From an optimization exercise on the open Yosys and OpenROAD flow, aimed at small area and a short achievable clock period; shortcuts taken in it are not production practice.
In this exercise RTL edits were held to simulation tests only and were not proved equivalent to the original.
Some runs may be left out. An edit can pass the tests and still lose a function that they never use.

==> design/flow/config.mk <==
export PLATFORM = sky130hd
export DESIGN_NAME = fir_top
export DESIGN_NICKNAME = fir_top
export VERILOG_FILES = /design/flow/design.v
export SDC_FILE = /design/flow/constraint.sdc
export NUM_CORES = 4
export LEC_CHECK = 0
export CAP_MARGIN = 20
export CORE_MARGIN = 2
export CORE_UTILIZATION = 40
export SETUP_SLACK_MARGIN = 0.5
export SLEW_MARGIN = 20
==> design/flow/constraint.sdc <==
create_clock -name core_clock -period 16.0 [get_ports {clk}]
set_input_delay 3.2000 -clock core_clock [delete_from_list [all_inputs] [get_ports {clk}]]
set_output_delay 3.2000 -clock core_clock [all_outputs]
set_load 0.01 [all_outputs]
==> design/flow/design.v <==
module safe_mult #(
        parameter A_WIDTH = 16,  
        parameter A_FRAC  = 14,  
        parameter B_WIDTH = 16,  
        parameter B_FRAC  = 14,  
        parameter Q_WIDTH = 16,  
        parameter Q_FRAC  = 14   
    ) (
        input signed [A_WIDTH-1:0] A,
        input signed [B_WIDTH-1:0] B,
        output [Q_WIDTH-1:0] Q,
        output overflow
    );
    localparam A_INT = A_WIDTH - A_FRAC;
    localparam B_INT = B_WIDTH - B_FRAC;
    localparam Q_FULLSCALE_FRAC = A_FRAC + B_FRAC;
    localparam Q_FULLSCALE_INT  = A_INT + B_INT;
    localparam Q_FULLSCALE_WIDTH = Q_FULLSCALE_INT + Q_FULLSCALE_FRAC;
    localparam Q_FRAC_OVERHEAD = (Q_FULLSCALE_FRAC >= Q_FRAC) ? (Q_FULLSCALE_FRAC-Q_FRAC) : (Q_FRAC-Q_FULLSCALE_FRAC);
    localparam Q_int = Q_WIDTH - Q_FRAC;
    localparam GUARD_WIDTH = (Q_FULLSCALE_INT > Q_int) ? Q_FULLSCALE_INT - Q_int : 1;  
    wire [GUARD_WIDTH-1:0] guard_bits;
    wire signed [Q_FULLSCALE_WIDTH - 1:0]  Q_fullscale;
    wire        [Q_FULLSCALE_INT-1:0]  Q_fullscale_int_bits;
    wire        [Q_FULLSCALE_FRAC-1:0] Q_fullscale_frac_bits;
    wire        [Q_int-1:0]            Q_int_bits;
    wire        [Q_FRAC-1:0]           Q_frac_bits;
    assign Q_fullscale = A*B;
    assign Q_fullscale_int_bits  = Q_fullscale[Q_FULLSCALE_WIDTH-1:Q_FULLSCALE_FRAC];
    assign Q_fullscale_frac_bits = Q_fullscale[Q_FULLSCALE_FRAC-1:0];
    generate
        if (Q_FULLSCALE_INT >= Q_int) begin : g_int_trunc
            assign Q_int_bits = Q_fullscale_int_bits[Q_int-1:0];
        end else begin : g_int_ext
            assign Q_int_bits = { {Q_int - Q_FULLSCALE_INT{Q_fullscale_int_bits[Q_FULLSCALE_INT-1]}} , Q_fullscale_int_bits};
        end
        if (Q_FULLSCALE_FRAC >= Q_FRAC) begin : g_frac_trunc
            assign Q_frac_bits = Q_fullscale_frac_bits[Q_FULLSCALE_FRAC-1:Q_FRAC_OVERHEAD];
        end else begin : g_frac_ext
            assign Q_frac_bits = {Q_fullscale_frac_bits, {Q_FRAC_OVERHEAD{1'b0}}};
        end
    endgenerate
    assign Q = {Q_int_bits, Q_frac_bits};
    generate
        if (Q_FULLSCALE_INT > Q_int) begin : g_guard
            assign guard_bits = Q_fullscale[Q_FULLSCALE_WIDTH-1:Q_FULLSCALE_WIDTH-GUARD_WIDTH];
        end else begin : g_no_guard
            assign guard_bits = 0;
        end
    endgenerate
    assign overflow = (Q_FULLSCALE_INT > Q_int) ? ( (Q[Q_WIDTH-1] == 1'b0) ? |guard_bits != 1'b0 : &guard_bits != 1'b1) : 1'b0;
endmodule
module safe_adder #(
        parameter A_WIDTH = 16,  
        parameter A_FRAC  = 14,  
        parameter B_WIDTH = 16,  
        parameter B_FRAC  = 14,  
        parameter Q_WIDTH = 16,  
        parameter Q_FRAC  = 14,   
        parameter OP = "ADD"     
    ) (
        input signed [A_WIDTH-1:0] A,
        input signed [B_WIDTH-1:0] B,
        output [Q_WIDTH-1:0] Q,
        output overflow
    );
    initial
      begin
          if (OP != "ADD" && OP != "SUB")
              $error("Illegal value for OP parameter");
      end
    localparam A_INT = A_WIDTH - A_FRAC;
    localparam B_INT = B_WIDTH - B_FRAC;
    localparam Q_FULLSCALE_FRAC = (A_FRAC > B_FRAC) ? A_FRAC : B_FRAC;
    localparam Q_FULLSCALE_INT  = (A_INT > B_INT) ? A_INT + 1 : B_INT + 1;  
    localparam Q_FULLSCALE_WIDTH = Q_FULLSCALE_INT + Q_FULLSCALE_FRAC;
    localparam Q_FRAC_OVERHEAD = (Q_FULLSCALE_FRAC >= Q_FRAC) ? (Q_FULLSCALE_FRAC-Q_FRAC) : (Q_FRAC-Q_FULLSCALE_FRAC);
    localparam Q_INT = Q_WIDTH - Q_FRAC;
    localparam GUARD_WIDTH = (Q_FULLSCALE_INT > Q_INT) ? Q_FULLSCALE_INT - Q_INT : 1;  
    wire [GUARD_WIDTH-1:0] guard_bits;
    wire signed [Q_FULLSCALE_WIDTH - 1:0]  Q_fullscale;
    wire        [Q_FULLSCALE_INT-1:0]  Q_fullscale_int_bits;
    wire        [Q_FULLSCALE_FRAC-1:0] Q_fullscale_frac_bits;
    wire        [Q_INT-1:0]            Q_int_bits;
    wire        [Q_FRAC-1:0]           Q_frac_bits;
    wire signed [B_WIDTH-1:0] B_buff;
    assign B_buff = (OP == "SUB") ? ~(B) + 1 : B;
    wire [Q_FULLSCALE_WIDTH-2:0] B_scaled;  
    wire [Q_FULLSCALE_WIDTH-2:0] A_scaled;  
    generate
        if (A_WIDTH == B_WIDTH && A_FRAC == B_FRAC)  
          begin 
              assign Q_fullscale = A + B_buff;
          end
        else if (A_INT == B_INT && A_FRAC > B_FRAC)  
          begin
              assign A_scaled = A;
              assign B_scaled = {B_buff, {A_FRAC-B_FRAC{1'b0}}};
              assign Q_fullscale = A + $signed({B_buff, {A_FRAC-B_FRAC{1'b0}}});
          end
        else if (A_INT == B_INT && A_FRAC < B_FRAC)  
          begin
              assign A_scaled = {A, {B_FRAC-A_FRAC{1'b0}}};
              assign B_scaled = B_buff;
              assign Q_fullscale = $signed({A, {B_FRAC-A_FRAC{1'b0}}}) + B_buff;
          end
        else if (A_INT > B_INT && A_FRAC == B_FRAC)  
          begin
              assign A_scaled = A;
              assign B_scaled = {{A_INT-B_INT{B_buff[B_WIDTH-1]}}, B_buff};
              assign Q_fullscale = A + $signed({{A_INT-B_INT{B_buff[B_WIDTH-1]}}, B_buff});  
          end
        else if (A_INT < B_INT && A_FRAC == B_FRAC)  
          begin
              assign A_scaled = {{B_INT-A_INT{A[A_WIDTH-1]}}, A};
              assign B_scaled = B_buff;
              assign Q_fullscale = $signed({{B_INT-A_INT{A[A_WIDTH-1]}}, A}) + B_buff;   
          end
        else if (A_INT > B_INT && A_FRAC > B_FRAC)
          begin
              assign A_scaled = A;
              assign B_scaled = {{A_INT-B_INT{B_buff[B_WIDTH-1]}}, B_buff, {A_FRAC-B_FRAC{1'b0}}};
              assign Q_fullscale = A + $signed({{A_INT-B_INT{B_buff[B_WIDTH-1]}}, B_buff, {A_FRAC-B_FRAC{1'b0}}});  
          end
        else if (A_INT > B_INT && A_FRAC < B_FRAC)
          begin
              assign A_scaled = {A, {B_FRAC-A_FRAC{1'b0}}};
              assign B_scaled = {{A_INT-B_INT{B_buff[B_WIDTH-1]}}, B_buff};
              assign Q_fullscale = $signed({A, {B_FRAC-A_FRAC{1'b0}}}) + $signed({{A_INT-B_INT{B_buff[B_WIDTH-1]}}, B_buff});  
          end
        else if (A_INT < B_INT && A_FRAC < B_FRAC)
          begin
              assign A_scaled = {{B_INT-A_INT{A[A_WIDTH-1]}}, A, {B_FRAC-A_FRAC{1'b0}}};
              assign B_scaled = B_buff;
              assign Q_fullscale = $signed({{B_INT-A_INT{A[A_WIDTH-1]}}, A, {B_FRAC-A_FRAC{1'b0}}}) + B_buff;
          end
        else if (A_INT < B_INT && A_FRAC > B_FRAC)
          begin
              assign B_scaled    = {B_buff, {A_FRAC-B_FRAC{1'b0}}};
              assign A_scaled    = {{B_INT-A_INT{A[A_WIDTH-1]}}, A};
              assign Q_fullscale = $signed({{B_INT-A_INT{A[A_WIDTH-1]}}, A}) +$signed( {B_buff, {A_FRAC-B_FRAC{1'b0}}});
          end
        else
          begin
              assign Q_fullscale = A + B_buff;
          end 
    endgenerate
    integer test_width1;
    integer test_width2;
    initial begin
    end
    assign Q_fullscale_int_bits  = Q_fullscale[Q_FULLSCALE_WIDTH-1:Q_FULLSCALE_FRAC];
    assign Q_fullscale_frac_bits = Q_fullscale[Q_FULLSCALE_FRAC-1:0];
    generate
        if (Q_FULLSCALE_INT >= Q_INT) begin : g_int_trunc
            assign Q_int_bits = Q_fullscale_int_bits[Q_INT-1:0];
        end else begin : g_int_ext
            assign Q_int_bits = { {Q_INT - Q_FULLSCALE_INT{Q_fullscale_int_bits[Q_FULLSCALE_INT-1]}} , Q_fullscale_int_bits};
        end
        if (Q_FULLSCALE_FRAC >= Q_FRAC) begin : g_frac_trunc
            assign Q_frac_bits = Q_fullscale_frac_bits[Q_FULLSCALE_FRAC-1:Q_FRAC_OVERHEAD];
        end else begin : g_frac_ext
            assign Q_frac_bits = {Q_fullscale_frac_bits, {Q_FRAC_OVERHEAD{1'b0}}};
        end
    endgenerate
    assign Q = {Q_int_bits, Q_frac_bits};
    generate
        if (Q_FULLSCALE_INT > Q_INT) begin : g_guard
            assign guard_bits = Q_fullscale[Q_FULLSCALE_WIDTH-1:Q_FULLSCALE_WIDTH-(Q_FULLSCALE_INT-Q_INT)];
        end else begin : g_no_guard
            assign guard_bits = 0;
        end
    endgenerate
    assign overflow = (Q_FULLSCALE_INT > Q_INT) ? ( (Q[Q_WIDTH-1] == 1'b0) ? |guard_bits != 1'b0 : &guard_bits != 1'b1) : 1'b0;
endmodule
module fir_generic #(
        parameter INPUT_W       = 16,
        parameter INPUT_FRAC_W  = 14,
        parameter COEFF_W       = 16,
        parameter COEFF_FRAC_W  = 14,
        parameter OUTPUT_W      = 16,
        parameter OUTPUT_FRAC_W = 14,
        parameter FILTER_TAPS   = 4
    ) (
        input rst,
        input clk,
        input         [FILTER_TAPS*COEFF_W - 1 : 0] coeff_vector,
        input  signed [INPUT_W-1:0]                 data_in,
        input                                       sample_en,
        output signed [OUTPUT_W-1:0]                data_out,
        output reg                                  sample_valid,
        output                                      overflow
    );
    localparam MULT_W = INPUT_W + COEFF_W;
    localparam MULT_FRAC_W = OUTPUT_FRAC_W + COEFF_FRAC_W;
    localparam ACC_W = (MULT_W + FILTER_TAPS);
    localparam ACC_FRAC_W = MULT_FRAC_W;
    wire signed [MULT_W - 1: 0] filter_product [FILTER_TAPS - 1: 0];
    wire signed [ACC_W - 1: 0] filter_sum [FILTER_TAPS - 2: 0];
    reg  signed [ACC_W - 1: 0] filter_pipeline [FILTER_TAPS - 1: 0];
    wire signed [OUTPUT_W - 1: 0] result;
    wire signed [INPUT_W - 1: 0] coeff[FILTER_TAPS-1: 0];
    wire [FILTER_TAPS-1:0] mult_overflow;
    wire [FILTER_TAPS-2:0] add_overflow;
    wire                   rescale_overflow;
    genvar i;
    generate
        for (i = 1; i <= FILTER_TAPS; i = i + 1)
          begin
              assign coeff[i-1] = coeff_vector[i*INPUT_W - 1 : (i-1)*INPUT_W];
          end
    endgenerate
    generate
      for (i = 0; i < FILTER_TAPS; i = i + 1)
        begin
            safe_mult #(
                .A_WIDTH (INPUT_W),  
                .A_FRAC  (INPUT_FRAC_W),  
                .B_WIDTH (COEFF_W),  
                .B_FRAC  (COEFF_FRAC_W),  
                .Q_WIDTH (MULT_W),  
                .Q_FRAC  (MULT_FRAC_W)   
            ) filter_mult (
                .A        (data_in),
                .B        (coeff[i]),
                .Q        (filter_product[i]),
                .overflow (mult_overflow[i])
            );
        end
    endgenerate
    always @(posedge clk)
      begin: PIPELINE
          integer k;
          if (rst)
            begin
                for (k = 0; k <= FILTER_TAPS-1; k = k + 1)
                  begin
                      filter_pipeline[k] <= 0;
                  end
                sample_valid <= 1'b0;
            end
          else if (sample_en)
             begin
                 filter_pipeline[FILTER_TAPS-1] <= filter_product[FILTER_TAPS-1];
                 for (k = 0; k < FILTER_TAPS-1; k = k + 1)
                   begin
                       filter_pipeline[k] <= filter_sum[k];
                   end
                 sample_valid <= 1'b1;
             end
          else
            begin
                sample_valid <= 1'b0;
            end
      end
    genvar j;
    generate
        for (j = 0; j < FILTER_TAPS - 1; j = j + 1)
          begin
              safe_adder #(
                  .A_WIDTH (ACC_W),  
                  .A_FRAC  (ACC_FRAC_W),  
                  .B_WIDTH (MULT_W),  
                  .B_FRAC  (MULT_FRAC_W),  
                  .Q_WIDTH (ACC_W),  
                  .Q_FRAC  (ACC_FRAC_W),   
                  .OP ("ADD")     
              ) filter_add (
                  .A (filter_pipeline[j+1]),
                  .B (filter_product[j]),
                  .Q (filter_sum[j]),
                  .overflow (add_overflow[j])
              );
          end
    endgenerate
    safe_adder #(
          .A_WIDTH (ACC_W),  
          .A_FRAC  (ACC_FRAC_W),  
          .B_WIDTH (2),  
          .B_FRAC  (1),  
          .Q_WIDTH (OUTPUT_W),  
          .Q_FRAC  (OUTPUT_FRAC_W),   
          .OP ("ADD")     
      ) output_rescale (
          .A (filter_pipeline[0]),
          .B (2'd0),
          .Q (result),
          .overflow (rescale_overflow)
      );
    assign data_out = result;
    assign overflow = |add_overflow | |mult_overflow | rescale_overflow;
endmodule
module fir_top (
        input          rst,
        input          clk,
        input  [255:0] coeff_vector,
        input  [15:0]  data_in,
        input          sample_en,
        output [15:0]  data_out,
        output         sample_valid,
        output         overflow
    );
    fir_generic #(
        .INPUT_W       (16),
        .INPUT_FRAC_W  (14),
        .COEFF_W       (16),
        .COEFF_FRAC_W  (14),
        .OUTPUT_W      (16),
        .OUTPUT_FRAC_W (14),
        .FILTER_TAPS   (16)
    ) u_fir (
        .rst          (rst),
        .clk          (clk),
        .coeff_vector (coeff_vector),
        .data_in      (data_in),
        .sample_en    (sample_en),
        .data_out     (data_out),
        .sample_valid (sample_valid),
        .overflow     (overflow)
    );
endmodule
==> design/flow/run.sh <==
#!/bin/bash
# synth_recipe.tcl (not shown) runs the flow's synth.tcl, then flattens the netlist and writes it again
# the make line also repeats each setting of config.mk as NAME=value (left out here)
make -C /OpenROAD-flow-scripts/flow DESIGN_CONFIG=/design/flow/config.mk WORK_HOME=/design/flow/orfs CLKGATE_MAP_FILE= SYNTH_SCRIPT=/design/flow/synth_recipe.tcl finish
==> run_1/port_nets.png <==
Scale: 1 px per um.
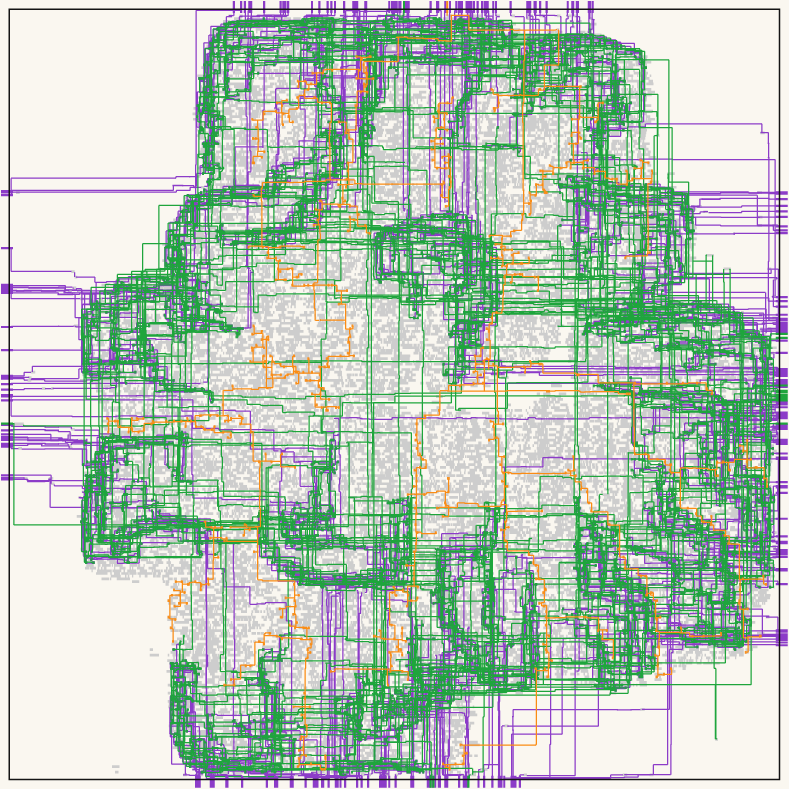
port	color	bits	direction	edge	end cells	buffers	wire
coeff_vector	purple	256	input	81 right, 73 top, 69 bottom, 33 left	3897	422	98.6 mm
data_in	green	16	input	11 right, 3 bottom, 1 top, 1 left	4096	229	122 mm
rst	orange	1	input	top	618	9	8950 um
Ports: 293
Port Buffers: 292

==> run_1/cell_classes.png <==
Scale: 1 px per um. Fill, decap, tap and diode cells in gray.
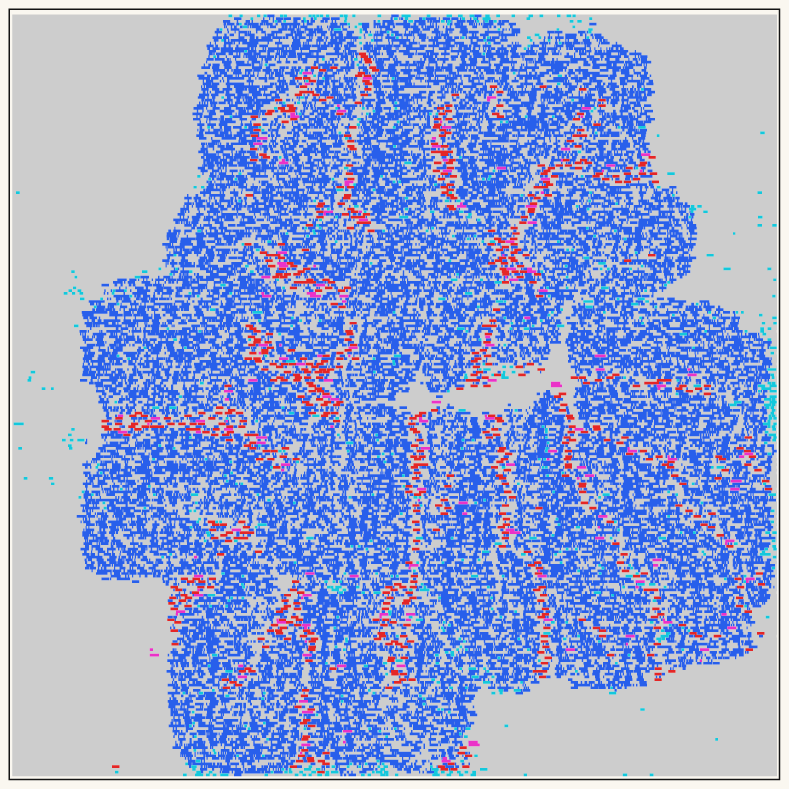
class	color	cells
all other logic	blue	23660
other buffers and delay cells	cyan	867
flip-flops	red	724
clock drivers and dummy loads	magenta	188
Seq/total area: 0.0573
placeable core area: 0.582 mm^2
design area: 0.253 mm^2

==> out/qor.yml, run 1 <==
final_layout:
  clk_share: 0.0140
  final-seq-area_mm2: 0.0145
  nNonClkBuffers: 867
  fillCellCount: 56800
  seq_cell_count: 724
  layout_commonest_cell: "inv_1"
  inv_count: 6693
  largest_reg_flops: 723
  multi_input_area_share: 0.757
  syn_to_final_growth_pct: 8.02
  final_cells: 33200
worst_setup_path:
  cp.depth: 28
  reg2reg_depth: 24
  critPathCapture: "overflow"
  path_max_fanout: 16
  cp.arrival_ns: 12.10
  r2r-end: "u_fir.filter_pipeline[3][46]"
  reg2reg_from: "u_fir.filter_pipeline[4][15]"
  crit_path_end_kind: "output pin"
  slowest_stage: "clkdlybuf4s15_1"
  cp-startpoint: "coeff_vector[68]"
  crit_family: "adder cells"
  crit_type: "in2out"
  r2r_slack_ns: 8.82
  critPathRequiredTime_ns: 12.80
placement:
  dpl.hpwl_um: 552000
  place_inst: 32900
  postPlaceCellArea_mm2: 0.248
  place_ws_ns: -0.381
clock_network:
  cts_resized: 103
  clk_path_buf_depth: 4
  clk_pin_slew_ns: 0.06
  hold_buffers: 0
  numCtsBuffers: 105
synth:
  synth_xor_area_frac: 0.0262
  synth_cell_types: 95
  synth_area_mm2: 0.234
  postSynthAreaPerCell_um2: 9.24
  synth_compound_area_frac: 0.0580
  synth_top_area_frac: 0.482
  synthMuxAreaShare: 0.0180
  synth_nets: 33300
  synthCells: 25300
  synth_top_family_by_area: "adder cells"
  ys.flop_type: "dfxtp_1"
floorplan:
  rows: 280
  nWellTaps: 7755
  die_y_um: 769
timing:
  fin_crit_ns: 15.30
  final_hold_viol_count: 0
  setup_viol: 0
  tightest_slew_ns: 1.09
  rsz0062_at_grt: "no"
  fin_crit_sh: 0.957
  max_slew_margin: 0.274
  setup_tns_ns: 0
detailed_routing:
  drc: 0
  routed-wl-met3_um: 41500
  postRouteAntennaNets: 0
  wl_met1_um: 288000
  wl_per_cell_um: 19.9
grt:
  grt_max_degree: 141
  overflow: 0
  use_met2: 0.378
outcome:
  status: "finished clean"
run:
  maxCapViolCount: 0
==> run_1/met1.png <==
Scale: 1 px per um. Supply wires on this layer in gray.
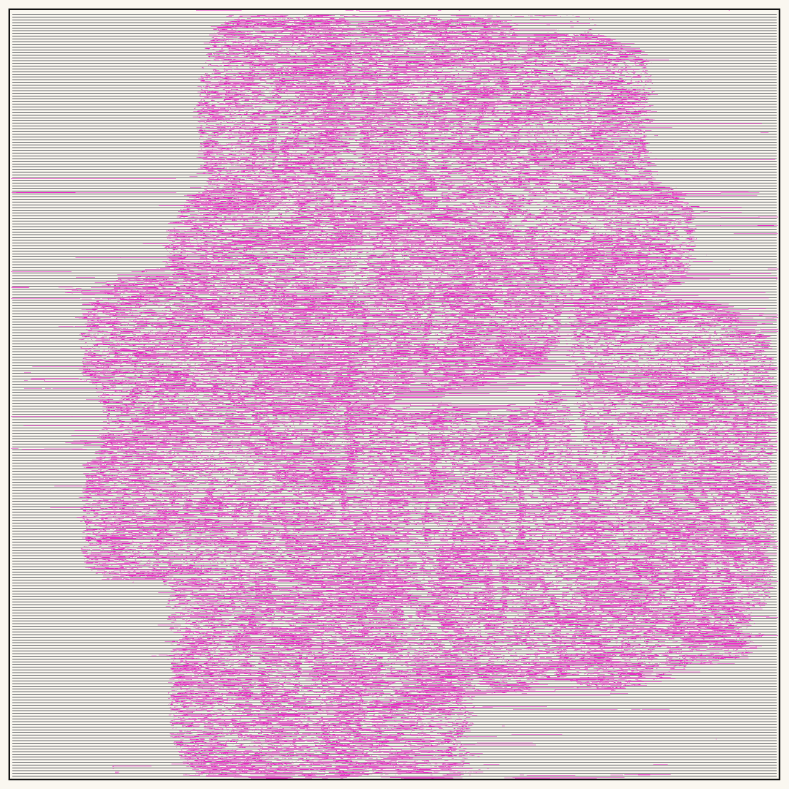
share of all routed wire	43%
longest straight run	165 um
nets with wire on the layer	30921
wire length on this layer	288 mm
main direction	horizontal
GR met1 Demand/Resource: 0.314
Via Count: 165000
Routed WL: 663000 um

==> run_1/final_clocks.png <==
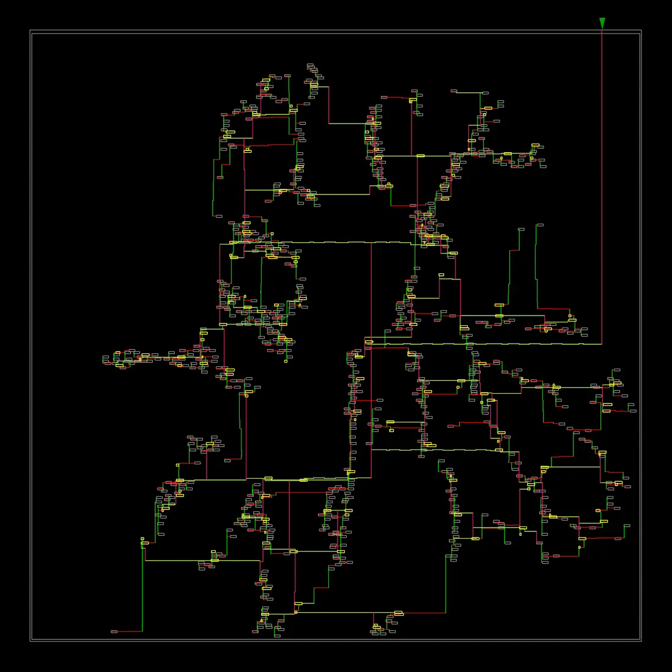
CTS sink cnt: 724
Final Skew: 0.0446 ns
CLK BUF: 130
Clock Latency Late Sink: 0.90 ns

==> run_1/pins.png <==
Scale: 0.5 px per um. Pins as bars across the die edge, other pins in gray.
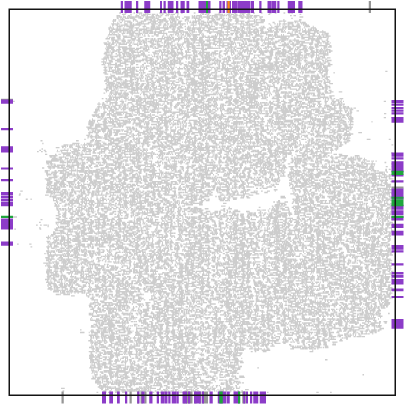

==> run 2: too many edits to list; what changed since run 1 <==
design/flow/design.v: 321 -> 7897 lines; modules unchanged: 0
  fir_top: edited, 29 -> 7897 lines
  removed: safe_mult, safe_adder, fir_generic
--- a/design/flow/config.mk
+++ b/design/flow/config.mk
@@ -7,6 +7,9 @@
 export LEC_CHECK = 0
 export CAP_MARGIN = 20
+export CELL_PAD_IN_SITES_DETAIL_PLACEMENT = 1
+export CELL_PAD_IN_SITES_GLOBAL_PLACEMENT = 1
 export CORE_MARGIN = 2
 export CORE_UTILIZATION = 40
+export PLACE_DENSITY = 0.55
 export SETUP_SLACK_MARGIN = 0.5
 export SLEW_MARGIN = 20
==> run_2/pins.png <==
Pins as bars across the die edge, other pins in gray.
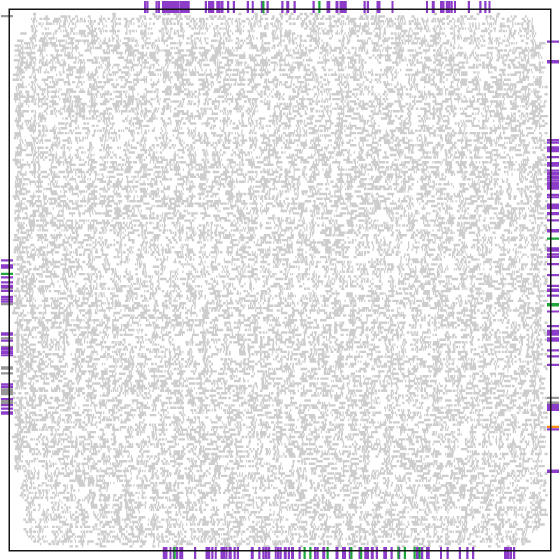
port	color	pins	direction	edge
coeff_vector	purple	256	input	83 top, 79 bottom, 67 right, 27 left
data_in	green	16	input	10 bottom, 3 right, 2 top, 1 left
rst	orange	1	input	right

==> run_2/cell_classes.png <==
Scale: 1 px per um. Fill, decap, tap and diode cells in gray.
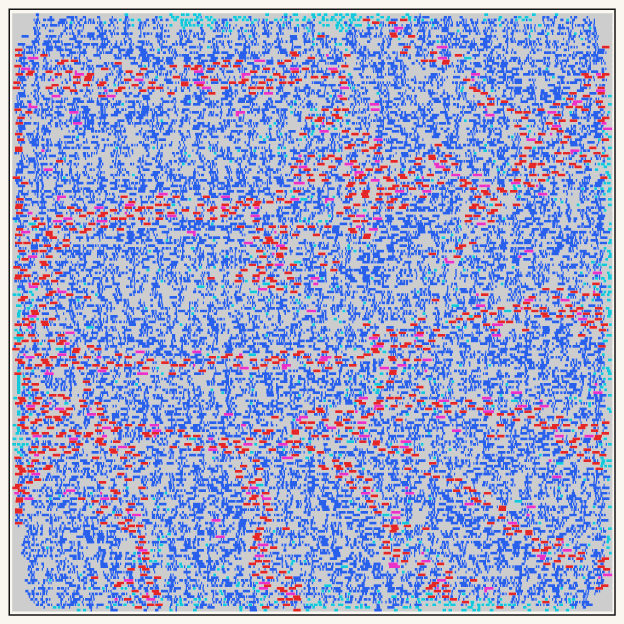
class	color	cells
clock drivers and dummy loads	magenta	260
all other logic	blue	14580
other buffers and delay cells	cyan	797
flip-flops	red	1019
FP Rows: 220
final core utilization: 0.434

==> run 2 against run 1 <==
Net effect:
- critical path type is now in2reg
- routed wire length fell by 6.4%
- fmax rose by 94%
- die area fell by 38%
==> out/qor.yml, run 2 <==
synth:
  postSynthAreaPerCell_um2: 8.30  # -10%
  ys.flop_type: "dfxtp_1"
  synth_common_cells: "nor2_1, fa_1, xnor2_1"
  synth_compound_area_frac: 0.150  # +0.0923
  synthMuxAreaShare: 0.0447  # +0.0267
  synth_area_mm2: 0.144  # -38%
  synthCells: 17400  # -31%
  synth_cell_types: 56  # -41%
  synthArstFlopShare: 0
  synth_nets: 20100  # -40%
  seq_area_frac_synth: 0.142
  synth_top_family_by_area: "adder cells"
  synth_xor_area_frac: 0.120  # +0.0942
  synth_fa_ha_area_frac: 0.328
  synth-seq-cells: 1019
  ys_warn_count: 1
  synth_top_area_frac: 0.309  # -0.173
placement:
  postPlaceCellArea_mm2: 0.151  # -39%
  port-buffer-count: 292  # unchanged
  place_ws_ns: 7.32  # +7.71 ns
  place_inst: 21200  # -36%
  dpl.hpwl_um: 461000  # -16%
run:
  maxCapViolCount: 0  # unchanged
final_layout:
  fin_nets: 19300
  seq_area_frac: 0.131  # +0.0735
  final-seq-area_mm2: 0.0204  # +41%
  clkbuf_count: 192  # +48%
  clk_share: 0.0327  # +0.0187
  fillCellCount: 42000  # -26%
  multi_input_area_mm2: 0.111
  fin_area_mm2: 0.156  # -38%
  nNonClkBuffers: 797  # -8.1%
  inv_count: 1785  # -73%
  syn_to_final_growth_pct: 8.16
  multi_input_area_share: 0.709  # -0.0477
  seq_cell_count: 1019  # +41%
  final_cells: 21400  # -36%
  layout_commonest_cell: "nor2_1"
  diodes: 16
  nonClkBufAreaFrac: 0.0456
worst_setup_path:
  crit_buf_inv: 3
  crit_type: "in2reg"
  r2r-end: "vc7[16]"
  reg2reg_depth: 10  # -58%
  cp-startpoint: "data_in[9]"
  path_max_fanout: 86  # +70
  critPathCapture: "vc4[19]"
  slowest_stage: "buf_4"
  cp.depth: 12  # -57%
  reg2reg_from: "vc8[14]"
  cpMostUsedCell: "fa_1"
  crit_path_start_kind: "primary input"
  crit_path_end_kind: "flop"
  r2r_slack_ns: 12.15  # +3.33 ns
  crit_family: "adder cells"
  critPathRequiredTime_ns: 16.77  # +3.97 ns
  cp.arrival_ns: 8.64  # -3.46 ns
clock_network:
  insertion_delay_ns: 0.89  # about the same
  cts_resized: 0  # -100%
  clk_pin_slew_ns: 0.05  # about the same
  cts.sinks: 1019  # +41%
  cts_tree: "done"
  cts-root-buf: "clkbuf_16"
  hold_buffers: 0  # unchanged
  numCtsBuffers: 146  # +39%
  clk_path_buf_depth: 4  # unchanged
  cts_setup_buffers: 0
grt:
  use_met2: 0.519  # +0.140
  gr-usage-all-layers: 0.338
  overflow: 0  # unchanged
  antenna_found_initial: 77
  grt_pass1_wl_um: 915000
  grt_max_degree: 177  # +26%
timing:
  tightest_slew_ns: 1.15  # +0.0593 ns
  setup_tns_ns: 0  # unchanged
  clock_skew_ns: 0.0471  # +0.00248 ns
  max_slew_margin: 0.234  # -0.0395
  final_hold_viol_count: 0  # unchanged
  setup_viol: 0  # unchanged
  hold_ws_ns: 0.479
  fin_crit_ns: 7.87  # -7.43 ns
  fin_crit_sh: 0.492  # -0.465
  rsz0062_at_grt: "no"
detailed_routing:
  drc: 0  # unchanged
  wl_met1_um: 280000  # -2.5%
  drtIter0Drc: 10000
  wl_per_cell_um: 28.9  # +45%
  top_layer: "met5"
  postRouteAntennaNets: 0  # unchanged
  routed-wl-met3_um: 44300  # +6.8%
  wl_met2_um: 273000
floorplan:
  nWellTaps: 4773  # -38%
  die_area_mm2: 0.365
  die_x_um: 604
  die_y_um: 604  # -21%
  core_mm2: 0.359  # -38%
  io_pins: 293  # unchanged
outcome:
  status: "finished clean"
==> run_2/met1.png <==
Scale: 1 px per um. Supply wires on this layer in gray.
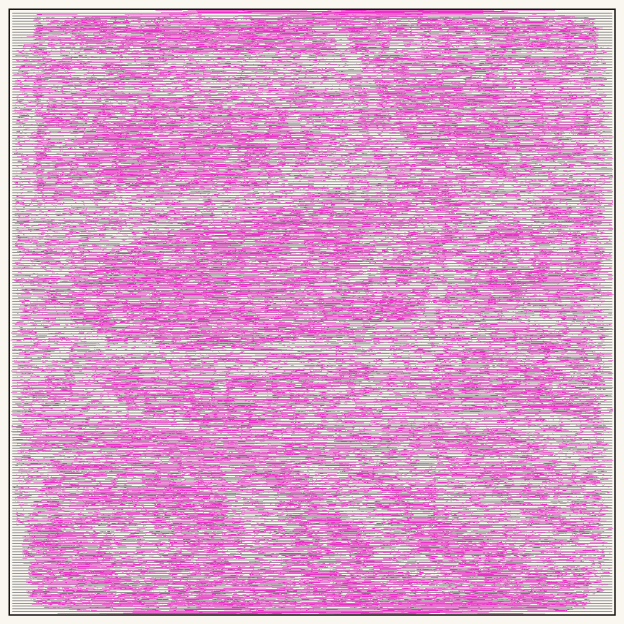
wire length on this layer	280 mm
longest straight run	227 um
Via Count: 123000
GR met1 Demand/Resource: 0.481
Routed WL: 621000 um

==> run_2/port_nets.png <==
Scale: 1 px per um.
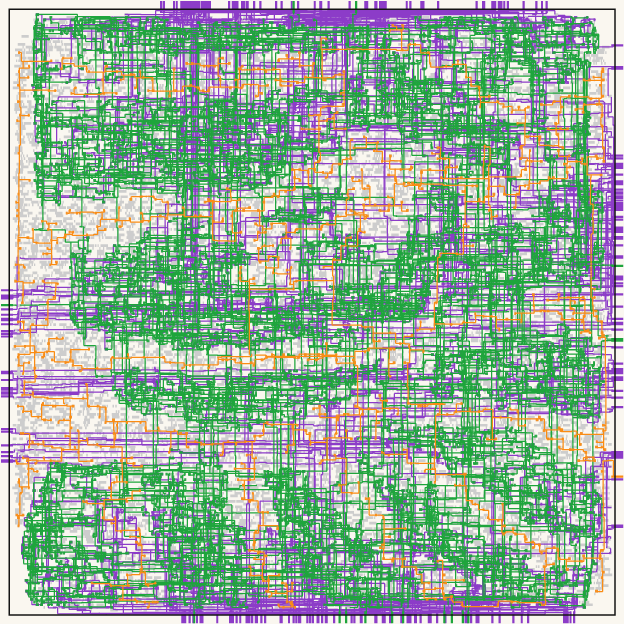
port	color	bits	direction	edge	end cells	buffers	wire
rst	orange	1	input	right	853	13	11400 um
data_in	green	16	input	10 bottom, 3 right, 2 top, 1 left	5801	129	113 mm
coeff_vector	purple	256	input	83 top, 79 bottom, 67 right, 27 left	3232	396	104 mm

==> run_2/final_clocks.png <==
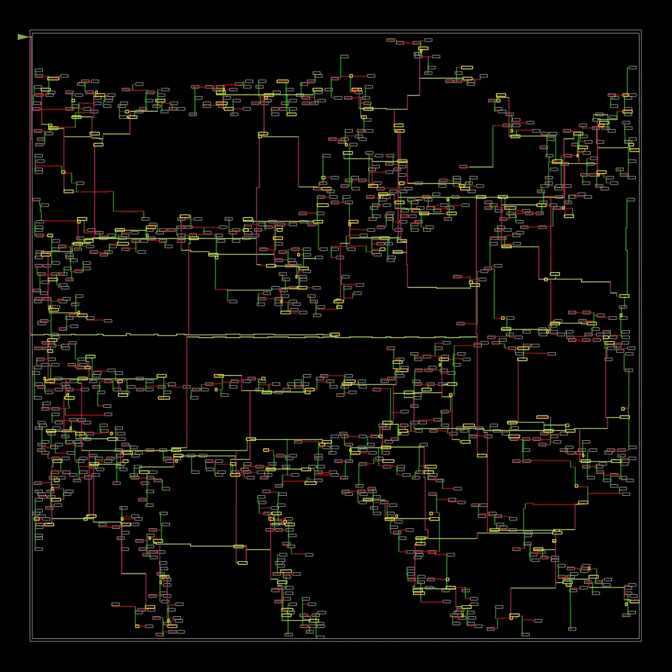

==> run 3, diff against run 2 <==
==> design/flow/flow/run.sh (new file) <==
#!/bin/bash
set -euo pipefail
bash standard.sh SETUP_SLACK_MARGIN=9 finish > standard_flow.log 2>&1
==> design/flow/standard.sh (new file) <==
#!/bin/bash
# synth_recipe.tcl (not shown) runs the flow's synth.tcl, then flattens the netlist and writes it again
# the make line also repeats each setting of config.mk as NAME=value (left out here)
make -C /OpenROAD-flow-scripts/flow DESIGN_CONFIG=/design/flow/config.mk WORK_HOME=/design/flow/orfs CLKGATE_MAP_FILE= SYNTH_SCRIPT=/design/flow/synth_recipe.tcl "${@:-finish}"
--- a/design/flow/config.mk
+++ b/design/flow/config.mk
@@ -12,4 +12,3 @@
 export CORE_UTILIZATION = 40
 export PLACE_DENSITY = 0.55
-export SETUP_SLACK_MARGIN = 0.5
 export SLEW_MARGIN = 20
removed: design/flow/run.sh
==> run_3/final_clocks.png <==
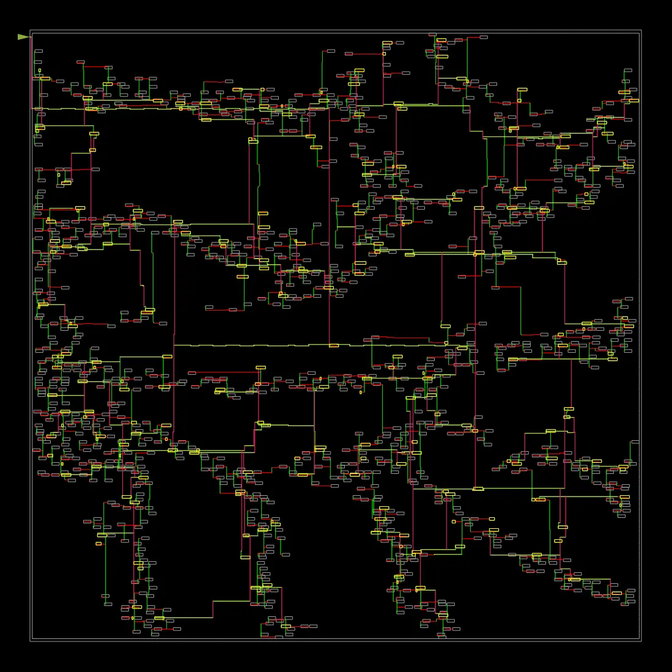
CLK BUF: 195
CTS Buf Count: 145

==> run_3/port_nets.png <==
Scale: 1 px per um.
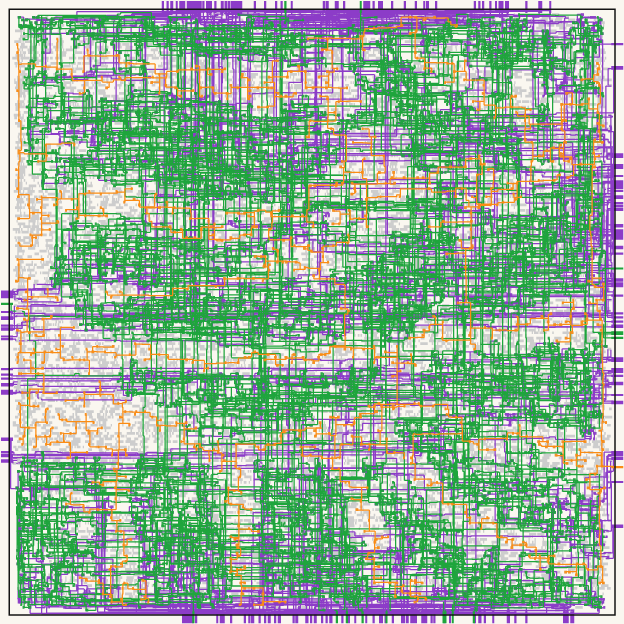
port	color	bits	direction	edge	end cells	buffers	wire
coeff_vector	purple	256	input	83 top, 79 bottom, 66 right, 28 left	3232	395	107 mm
rst	orange	1	input	right	853	10	11100 um
data_in	green	16	input	9 bottom, 4 right, 2 top, 1 left	5801	139	126 mm

==> run 3 against run 2 <==
Net effect:
- sequential share of layout area fell by 0.14 points
- cell count barely moved
- global-route usage is 0.79 points higher
- synthesized cell count unchanged
- routed wire length increased by 3.5%
- count of clock-buffer cells in the layout increased by 3
- hold slack barely moved
- fmax grew 12%
- cell area rose by 1.1%
- first-iteration DRC count up 4.9%
- die area did not move
- critical endpoint is now vc15[14]
==> out/qor.yml, run 3 <==
outcome:
  status: "finished clean"
placement:
  place_inst: 21200  # -0.047%
  port-buffer-count: 292  # unchanged
  postPlaceCellArea_mm2: 0.151  # about the same
  dpl.hpwl_um: 466000  # +1.2%
detailed_routing:
  drtIter0Drc: 10500  # +4.9%
  postRouteAntennaNets: 0  # unchanged
  top_layer: "met5"
  wl_met2_um: 279000  # +2.2%
  drt-total-wl_um: 642000  # +3.5%
  wl_met1_um: 288000  # +2.7%
worst_setup_path:
  r2r_slack_ns: 12.15  # about the same
  path_max_fanout: 101  # +17%
  cp.depth: 14  # +2
  cp-startpoint: "data_in[4]"
  r2r-end: "vc7[16]"
  critPathRequiredTime_ns: 16.72  # -0.05 ns
  reg2reg_from: "vs8[14]"
  slowest_stage: "fa_1"
  crit_type: "in2reg"
  cpMostUsedCell: "fa_1"
synth:
  synth_top_family_by_area: "adder cells"
  synth_xor_area_frac: 0.120  # unchanged
  ys_warn_count: 1  # unchanged
  synthArstFlopShare: 0  # unchanged
  synth_compound_area_frac: 0.150  # unchanged
  seq_area_frac_synth: 0.142  # unchanged
  synthMuxAreaShare: 0.0447  # unchanged
  postSynthAreaPerCell_um2: 8.30  # unchanged
final_layout:
  seq_area_frac: 0.129  # -0.00141
  multi_input_area_share: 0.706  # -0.00333
  inv_count: 1785  # unchanged
  fillCellCount: 41700  # -0.71%
  clk_share: 0.0315  # -0.00115
  syn_to_final_growth_pct: 9.35
  fin_nets: 19300  # +0.062%
  final-seq-area_mm2: 0.0204  # about the same
  layout_commonest_cell: "nor2_1"
grt:
  antenna_found_initial: 94  # +22%
  gr-usage-all-layers: 0.346  # +0.00790
  grtUsageMet1: 0.491  # +0.00994
  grt_max_degree: 186  # +5.1%
  use_met2: 0.525  # +0.00600
floorplan:
  core_mm2: 0.359  # unchanged
  nWellTaps: 4773  # unchanged
  rows: 220  # unchanged
  die_area_mm2: 0.365  # unchanged
timing:
  max_slew_margin: 0.0597  # -0.174
  fin_crit_ns: 7.01  # -0.859 ns
  fin_crit_sh: 0.438  # -0.0537
  setup_viol: 0  # unchanged
clock_network:
  clk_path_buf_depth: 4  # unchanged
  hold_buffers: 0  # unchanged
  clk_pin_slew_ns: 0.05  # about the same
  cts_tree: "done"
  cts-root-buf: "clkbuf_16"
  cts_resized: 131  # +131
run:
  maxCapViolCount: 0  # unchanged
==> run_3/cell_classes.png <==
Scale: 1 px per um. Fill, decap, tap and diode cells in gray.
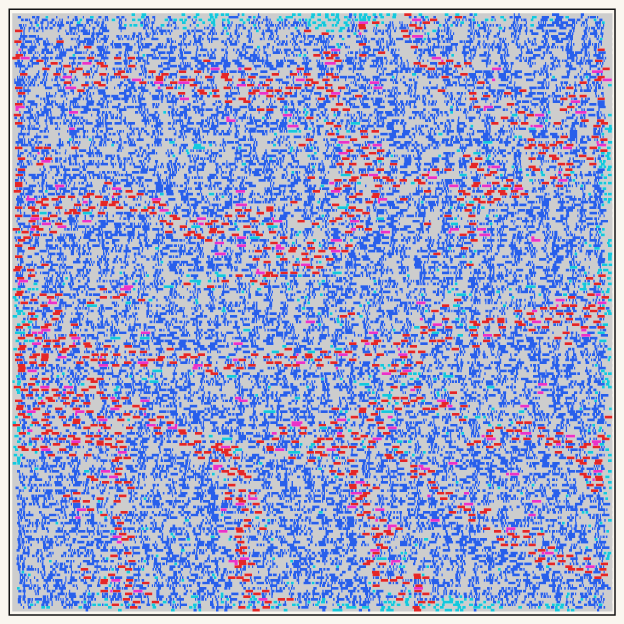
class	color	cells
all other logic	blue	14580
other buffers and delay cells	cyan	810
clock drivers and dummy loads	magenta	252
flip-flops	red	1019
final core utilization: 0.439
design area: 0.158 mm^2

==> run_3/pins.png <==
Pins as bars across the die edge, other pins in gray.
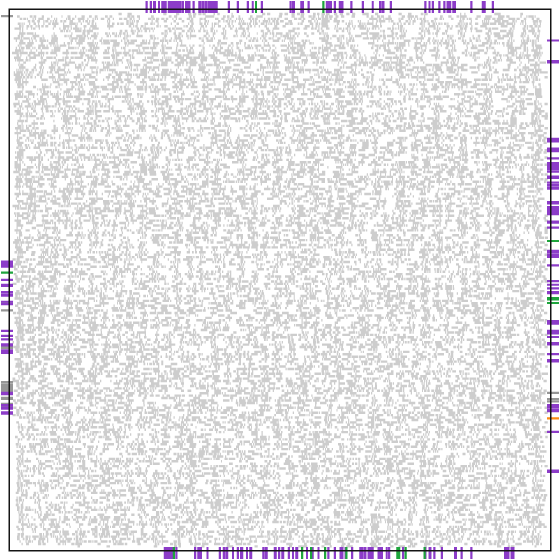
port	color	pins	direction	edge
coeff_vector	purple	256	input	83 top, 79 bottom, 66 right, 28 left
rst	orange	1	input	right
data_in	green	16	input	9 bottom, 4 right, 2 top, 1 left
all pins by edge	88 bottom, 85 top, 74 right, 46 left
Die H: 604 um
die width: 604 um

==> run_3/met1.png <==
Scale: 1 px per um. Supply wires on this layer in gray.
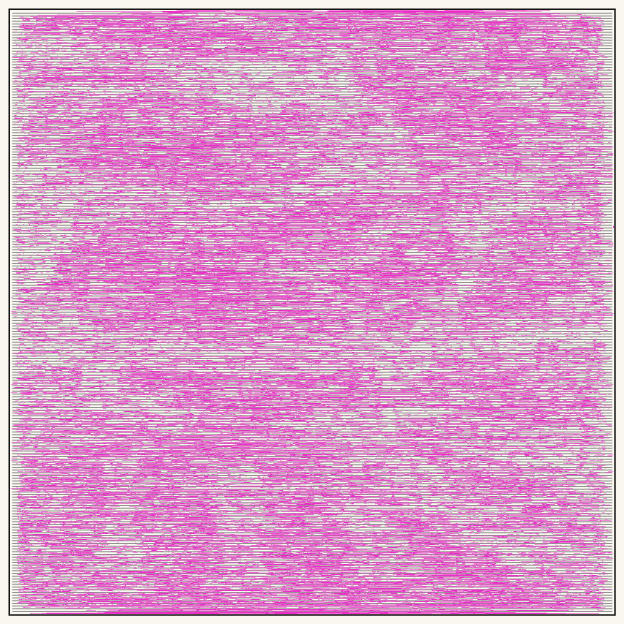

==> run 4, diff against run 3 <==
--- a/design/flow/config.mk
+++ b/design/flow/config.mk
@@ -6,4 +6,5 @@
 export NUM_CORES = 4
 export LEC_CHECK = 0
+export ABC_AREA = 1
 export CAP_MARGIN = 20
 export CELL_PAD_IN_SITES_DETAIL_PLACEMENT = 1
==> run_4/met1.png <==
Scale: 1 px per um. Supply wires on this layer in gray.
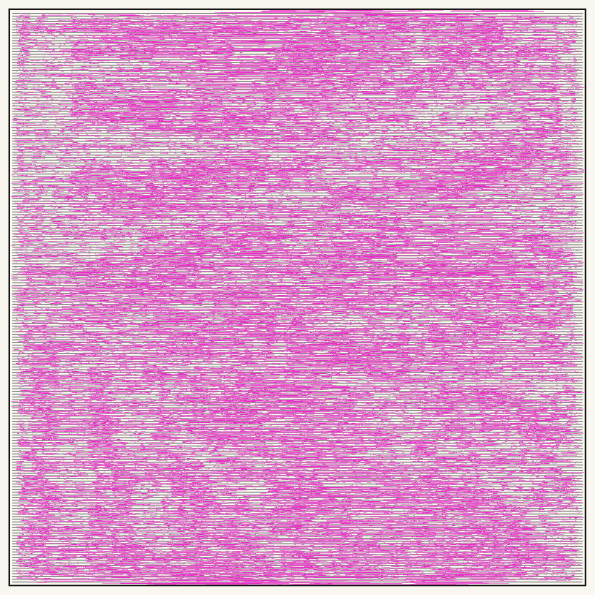
main direction	horizontal
wire length on this layer	274 mm
share of all routed wire	40%
longest straight run	193 um

==> run_4/pins.png <==
Pins as bars across the die edge, other pins in gray.
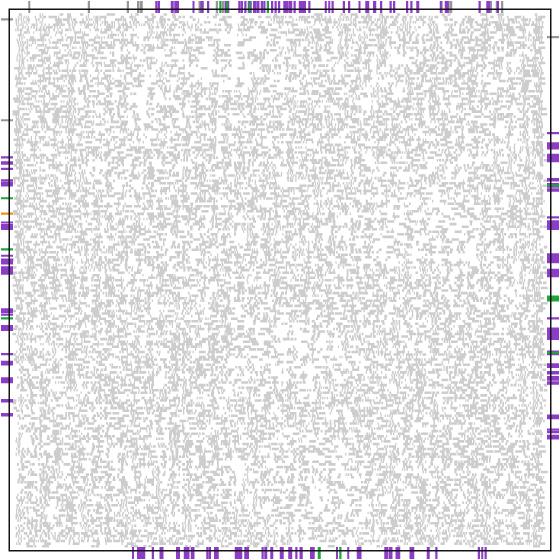
port	color	pins	direction	edge
data_in	green	16	input	6 right, 4 top, 3 left, 3 bottom
coeff_vector	purple	256	input	79 bottom, 69 right, 64 top, 44 left
rst	orange	1	input	left
all pins by edge	85 top, 82 bottom, 76 right, 50 left

==> run 4 against run 3 <==
Net effect:
- worst setup slack better by 0.0061 ns
- die area is 9.6% lower
- clock skew is 0.023 ns higher
- first-iteration DRC count is 43% higher
- critical path type unchanged
- fmax hardly changed
- core utilization is 0.68 points higher
- routed wire length is 5.7% higher
- flip-flop and latch count stayed put
==> out/qor.yml, run 4 <==
detailed_routing:
  postRouteAntennaNets: 0  # unchanged
  drt-total-wl_um: 679000  # +5.7%
  drtIter0Drc: 15000  # +43%
  detail_route.first_pass.iterations: 7
  wl_met2_um: 283000  # +1.4%
  top_layer: "met5"
  wl_met1_um: 274000  # -4.9%
  vias: 131000
clock_network:
  cts-root-buf: "clkbuf_16"
  cts_tree: "done"
  clk_path_buf_depth: 4  # unchanged
  cts_setup_buffers: 27
  cts_resized: 251  # +92%
  clk_pin_slew_ns: 0.07  # +0.02 ns
  hold_buffers: 0  # unchanged
worst_setup_path:
  cp-startpoint: "data_in[13]"
  slowest_stage: "fa_1"
  cpMostUsedCell: "fa_1"
  crit_path_end_kind: "flop"
  r2r_slack_ns: 12.02  # -0.13 ns
  critPathRequiredTime_ns: 16.70  # -0.02 ns
  critPathCapture: "vc13[20]"
  crit_type: "in2reg"
  r2r-end: "vc12[16]"
  reg2reg_from: "vs13[14]"
  cp.depth: 13  # -1
  reg2reg_depth: 10
  path_max_fanout: 85  # -16%
placement:
  postPlaceCellArea_mm2: 0.135  # -10%
  place_ws_ns: 7.22
  dpl.hpwl_um: 473000  # +1.4%
  port-buffer-count: 292  # unchanged
  gp_congestion: 0.944
  place_inst: 19000  # -10%
final_layout:
  diodes: 26
  layout_common_cells: "fa_1, inv_1, o22ai_1"
  final-seq-area_mm2: 0.0204  # about the same
  nonClkBufAreaFrac: 0.0634
  layout_commonest_cell: "fa_1"
  fin_nets: 17800  # -7.8%
  postLayoutCoreUtil: 0.446  # +0.00680
  inv_count: 2373  # +33%
  syn_to_final_growth_pct: 10.9
  clk_share: 0.0337  # +0.00212
  seq_area_frac: 0.141  # +0.0118
  fillCellCount: 37500  # -10%
  fin_area_mm2: 0.144  # -8.3%
  multi_input_area_share: 0.658  # -0.0482
synth:
  postSynthAreaPerCell_um2: 8.31  # +0.16%
  synthMuxAreaShare: 0  # -0.0447
  synthCells: 15700
  synth_compound_area_frac: 0.295  # +0.144
  synth_edf_count: 0
  synth_fa_ha_area_frac: 0.363
  seq_area_frac_synth: 0.157  # +0.0151
  synth.most_common_cell: "inv_1"
  synthTopCellsByArea: "fa_1, dfxtp_1, o22ai_1, a221oi_1, inv_1"
  synth_top_family_by_area: "adder cells"
  synthArstFlopShare: 0  # unchanged
  yosysTopAreaCell: "fa_1"
  synth_xor_area_frac: 0.00121  # -0.119
  synth_area_mm2: 0.130
  ys_warn_count: 1  # unchanged
timing:
  setup_slack_ns: 8.99
  max_slew_margin: 0.121  # +0.0616
  fin_crit_sh: 0.438  # about the same
  hold_ws_ns: 0.467
  setup_viol: 0  # unchanged
  rsz0062_at_grt: "yes"
  fin_crit_ns: 7.01  # -0.00609 ns
  setup_tns_ns: 0
  max_freq_ghz: 0.143
floorplan:
  initial_core_util: 0.402
  die_x_um: 575  # -4.9%
  core_mm2: 0.324  # -9.7%
  die_y_um: 575  # -4.9%
  nWellTaps: 4325  # -9.4%
  io_pins: 293
  rows: 209  # -5.0%
  die_area_mm2: 0.330  # -9.6%
grt:
  grt_pass1_wl_um: 965000
  grt_max_degree: 176  # -5.4%
  grt_pass1_vias: 133000
  antenna_found_initial: 67  # -29%
  gr-usage-all-layers: 0.399  # +0.0523
  use_met2: 0.582  # +0.0574
  grtUsageMet1: 0.534  # +0.0433
min_path:
  hold_depth: 2
outcome:
  status: "finished clean"
run:
  maxCapViolCount: 0  # unchanged
==> run_4/final_clocks.png <==
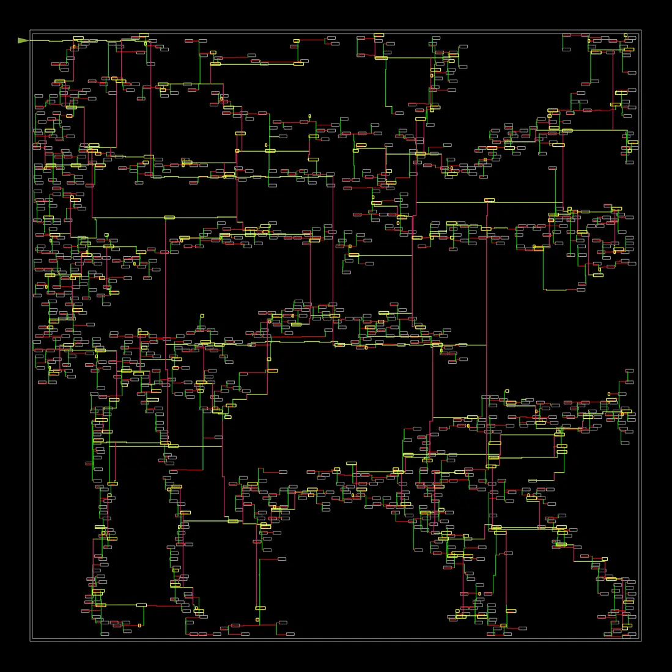
CLK BUF: 205
CTS Buf Count: 147
Seq cells: 1019
Final Skew: 0.0575 ns

==> run_4/port_nets.png <==
Scale: 1.5 px per um.
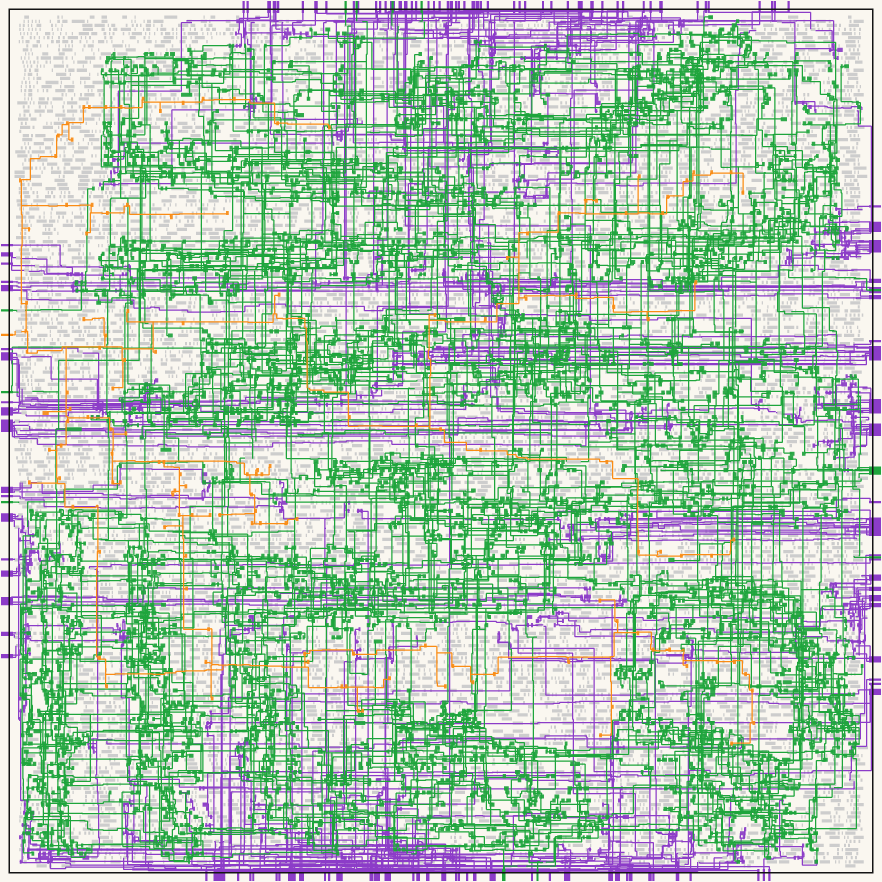
port	color	bits	direction	edge	end cells	buffers	wire
data_in	green	16	input	6 right, 4 top, 3 left, 3 bottom	3880	103	94.6 mm
rst	orange	1	input	left	140	3	3740 um
coeff_vector	purple	256	input	79 bottom, 69 right, 64 top, 44 left	713	256	52.3 mm

==> run_4/cell_classes.png <==
Scale: 1 px per um. Fill, decap, tap and diode cells in gray.
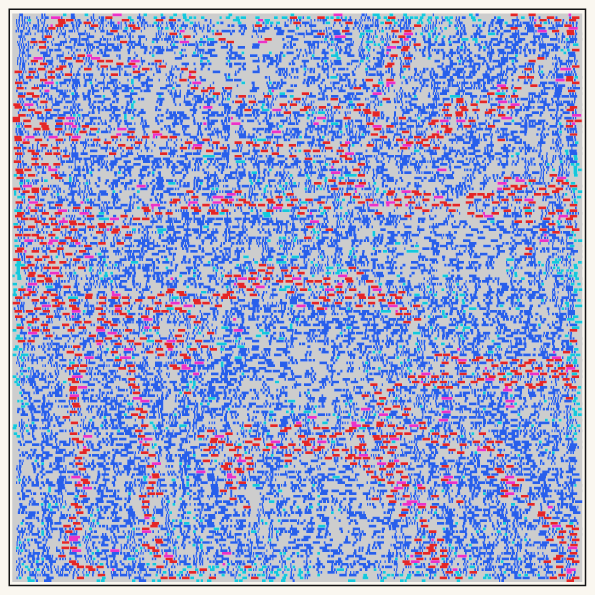

==> run 5: too many edits to list; what changed since run 4 <==
design/flow/design.v: 7897 -> 7266 lines; modules unchanged: 0
  fir_top: edited, 7897 -> 7266 lines
==> design/flow/flow/run.sh (replaced) <==
#!/bin/bash
set -euo pipefail
bash standard.sh SETUP_SLACK_MARGIN=10 finish > standard_flow.log 2>&1
==> run_5/cell_classes.png <==
Scale: 1 px per um. Fill, decap, tap and diode cells in gray.
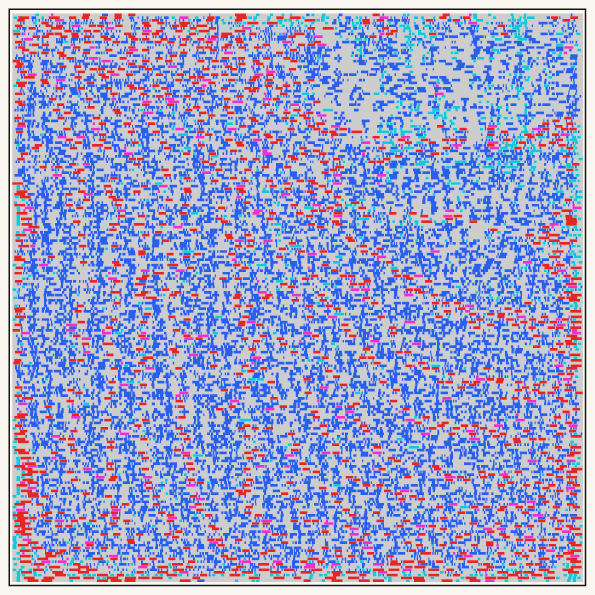
class	color	cells
other buffers and delay cells	cyan	884
flip-flops	red	1221
all other logic	blue	11432
clock drivers and dummy loads	magenta	322
final core utilization: 0.458
design area: 0.148 mm^2
FP Rows: 209
placeable core area: 0.324 mm^2
Seq/total area: 0.179

==> run_5/port_nets.png <==
Scale: 1.5 px per um.
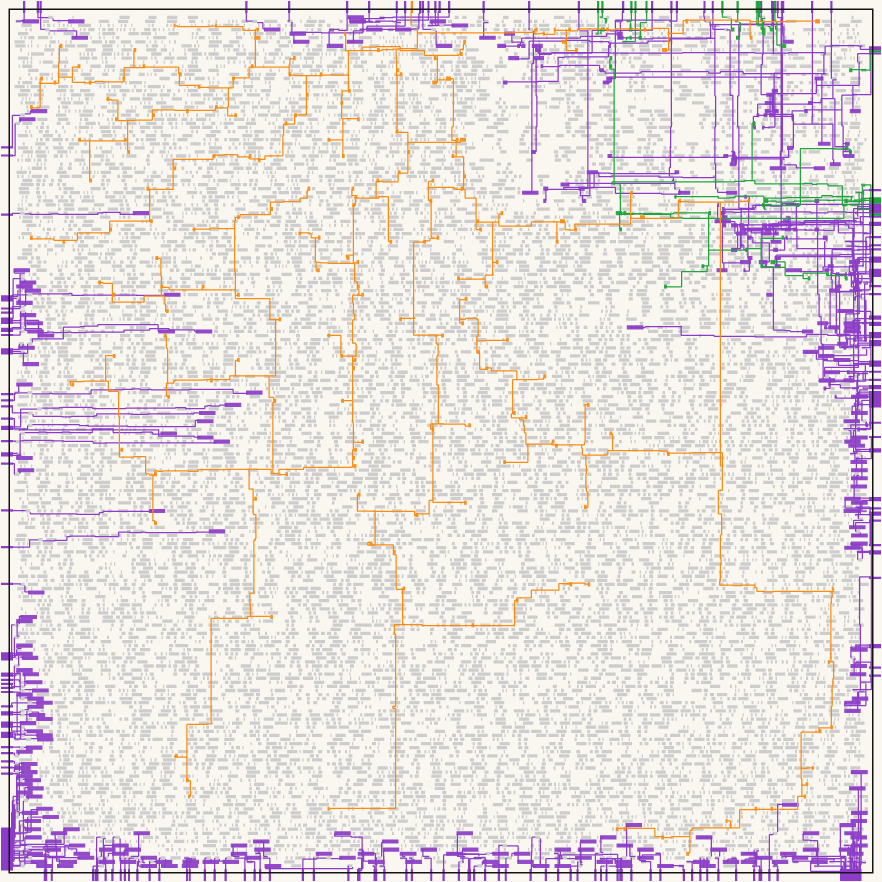
port	color	bits	direction	edge	end cells	buffers	wire
data_in	green	16	input	11 top, 5 right	37	22	1440 um
coeff_vector	purple	256	input	82 bottom, 75 left, 67 right, 32 top	337	278	14400 um
rst	orange	1	input	top	185	4	5830 um

==> run_5/pins.png <==
Pins as bars across the die edge, other pins in gray.
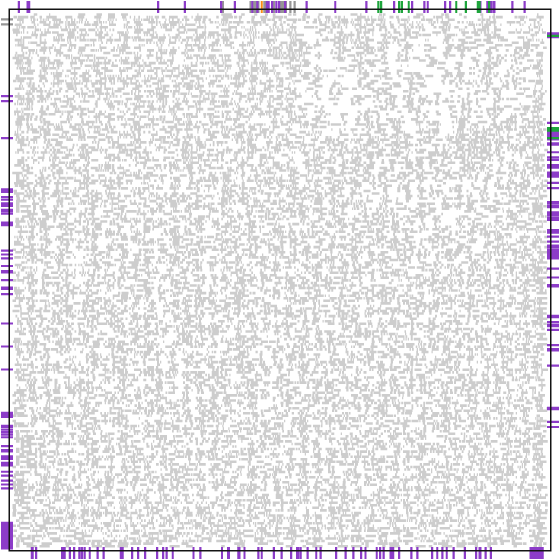
port	color	pins	direction	edge
rst	orange	1	input	top
data_in	green	16	input	11 top, 5 right
coeff_vector	purple	256	input	82 bottom, 75 left, 67 right, 32 top

==> run_5/met1.png <==
Scale: 1 px per um. Supply wires on this layer in gray.
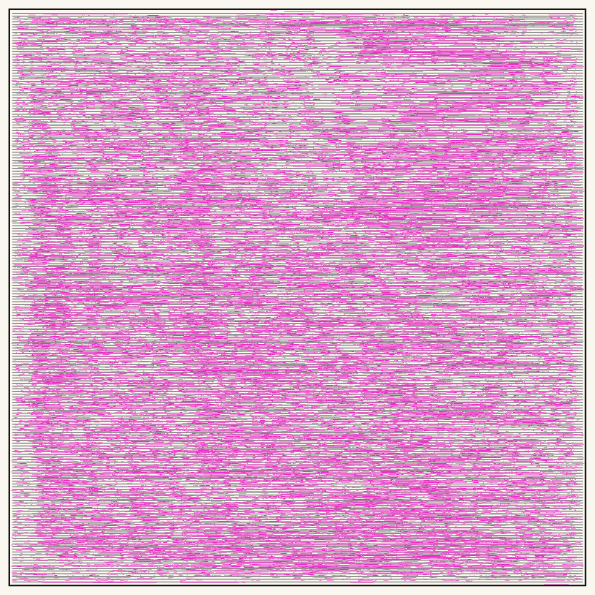
wire length on this layer	235 mm
nets with wire on the layer	15174
main direction	horizontal
share of all routed wire	40%
Routed WL: 580000 um
Via Count: 109000
GR met1 Demand/Resource: 0.437

==> run 5 against run 4 <==
Net effect:
- still clean on timing, DRC and antenna
- worst setup slack better by 0.29 ns
- count of clock-buffer cells in the layout is 41 higher
- global-route usage fell by 5.1 points
- hold slack gained 0.0012 ns
- synthesized area is essentially flat
- critical path type unchanged
- largest cell class unchanged
==> out/qor.yml, run 5 <==
synth:
  synth.most_common_cell: "fa_1"
  synth_compound_area_frac: 0.172  # -0.123
  synthMuxAreaShare: 0  # unchanged
  seq_area_frac_synth: 0.204  # +0.0470
  synth_xor_area_frac: 0.141  # +0.139
  ys_warn_count: 1  # unchanged
  postSynthAreaPerCell_um2: 9.36  # +13%
  yosysTopAreaCell: "fa_1"
  synthSimpleGateAreaFrac: 0.0334
  synthCells: 13900  # -11%
  synthArstFlopShare: 0  # unchanged
  synth_edf_count: 208  # +208
  synth_fa_ha_area_frac: 0.355  # -0.00792
  synthTopCellsByArea: "fa_1, dfxtp_1, xor2_1, o22ai_1, inv_1"
worst_setup_path:
  critPathRequiredTime_ns: 16.77  # +0.07 ns
  crit_type: "in2reg"
  r2r_slack_ns: 9.98  # -2.04 ns
  slowest_stage: "fa_2"
  cp-startpoint: "coeff_vector[9]"
  cpMostUsedCell: "fa_2"
  critPathCapture: "a0s[23]"
  reg2reg_from: "xr[3]"
  reg2reg_depth: 14  # +4
  crit_path_end_kind: "flop"
  path_max_fanout: 5  # -94%
grt:
  use_met2: 0.585  # +0.00281
  grt_pass1_wl_um: 848000  # -12%
  grt_max_degree: 193  # +9.7%
  grt_pass1_vias: 122000  # -8.5%
  grt_util_met3: 0.0592
  gr-usage-all-layers: 0.348  # -0.0506
  antenna_found_initial: 19  # -72%
floorplan:
  die_y_um: 575  # about the same
  io_pins: 293  # unchanged
  nWellTaps: 4325  # unchanged
  die_area_mm2: 0.330  # about the same
  die_x_um: 575  # about the same
  initial_core_util: 0.402  # about the same
placement:
  dpl.hpwl_um: 379000  # -20%
  place_inst: 17600  # -7.4%
  gp_congestion: 0.877  # -7.2%
  place_ws_ns: 6.98  # -0.239 ns
  port-buffer-count: 292  # unchanged
  postPlaceCellArea_mm2: 0.137  # +1.3%
clock_network:
  clk_pin_slew_ns: 0.06  # about the same
  cts.sinks: 1221
  cts_setup_buffers: 220  # +710%
  hold_buffers: 0  # unchanged
  numCtsBuffers: 175  # +19%
  cts_resized: 666  # +170%
  clk_path_buf_depth: 4  # unchanged
  cts_tree: "done"
  cts-root-buf: "clkbuf_16"
timing:
  hold_ws_ns: 0.468  # +0.00118 ns
  tightest_slew_ns: 1.22
  max_slew_margin: 0.183  # +0.0614
  fin_crit_sh: 0.420  # -0.0180
  setup_viol: 0  # unchanged
  max_freq_ghz: 0.149  # +4.3%
  clock_skew_ns: 0.0948  # +0.0373 ns
  fin_crit_ns: 6.72  # -0.288 ns
  setup_slack_ns: 9.28  # +0.288 ns
  rsz0062_at_grt: "yes"
  setup_tns_ns: 0  # unchanged
detailed_routing:
  wl_met2_um: 277000  # -2.2%
  detail_route.first_pass.iterations: 5  # -2
  drtIter0Drc: 7648  # -49%
  postRouteAntennaNets: 0  # unchanged
  top_layer: "met5"
  wl_met1_um: 235000  # -14%
  routed-wl-met3_um: 39000
final_layout:
  diodes: 7  # -73%
  final-seq-area_mm2: 0.0266  # +30%
  layout_common_cells: "fa_1, xor2_1, o22ai_1"
  fillCellCount: 35800  # -4.6%
  layout_commonest_cell: "fa_1"
  multi_input_area_share: 0.632  # -0.0252
  seq_cell_count: 1221  # +20%
  nonClkBufAreaFrac: 0.0612  # -0.00216
  syn_to_final_growth_pct: 14.0
  fin_nets: 16400  # -7.8%
  clkbuf_count: 246  # +20%
run:
  maxCapViolCount: 0  # unchanged
outcome:
  status: "finished clean"
min_path:
  hold_depth: 2  # unchanged
==> run_5/final_clocks.png <==
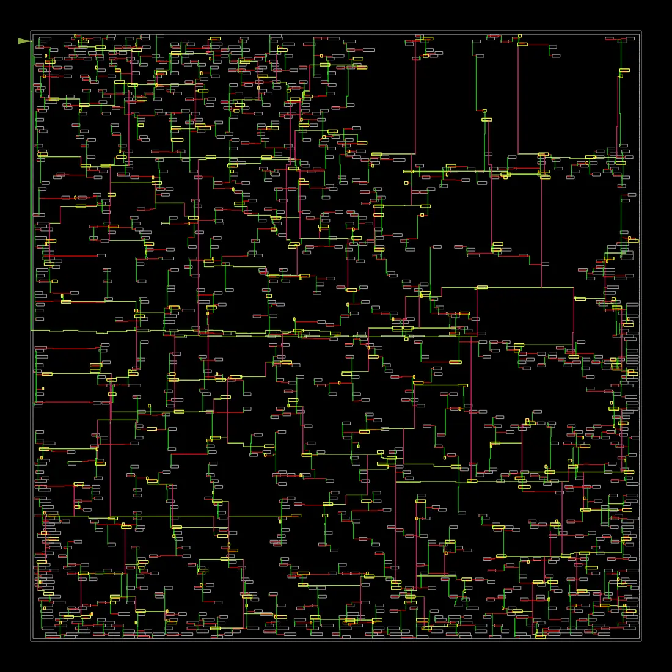

==> run 6, diff against run 5 <==
--- a/design/flow/design.v
+++ b/design/flow/design.v
@@ -7235,31 +7235,66 @@
     wire [35:0] c0s = {t0_s321, t0_s319, t0_s317, t0_s315, t0_s313, t0_s309, t0_s305, t0_s299, t0_s293, t0_s285, t0_s277, t0_s267, t0_s257, t0_s245, t0_s233, t0_s219, t0_s205, t0_s191, t0_s175, t0_s159, t0_s143, t0_s127, t0_s111, t0_s97, t0_s83, t0_s71, t0_s59, t0_s49, t0_s39, t0_s31, t0_s23, t0_s17, t0_s11, t0_s7, t0_s3, t0_s1};
     wire [35:0] a0s_d;
-    wire [5:0] a0g_d, a0p_d;
+    wire [8:0] a0g_d, a0p_d;
     wire [35:0] pr0 = s0 ^ c0s;
-    assign {a0g_d[0], a0s_d[5:0]} = s0[5:0] + c0s[5:0];
-    assign a0p_d[0] = &pr0[5:0];
-    assign {a0g_d[1], a0s_d[11:6]} = s0[11:6] + c0s[11:6];
-    assign a0p_d[1] = &pr0[11:6];
-    assign {a0g_d[2], a0s_d[17:12]} = s0[17:12] + c0s[17:12];
-    assign a0p_d[2] = &pr0[17:12];
-    assign {a0g_d[3], a0s_d[23:18]} = s0[23:18] + c0s[23:18];
-    assign a0p_d[3] = &pr0[23:18];
-    assign {a0g_d[4], a0s_d[29:24]} = s0[29:24] + c0s[29:24];
-    assign a0p_d[4] = &pr0[29:24];
-    assign {a0g_d[5], a0s_d[35:30]} = s0[35:30] + c0s[35:30];
-    assign a0p_d[5] = &pr0[35:30];
+    assign {a0g_d[0], a0s_d[3:0]} = s0[3:0] + c0s[3:0];
+    assign a0p_d[0] = &pr0[3:0];
+    assign {a0g_d[1], a0s_d[7:4]} = s0[7:4] + c0s[7:4];
+    assign a0p_d[1] = &pr0[7:4];
+    assign {a0g_d[2], a0s_d[11:8]} = s0[11:8] + c0s[11:8];
+    assign a0p_d[2] = &pr0[11:8];
+    assign {a0g_d[3], a0s_d[15:12]} = s0[15:12] + c0s[15:12];
+    assign a0p_d[3] = &pr0[15:12];
+    assign {a0g_d[4], a0s_d[19:16]} = s0[19:16] + c0s[19:16];
+    assign a0p_d[4] = &pr0[19:16];
+    assign {a0g_d[5], a0s_d[23:20]} = s0[23:20] + c0s[23:20];
+    assign a0p_d[5] = &pr0[23:20];
+    assign {a0g_d[6], a0s_d[27:24]} = s0[27:24] + c0s[27:24];
+    assign a0p_d[6] = &pr0[27:24];
+    assign {a0g_d[7], a0s_d[31:28]} = s0[31:28] + c0s[31:28];
+    assign a0p_d[7] = &pr0[31:28];
+    assign {a0g_d[8], a0s_d[35:32]} = s0[35:32] + c0s[35:32];
+    assign a0p_d[8] = &pr0[35:32];
     reg [35:0] a0s;
-    reg [5:0] a0g, a0p;
+    reg [8:0] a0g, a0p;
     always @(posedge clk)
-        if (rst) begin a0s <= 36'h0; a0g <= 6'h0; a0p <= 6'h0; end
+        if (rst) begin a0s <= 36'h0; a0g <= 9'h0; a0p <= 9'h0; end
         else if (sample_en) begin a0s <= a0s_d; a0g <= a0g_d; a0p <= a0p_d; end
-    wire [5:0] bcin;
+    wire [8:0] bcin;
     assign bcin[0] = 1'b0;
-    assign bcin[1] = a0g[0] | (a0p[0] & bcin[0]);
-    assign bcin[2] = a0g[1] | (a0p[1] & bcin[1]);
-    assign bcin[3] = a0g[2] | (a0p[2] & bcin[2]);
-    assign bcin[4] = a0g[3] | (a0p[3] & bcin[3]);
-    assign bcin[5] = a0g[4] | (a0p[4] & bcin[4]);
-    wire [35:0] a0 = {a0s[35] ^ (bcin[5] & (&a0s[34:30])), a0s[34] ^ (bcin[5] & (&a0s[33:30])), a0s[33] ^ (bcin[5] & (&a0s[32:30])), a0s[32] ^ (bcin[5] & (&a0s[31:30])), a0s[31] ^ (bcin[5] & (&a0s[30:30])), a0s[30] ^ bcin[5], a0s[29] ^ (bcin[4] & (&a0s[28:24])), a0s[28] ^ (bcin[4] & (&a0s[27:24])), a0s[27] ^ (bcin[4] & (&a0s[26:24])), a0s[26] ^ (bcin[4] & (&a0s[25:24])), a0s[25] ^ (bcin[4] & (&a0s[24:24])), a0s[24] ^ bcin[4], a0s[23] ^ (bcin[3] & (&a0s[22:18])), a0s[22] ^ (bcin[3] & (&a0s[21:18])), a0s[21] ^ (bcin[3] & (&a0s[20:18])), a0s[20] ^ (bcin[3] & (&a0s[19:18])), a0s[19] ^ (bcin[3] & (&a0s[18:18])), a0s[18] ^ bcin[3], a0s[17] ^ (bcin[2] & (&a0s[16:12])), a0s[16] ^ (bcin[2] & (&a0s[15:12])), a0s[15] ^ (bcin[2] & (&a0s[14:12])), a0s[14] ^ (bcin[2] & (&a0s[13:12])), a0s[13] ^ (bcin[2] & (&a0s[12:12])), a0s[12] ^ bcin[2], a0s[11] ^ (bcin[1] & (&a0s[10:6])), a0s[10] ^ (bcin[1] & (&a0s[9:6])), a0s[9] ^ (bcin[1] & (&a0s[8:6])), a0s[8] ^ (bcin[1] & (&a0s[7:6])), a0s[7] ^ (bcin[1] & (&a0s[6:6])), a0s[6] ^ bcin[1], a0s[5] ^ (bcin[0] & (&a0s[4:0])), a0s[4] ^ (bcin[0] & (&a0s[3:0])), a0s[3] ^ (bcin[0] & (&a0s[2:0])), a0s[2] ^ (bcin[0] & (&a0s[1:0])), a0s[1] ^ (bcin[0] & (&a0s[0:0])), a0s[0] ^ bcin[0]};
+    wire bG0_1 = a0g[1] | (a0p[1] & a0g[0]);
+    wire bP0_1 = a0p[1] & a0p[0];
+    wire bG0_3 = a0g[3] | (a0p[3] & a0g[2]);
+    wire bP0_3 = a0p[3] & a0p[2];
+    wire bG0_5 = a0g[5] | (a0p[5] & a0g[4]);
+    wire bP0_5 = a0p[5] & a0p[4];
+    wire bG0_7 = a0g[7] | (a0p[7] & a0g[6]);
+    wire bP0_7 = a0p[7] & a0p[6];
+    wire bG1_2 = a0g[2] | (a0p[2] & bG0_1);
+    wire bP1_2 = a0p[2] & bP0_1;
+    wire bG1_3 = bG0_3 | (bP0_3 & bG0_1);
+    wire bP1_3 = bP0_3 & bP0_1;
+    wire bG1_6 = a0g[6] | (a0p[6] & bG0_5);
+    wire bP1_6 = a0p[6] & bP0_5;
+    wire bG1_7 = bG0_7 | (bP0_7 & bG0_5);
+    wire bP1_7 = bP0_7 & bP0_5;
+    wire bG2_4 = a0g[4] | (a0p[4] & bG1_3);
+    wire bP2_4 = a0p[4] & bP1_3;
+    wire bG2_5 = bG0_5 | (bP0_5 & bG1_3);
+    wire bP2_5 = bP0_5 & bP1_3;
+    wire bG2_6 = bG1_6 | (bP1_6 & bG1_3);
+    wire bP2_6 = bP1_6 & bP1_3;
+    wire bG2_7 = bG1_7 | (bP1_7 & bG1_3);
+    wire bP2_7 = bP1_7 & bP1_3;
+    wire bG3_8 = a0g[8] | (a0p[8] & bG2_7);
+    wire bP3_8 = a0p[8] & bP2_7;
+    assign bcin[1] = a0g[0];
+    assign bcin[2] = bG0_1;
+    assign bcin[3] = bG1_2;
+    assign bcin[4] = bG1_3;
+    assign bcin[5] = bG2_4;
+    assign bcin[6] = bG2_5;
+    assign bcin[7] = bG2_6;
+    assign bcin[8] = bG2_7;
+    wire [35:0] a0 = {a0s[35] ^ (bcin[8] & (&a0s[34:32])), a0s[34] ^ (bcin[8] & (&a0s[33:32])), a0s[33] ^ (bcin[8] & (&a0s[32:32])), a0s[32] ^ bcin[8], a0s[31] ^ (bcin[7] & (&a0s[30:28])), a0s[30] ^ (bcin[7] & (&a0s[29:28])), a0s[29] ^ (bcin[7] & (&a0s[28:28])), a0s[28] ^ bcin[7], a0s[27] ^ (bcin[6] & (&a0s[26:24])), a0s[26] ^ (bcin[6] & (&a0s[25:24])), a0s[25] ^ (bcin[6] & (&a0s[24:24])), a0s[24] ^ bcin[6], a0s[23] ^ (bcin[5] & (&a0s[22:20])), a0s[22] ^ (bcin[5] & (&a0s[21:20])), a0s[21] ^ (bcin[5] & (&a0s[20:20])), a0s[20] ^ bcin[5], a0s[19] ^ (bcin[4] & (&a0s[18:16])), a0s[18] ^ (bcin[4] & (&a0s[17:16])), a0s[17] ^ (bcin[4] & (&a0s[16:16])), a0s[16] ^ bcin[4], a0s[15] ^ (bcin[3] & (&a0s[14:12])), a0s[14] ^ (bcin[3] & (&a0s[13:12])), a0s[13] ^ (bcin[3] & (&a0s[12:12])), a0s[12] ^ bcin[3], a0s[11] ^ (bcin[2] & (&a0s[10:8])), a0s[10] ^ (bcin[2] & (&a0s[9:8])), a0s[9] ^ (bcin[2] & (&a0s[8:8])), a0s[8] ^ bcin[2], a0s[7] ^ (bcin[1] & (&a0s[6:4])), a0s[6] ^ (bcin[1] & (&a0s[5:4])), a0s[5] ^ (bcin[1] & (&a0s[4:4])), a0s[4] ^ bcin[1], a0s[3] ^ (bcin[0] & (&a0s[2:0])), a0s[2] ^ (bcin[0] & (&a0s[1:0])), a0s[1] ^ (bcin[0] & (&a0s[0:0])), a0s[0] ^ bcin[0]};
     assign data_out = a0[29:14];
     assign overflow = ~(&a0[35:29] | ~|a0[35:29]);
==> run_6/final_clocks.png <==
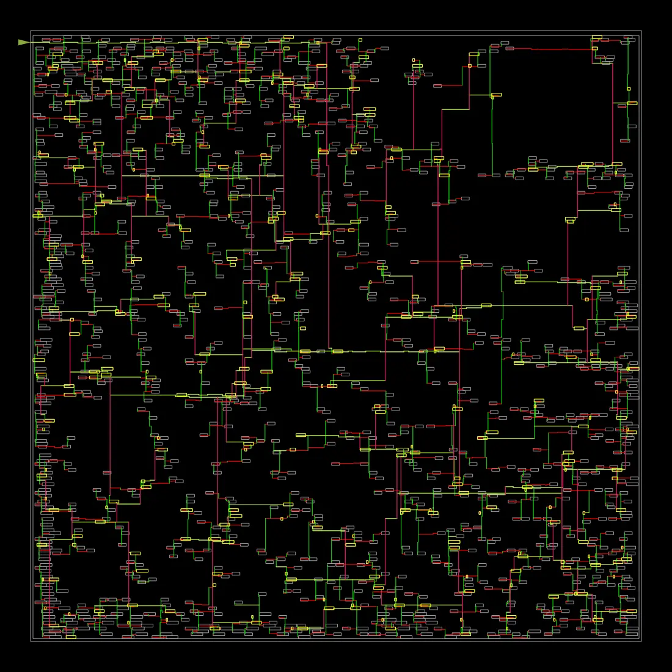
CTS Buf Count: 176

==> run_6/met1.png <==
Scale: 1 px per um. Supply wires on this layer in gray.
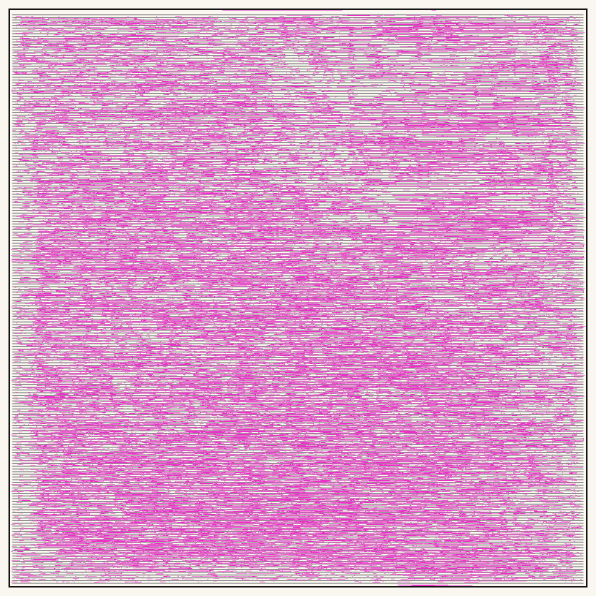
longest straight run	216 um
main direction	horizontal
wire length on this layer	248 mm
share of all routed wire	42%
nets with wire on the layer	15265
GR met1 Demand/Resource: 0.479
Routed WL: 597000 um

==> run 6 against run 5 <==
Net effect:
- cell area rose by 0.22%
- via count increased by 0.72%
- register-to-register slack gained 0.04 ns
- routed wire length increased by 2.9%
- clock skew fell by 0.0021 ns
- flip-flop and latch count up 6
- sequential share of layout area hardly changed
- count of clock-buffer cells in the layout down 16
==> out/qor.yml, run 6 <==
synth:
  synth_compound_area_frac: 0.171  # about the same
  synth.most_common_cell: "fa_1"
  seq_area_frac_synth: 0.204  # about the same
  synth_fa_ha_area_frac: 0.354  # -0.000965
  synthMuxAreaShare: 0  # unchanged
  yosysTopAreaCell: "fa_1"
  synthTopCellsByArea: "fa_1, dfxtp_1, xor2_1, o22ai_1, inv_1"
  postSynthAreaPerCell_um2: 9.36  # about the same
  synthSimpleGateAreaFrac: 0.0337  # +0.000341
  synth_xor_area_frac: 0.140  # -0.000848
detailed_routing:
  drtIter0Drc: 9216  # +21%
  vias: 110000  # +0.72%
  wl_met1_um: 248000  # +5.7%
  top_layer: "met5"
  postRouteAntennaNets: 0  # unchanged
  routed-wl-met3_um: 48100  # +23%
  wl_met2_um: 273000  # -1.4%
placement:
  port-buffer-count: 292  # unchanged
  place_ws_ns: 7.11  # +0.124 ns
  place_inst: 17600  # +0.35%
  gp_congestion: 0.890  # +1.5%
  postPlaceCellArea_mm2: 0.137  # +0.30%
floorplan:
  die_x_um: 576  # +0.21%
  nWellTaps: 4325  # unchanged
  rows: 209  # unchanged
  initial_core_util: 0.403  # +0.00101
  die_area_mm2: 0.332  # +0.41%
  io_pins: 293  # unchanged
clock_network:
  cts_setup_buffers: 188  # -15%
  hold_buffers: 0  # unchanged
  cts.sinks: 1227  # +0.49%
  cts-root-buf: "clkbuf_16"
  clk_pin_slew_ns: 0.06  # about the same
  cts_resized: 645  # -3.2%
worst_setup_path:
  crit_type: "in2reg"
  reg2reg_depth: 12  # -2
  cp-startpoint: "coeff_vector[14]"
  slowest_stage: "fa_2"
  reg2reg_from: "xr[1]"
grt:
  grt_max_degree: 157  # -19%
  grt_pass1_vias: 122000  # -0.24%
  grt_pass1_wl_um: 873000  # +2.9%
  grt_util_met3: 0.0680  # +0.00887
timing:
  setup_slack_ns: 9.50  # +0.215 ns
  tightest_slew_ns: 1.29  # +0.0672 ns
  setup_viol: 0  # unchanged
  max_slew_margin: 0.139  # -0.0439
  setup_tns_ns: 0  # unchanged
  clock_skew_ns: 0.0926  # -0.00214 ns
  rsz0062_at_grt: "yes"
  fin_crit_sh: 0.406  # -0.0134
  hold_ws_ns: 0.468  # +0.000493 ns
final_layout:
  layout_commonest_cell: "fa_1"
  clkbuf_count: 230  # -6.5%
  final-seq-area_mm2: 0.0267  # +0.49%
  diodes: 3  # -4
  fin_nets: 16400  # +0.35%
  multi_input_area_share: 0.633  # about the same
  postLayoutCoreUtil: 0.458  # about the same
min_path:
  hold_depth: 2  # unchanged
outcome:
  status: "finished clean"
run:
  maxCapViolCount: 0  # unchanged
==> run_6/pins.png <==
Pins as bars across the die edge, other pins in gray.
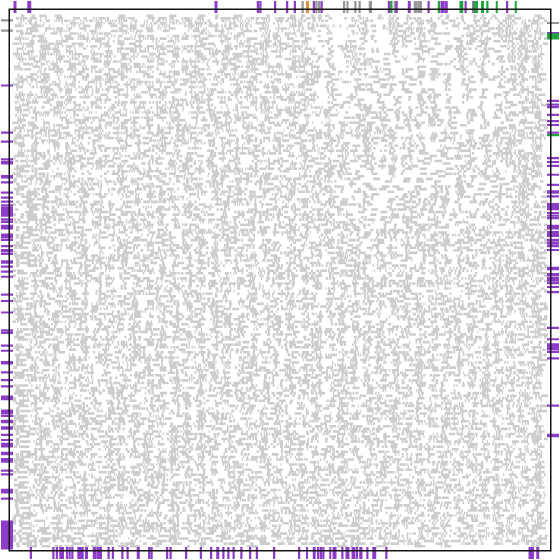
port	color	pins	direction	edge
rst	orange	1	input	top
coeff_vector	purple	256	input	99 left, 72 bottom, 58 right, 27 top
data_in	green	16	input	11 top, 5 right
all pins by edge	101 left, 72 bottom, 64 right, 56 top

==> run_6/cell_classes.png <==
Scale: 1 px per um. Fill, decap, tap and diode cells in gray.
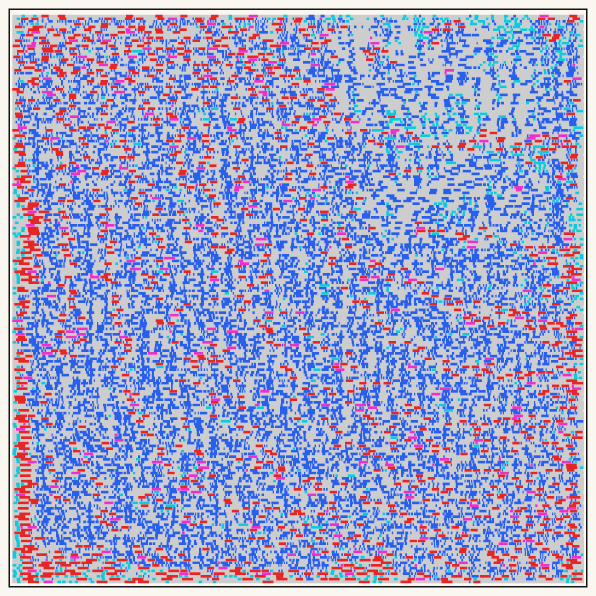
class	color	cells
flip-flops	red	1227
all other logic	blue	11480
clock drivers and dummy loads	magenta	327
other buffers and delay cells	cyan	882

==> run_6/port_nets.png <==
Scale: 1.5 px per um.
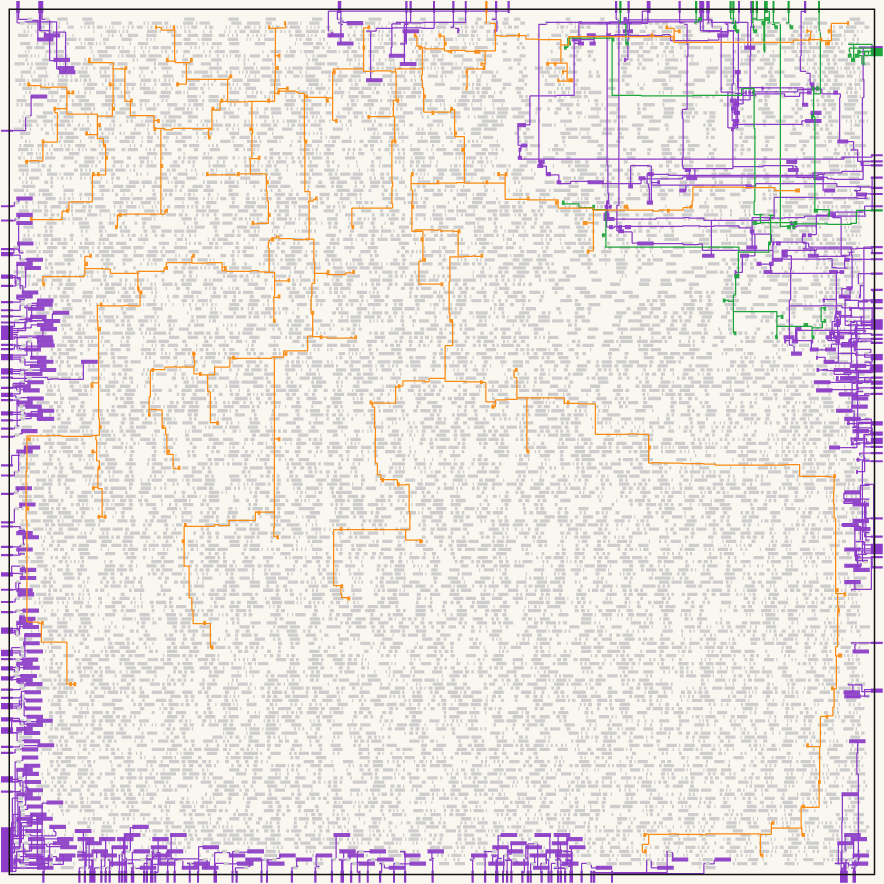

==> run 7, diff against run 6 <==
==> design/flow/flow/run.sh (replaced) <==
#!/bin/bash
set -euo pipefail
bash standard.sh SETUP_SLACK_MARGIN=9.7 finish > standard_flow.log 2>&1
--- a/design/flow/config.mk
+++ b/design/flow/config.mk
@@ -12,4 +12,6 @@
 export CORE_MARGIN = 2
 export CORE_UTILIZATION = 40
+export CTS_CLUSTER_DIAMETER = 100
+export CTS_CLUSTER_SIZE = 14
 export PLACE_DENSITY = 0.55
 export SLEW_MARGIN = 20
==> run_7/port_nets.png <==
Scale: 1.5 px per um.
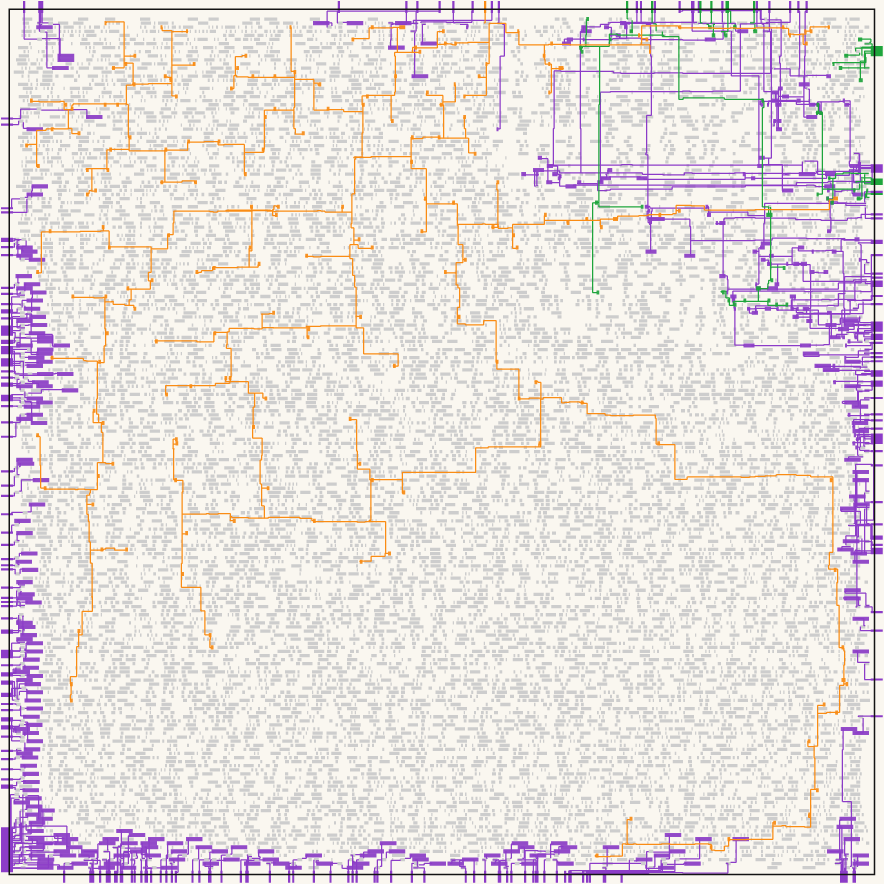
port	color	bits	direction	edge	end cells	buffers	wire
data_in	green	16	input	9 right, 7 top	40	19	1110 um
rst	orange	1	input	top	188	4	5440 um
coeff_vector	purple	256	input	101 left, 72 bottom, 58 right, 25 top	336	266	11300 um

==> run_7/pins.png <==
Pins as bars across the die edge, other pins in gray.
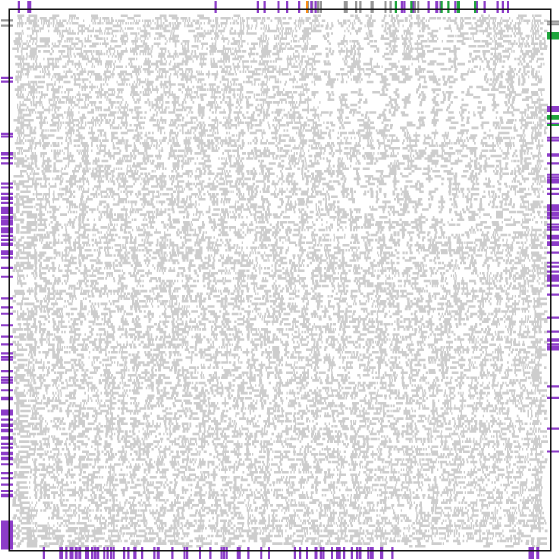
port	color	pins	direction	edge
rst	orange	1	input	top
data_in	green	16	input	9 right, 7 top
coeff_vector	purple	256	input	101 left, 72 bottom, 58 right, 25 top
die width: 576 um
Die H: 576 um

==> run_7/met1.png <==
Scale: 1 px per um. Supply wires on this layer in gray.
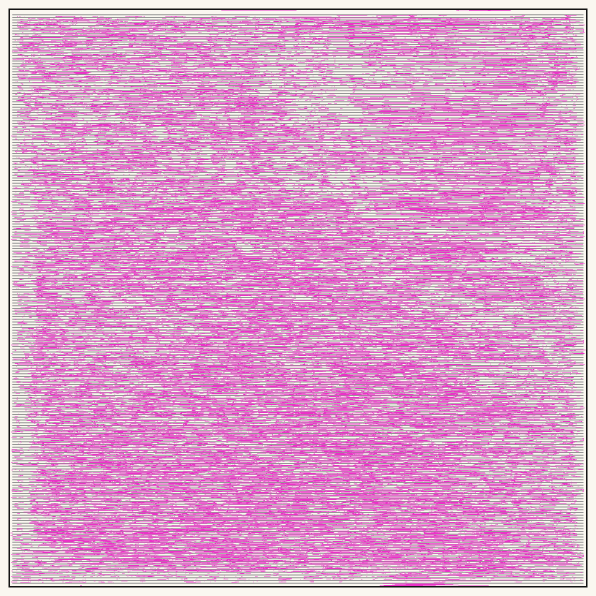
nets with wire on the layer	15155
longest straight run	149 um
Routed WL: 590000 um
GR met1 Demand/Resource: 0.473
Via Count: 109000

==> run_7/final_clocks.png <==
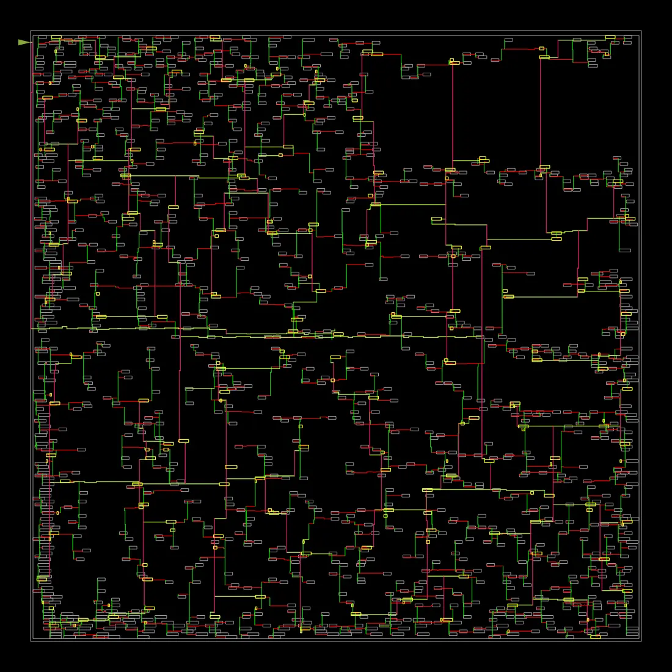
Seq cells: 1227
CLK BUF: 167
CTS Buf Count: 125
CTS sink cnt: 1227

==> run 7 against run 6 <==
Net effect:
- flip-flop and latch count stayed put
- core utilization is 1.1 points lower
- synthesized area stayed put
- critical path depth is 1 lower
- via count is 0.87% lower
- first-iteration DRC count is 2.7% lower
- cell area is 2.5% lower
- routed wire length is 1.2% lower
- hold slack better by 0.00077 ns
- die area stayed put
- global-route usage is 0.48 points lower
- critical path type unchanged
- largest cell class unchanged
- highest routed layer unchanged
==> out/qor.yml, run 7 <==
grt:
  overflow: 0
  antenna_found_initial: 17
  grt_pass1_wl_um: 862000  # -1.2%
  busiest_layer: "met2"
  grt_max_degree: 204  # +30%
  grt_util_met3: 0.0678  # -0.000231
  use_met2: 0.562
  grt_pass1_vias: 120000  # -0.86%
  gr-usage-all-layers: 0.353
timing:
  clock_skew_ns: 0.114  # +0.0216 ns
  tightest_slew_ns: 1.27  # -0.0231 ns
  setup_tns_ns: 0  # unchanged
  slew_violations: 0
  max_slew_margin: 0.154  # +0.0154
  max_freq_ghz: 0.154
  fin_crit_sh: 0.405  # -0.00132
  hold_ws_ns: 0.469  # +0.000765 ns
  setup_slack_ns: 9.52  # +0.0211 ns
  setup_viol: 0  # unchanged
  rsz0062_at_grt: "yes"
synth:
  ys_warn_count: 1
  synth_nets: 16700
  synth_common_cells: "fa_1, xor2_1, o22ai_1"
  synthTopCellsByArea: "fa_1, dfxtp_1, xor2_1, o22ai_1, inv_1"
  seq_area_frac_synth: 0.204  # unchanged
  synth_fa_ha_area_frac: 0.354  # unchanged
  synthArstFlopShare: 0
  synth_compound_area_frac: 0.171  # unchanged
  ys.flop_type: "dfxtp_1"
  synth_top_family_by_area: "adder cells"
  synth_top_area_frac: 0.331
  synthMuxAreaShare: 0  # unchanged
  synth_xor_area_frac: 0.140  # unchanged
  postSynthAreaPerCell_um2: 9.36  # unchanged
  synth_area_mm2: 0.131
  synth_edf_count: 208
  synth_cell_types: 40
  yosysTopAreaCell: "fa_1"
  synth.most_common_cell: "fa_1"
  synthSimpleGateAreaFrac: 0.0337  # unchanged
clock_network:
  clk_pin_slew_ns: 0.07  # about the same
  clk_path_buf_depth: 4
  hold_buffers: 0  # unchanged
  cts-root-buf: "clkbuf_16"
  cts_setup_buffers: 143  # -24%
  cts.htree.levels: 3
  insertion_delay_ns: 0.98
  cts_tree: "done"
  cts_resized: 447  # -31%
detailed_routing:
  postRouteAntennaNets: 0  # unchanged
  wl_met2_um: 268000  # -1.9%
  top_layer: "met5"
  wl_met1_um: 248000  # -0.29%
  avgViaCountPerCell: 6.04
  routed-wl-met3_um: 45900  # -4.5%
  wl_per_cell_um: 32.7
  drc: 0
  drtIter0Drc: 8965  # -2.7%
min_path:
  hold_depth: 2  # unchanged
  holdPathEnd: "a0s[12]"
  worstHoldStart: "a0s[12]"
final_layout:
  syn_to_final_growth_pct: 11.0
  seq_area_frac: 0.184
  num-multi-input-gates: 9569
  multi_input_area_mm2: 0.0934
  final_cells: 18100
  layout_commonest_cell: "fa_1"
  diodes: 7  # +4
  fin_nets: 16300  # -0.69%
  nonClkBufAreaFrac: 0.0555
  final_layout_size_suffix_gt1_frac: 0.0866
  multi_input_area_share: 0.644  # +0.0109
  final-seq-area_mm2: 0.0267  # -0.12%
  fin_area_mm2: 0.145
  largest_class: "multi-input combinational cells"
  clk_share: 0.0271
  nNonClkBuffers: 819
  layout_common_cells: "fa_1, xor2_1, o22ai_1"
  inv_count: 1911
  fillCellCount: 36400
  postLayoutCoreUtil: 0.447  # -0.0113
floorplan:
  io_pins: 293  # unchanged
  nWellTaps: 4325  # unchanged
  rows: 209  # unchanged
  initial_core_util: 0.403  # unchanged
  die_area_mm2: 0.332  # unchanged
outcome:
  status: "finished clean"
worst_setup_path:
  reg2reg_depth: 16  # +4
  crit_chain: "buf_6 > buf_12 > nand2_8 > nand2_4 > o21ai_4 > buf_4 > o22ai_4 > xor2_2 > fa_1 > fa_2 > fa_2 > fa_1 > fa_2 > inv_2 > ha_4 > inv_4 > fa_2 > xnor2_2 > o21ai_1 > inv_1"
  cp.arrival_ns: 7.26
  slowest_delay_ns: 0.52
  cp.depth: 20
  slowest_stage: "fa_1"
  crit_buf_inv: 6
  crit_type: "in2reg"
  crit_path_start_kind: "primary input"
  r2r-end: "bc4[17]"
  path_max_fanout: 6
  critPathCapture: "a0s[22]"
  crit_family: "adder cells"
  critPathRequiredTime_ns: 16.77
  crit_path_end_kind: "flop"
  reg2reg_from: "xr[7]"
  cp-startpoint: "coeff_vector[11]"
placement:
  place_inst: 17600  # +0.11%
  port-buffer-count: 292  # unchanged
  gp_congestion: 0.888  # -0.18%
  postPlaceCellArea_mm2: 0.137  # about the same
  place_ws_ns: 7.14  # +0.0334 ns
  dpl.hpwl_um: 405000
run:
  maxCapViolCount: 0  # unchanged
==> run_7/cell_classes.png <==
Scale: 1 px per um. Fill, decap, tap and diode cells in gray.
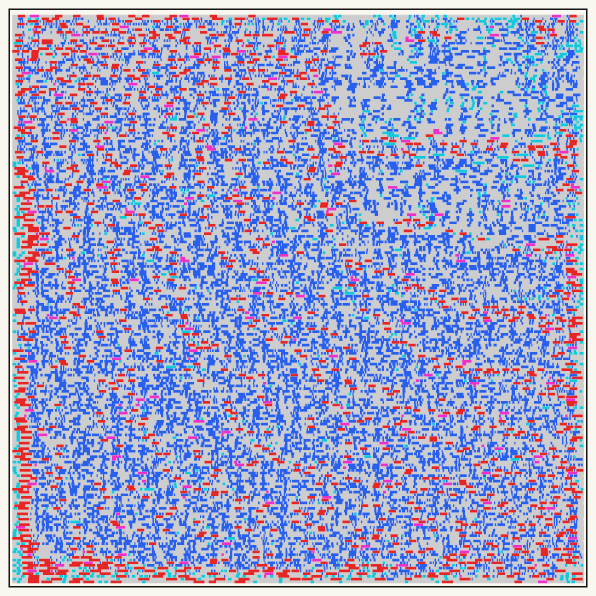

--- run 8: outline of the changes from run 7 ---
design/flow/design.v: 7301 -> 7460 lines; modules unchanged: 0
  fir_top: edited, 7301 -> 7460 lines
==> design/flow/flow/run.sh (replaced) <==
#!/bin/bash
set -euo pipefail
bash standard.sh SETUP_SLACK_MARGIN=10 finish > standard_flow.log 2>&1
--- a/design/flow/config.mk
+++ b/design/flow/config.mk
@@ -11,7 +11,5 @@
 export CELL_PAD_IN_SITES_GLOBAL_PLACEMENT = 1
 export CORE_MARGIN = 2
-export CORE_UTILIZATION = 40
-export CTS_CLUSTER_DIAMETER = 100
-export CTS_CLUSTER_SIZE = 14
+export CORE_UTILIZATION = 30
 export PLACE_DENSITY = 0.55
 export SLEW_MARGIN = 20
==> run_8/cell_classes.png <==
Scale: 1 px per um. Fill, decap, tap and diode cells in gray.
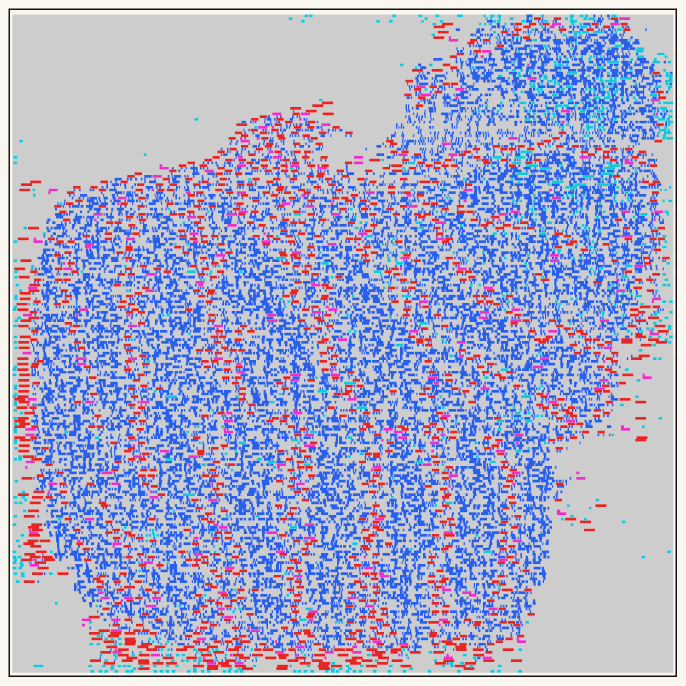
class	color	cells
all other logic	blue	11775
flip-flops	red	1227
other buffers and delay cells	cyan	839
clock drivers and dummy loads	magenta	323

==> run_8/pins.png <==
Pins as bars across the die edge, other pins in gray.
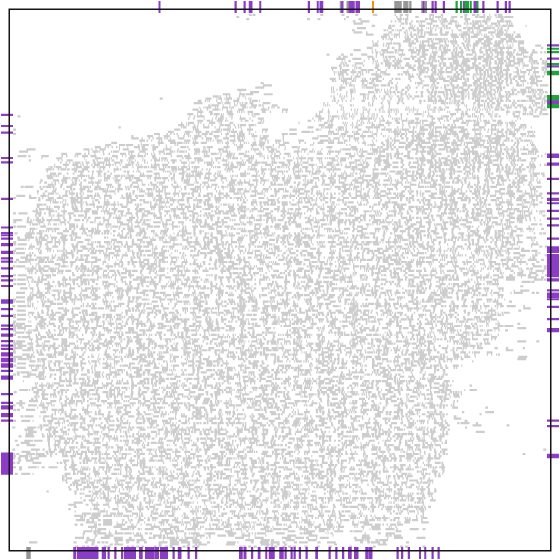
port	color	pins	direction	edge
data_in	green	16	input	10 right, 6 top
coeff_vector	purple	256	input	101 bottom, 68 left, 58 right, 29 top
rst	orange	1	input	top
all pins by edge	103 bottom, 68 left, 68 right, 54 top
Die H: 666 um
die width: 666 um

==> run 8 against run 7 <==
Net effect:
- hold slack worse by 0.0023 ns
- critical path type unchanged
- non-clock buffer count up 20
- cell area up 4.0%
- flip-flop and latch count unchanged
- via count down 0.38%
- highest routed layer unchanged
- synthesized area up 0.36%
- register-to-register slack better by 0.19 ns
- cell count up 10%
- worst setup slack better by 0.023 ns
- critical path depth up 1
==> out/qor.yml, run 8 <==
outcome:
  status: "finished clean"
timing:
  rsz0062_at_grt: "yes"
  fin_crit_sh: 0.404  # -0.00146
  setup_viol: 0  # unchanged
  max_freq_ghz: 0.155  # +0.36%
  max_slew_margin: 0.220  # +0.0655
  final_hold_viol_count: 0
  tightest_slew_ns: 1.17  # -0.0982 ns
  hold_ws_ns: 0.467  # -0.00227 ns
  fin_crit_ns: 6.46
  slew_violations: 0  # unchanged
  setup_tns_ns: 0  # unchanged
  setup_slack_ns: 9.54  # +0.0233 ns
detailed_routing:
  detail_route.first_pass.iterations: 6
  avgViaCountPerCell: 5.46  # -9.5%
  routed-wl-met3_um: 40400  # -12%
  drc: 0  # unchanged
  drtIter0Drc: 8495  # -5.2%
  wl_met1_um: 248000  # +0.20%
  wl_per_cell_um: 28.9  # -11%
  wl_met2_um: 264000  # -1.4%
  top_layer: "met5"
  postRouteAntennaNets: 0  # unchanged
synth:
  synth.most_common_cell: "fa_1"
  postSynthAreaPerCell_um2: 9.20  # -1.7%
  synth_top_family_by_area: "adder cells"
  ys_warn_count: 1  # unchanged
  synthTopCellsByArea: "fa_1, dfxtp_1, xor2_1, o22ai_1, inv_1"
  synth_nets: 17000  # +1.8%
  synth_common_cells: "fa_1, xor2_1, o22ai_1"
  synth_top_area_frac: 0.327  # -0.00484
  synth_compound_area_frac: 0.171  # -0.000734
  synth-seq-cells: 1227
  yosysTopAreaCell: "fa_1"
  seq_area_frac_synth: 0.203  # -0.000724
  synthArstFlopShare: 0  # unchanged
  synthSimpleGateAreaFrac: 0.0420  # +0.00833
  synth_edf_count: 208  # unchanged
  synth_cell_types: 44  # +10%
  synth_fa_ha_area_frac: 0.352  # -0.00139
  synthMuxAreaShare: 0  # unchanged
  synth_area_mm2: 0.131  # +0.36%
  synthCells: 14300
  ys.flop_type: "dfxtp_1"
  synth_xor_area_frac: 0.140  # about the same
final_layout:
  fin_nets: 16700  # +2.3%
  multi_input_area_mm2: 0.0949  # +1.6%
  clk_share: 0.0395  # +0.0124
  num-multi-input-gates: 9866  # +3.1%
  fillCellCount: 49200  # +35%
  diodes: 7  # unchanged
  layout_common_cells: "fa_1, xor2_1, o22ai_1"
  multi_input_area_share: 0.628  # -0.0153
  layout_commonest_cell: "fa_1"
  nNonClkBuffers: 839  # +2.4%
  clkbuf_count: 243  # +46%
  seq_cell_count: 1227  # unchanged
  syn_to_final_growth_pct: 15.0
  nonClkBufAreaFrac: 0.0569  # +0.00142
  inv_count: 1909  # -0.10%
  postLayoutCoreUtil: 0.347  # -0.0998
  fin_area_mm2: 0.151  # +4.0%
  largest_class: "multi-input combinational cells"
  final-seq-area_mm2: 0.0267  # about the same
  final_layout_size_suffix_gt1_frac: 0.0983  # +0.0116
  seq_area_frac: 0.177  # -0.00699
  final_cells: 19900  # +10%
floorplan:
  die_area_mm2: 0.443  # +34%
  nWellTaps: 5734  # +33%
  initial_core_util: 0.302  # -0.101
  rows: 242  # +16%
  io_pins: 293  # unchanged
  core_mm2: 0.435
grt:
  grt_util_met3: 0.0473  # -0.0206
  overflow: 0  # unchanged
  antenna_found_initial: 26  # +9
  busiest_layer: "met2"
  grt_pass1_wl_um: 843000  # -2.3%
  grt_max_degree: 204  # unchanged
  grt_pass1_vias: 117000  # -3.2%
  use_met2: 0.415  # -0.147
  gr-usage-all-layers: 0.257  # -0.0967
worst_setup_path:
  r2r_slack_ns: 9.86
  crit_path_start_kind: "primary input"
  slowest_stage: "fa_1"
  crit_buf_inv: 6  # unchanged
  reg2reg_depth: 35  # +19
  r2r-end: "a0s[23]"
  cp.depth: 21  # +5.0%
  crit_type: "in2reg"
  crit_path_end_kind: "flop"
  cp-startpoint: "coeff_vector[7]"
  slowest_delay_ns: 0.52  # about the same
  critPathCapture: "a0s[15]"
  crit_family: "adder cells"
  path_max_fanout: 6  # unchanged
  cp.arrival_ns: 7.31  # +0.05 ns
  reg2reg_from: "as1[0]"
  critPathRequiredTime_ns: 16.85  # +0.08 ns
  crit_chain: "buf_8 > buf_12 > nor2_4 > o21ai_4 > buf_12 > o22ai_2 > xor2_1 > fa_2 > fa_2 > fa_2 > fa_1 > inv_1 > fa_1 > ha_4 > nand2_2 > inv_1 > a221oi_2 > nand2_1 > nand2_1 > o221ai_1 > inv_1"
min_path:
  hold_path_class: "reg2reg"
  worstHoldStart: "bc2[33]"
  holdPathEnd: "bc2[33]"
  hold_depth: 2  # unchanged
run:
  maxCapViolCount: 0  # unchanged
placement:
  port-buffer-count: 292  # unchanged
  gp_congestion: 0.852  # -4.1%
  dpl.hpwl_um: 384000  # -5.3%
  place_inst: 19300  # +9.4%
  postPlaceCellArea_mm2: 0.140  # +2.1%
  place_ws_ns: 7.24  # +0.0963 ns
clock_network:
  hold_buffers: 0  # unchanged
  cts-root-buf: "clkbuf_16"
  clk_pin_slew_ns: 0.05  # -0.02 ns
  cts.htree.levels: 4  # +1
  cts_tree: "done"
  cts.sinks: 1227  # unchanged
  cts_setup_buffers: 208  # +45%
  cts_resized: 635  # +42%
  clk_path_buf_depth: 4  # unchanged
==> run_8/final_clocks.png <==
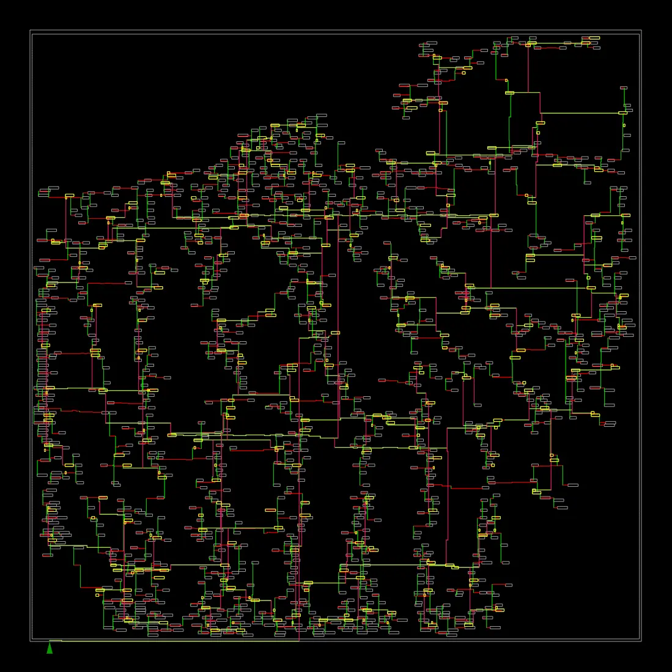
Final Skew: 0.126 ns
Clock Latency Late Sink: 0.99 ns
CTS Buf Count: 177

==> run_8/met1.png <==
Scale: 1 px per um. Supply wires on this layer in gray.
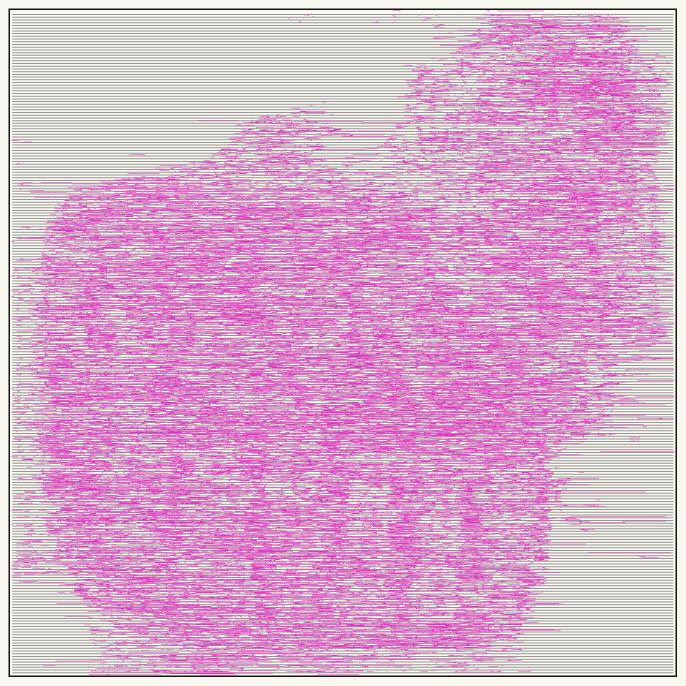
nets with wire on the layer	15426
share of all routed wire	43%
GR met1 Demand/Resource: 0.343
Via Count: 109000
Routed WL: 576000 um

what the ideal ports hide:
The results above use ideal ports. As a check the final layouts listed here were re-extracted and re-timed, cells and wires unchanged. Step 1, drivers: a clkbuf_16 drives clk and a buf_2 each remaining input, both assumed. Step 2 also shifts input and output timing later by t, the mid clock arrival at the registers, as if the neighbouring blocks saw the same clock. Slacks: ideal / step 1 / step 2; pairs: ideal / step 1.
run | t, ns | setup WS [ns] | hold slack, ns
run 1 | 0.998 | 0.696 / 0.547 / 0.547 | 0.464 / 0.464 / 0.464
run 2 | 0.978 | 8.129 / 8.181 / 7.203 | 0.479 / 0.479 / 0.479
run 3 | 0.998 | 8.988 / 8.887 / 8.014 | 0.479 / 0.479 / 0.479
run 4 | 0.988 | 8.994 / 8.717 / 7.729 | 0.467 / 0.467 / 0.467
run 5 | 0.995 | 9.281 / 9.333 / 8.338 | 0.468 / 0.468 / 0.468
run 6 | 1.026 | 9.496 / 9.589 / 8.563 | 0.468 / 0.468 / 0.468
run 7 | 1.034 | 9.517 / 9.557 / 8.524 | 0.469 / 0.469 / 0.469
run 8 | 1.046 | 9.541 / 9.589 / 8.542 | 0.467 / 0.467 / 0.467
After both steps every run listed still meets setup and hold. For run 4, which loses most, drivers alone change the setup slack by -0.277 ns; drivers and shift together by -1.265 ns.
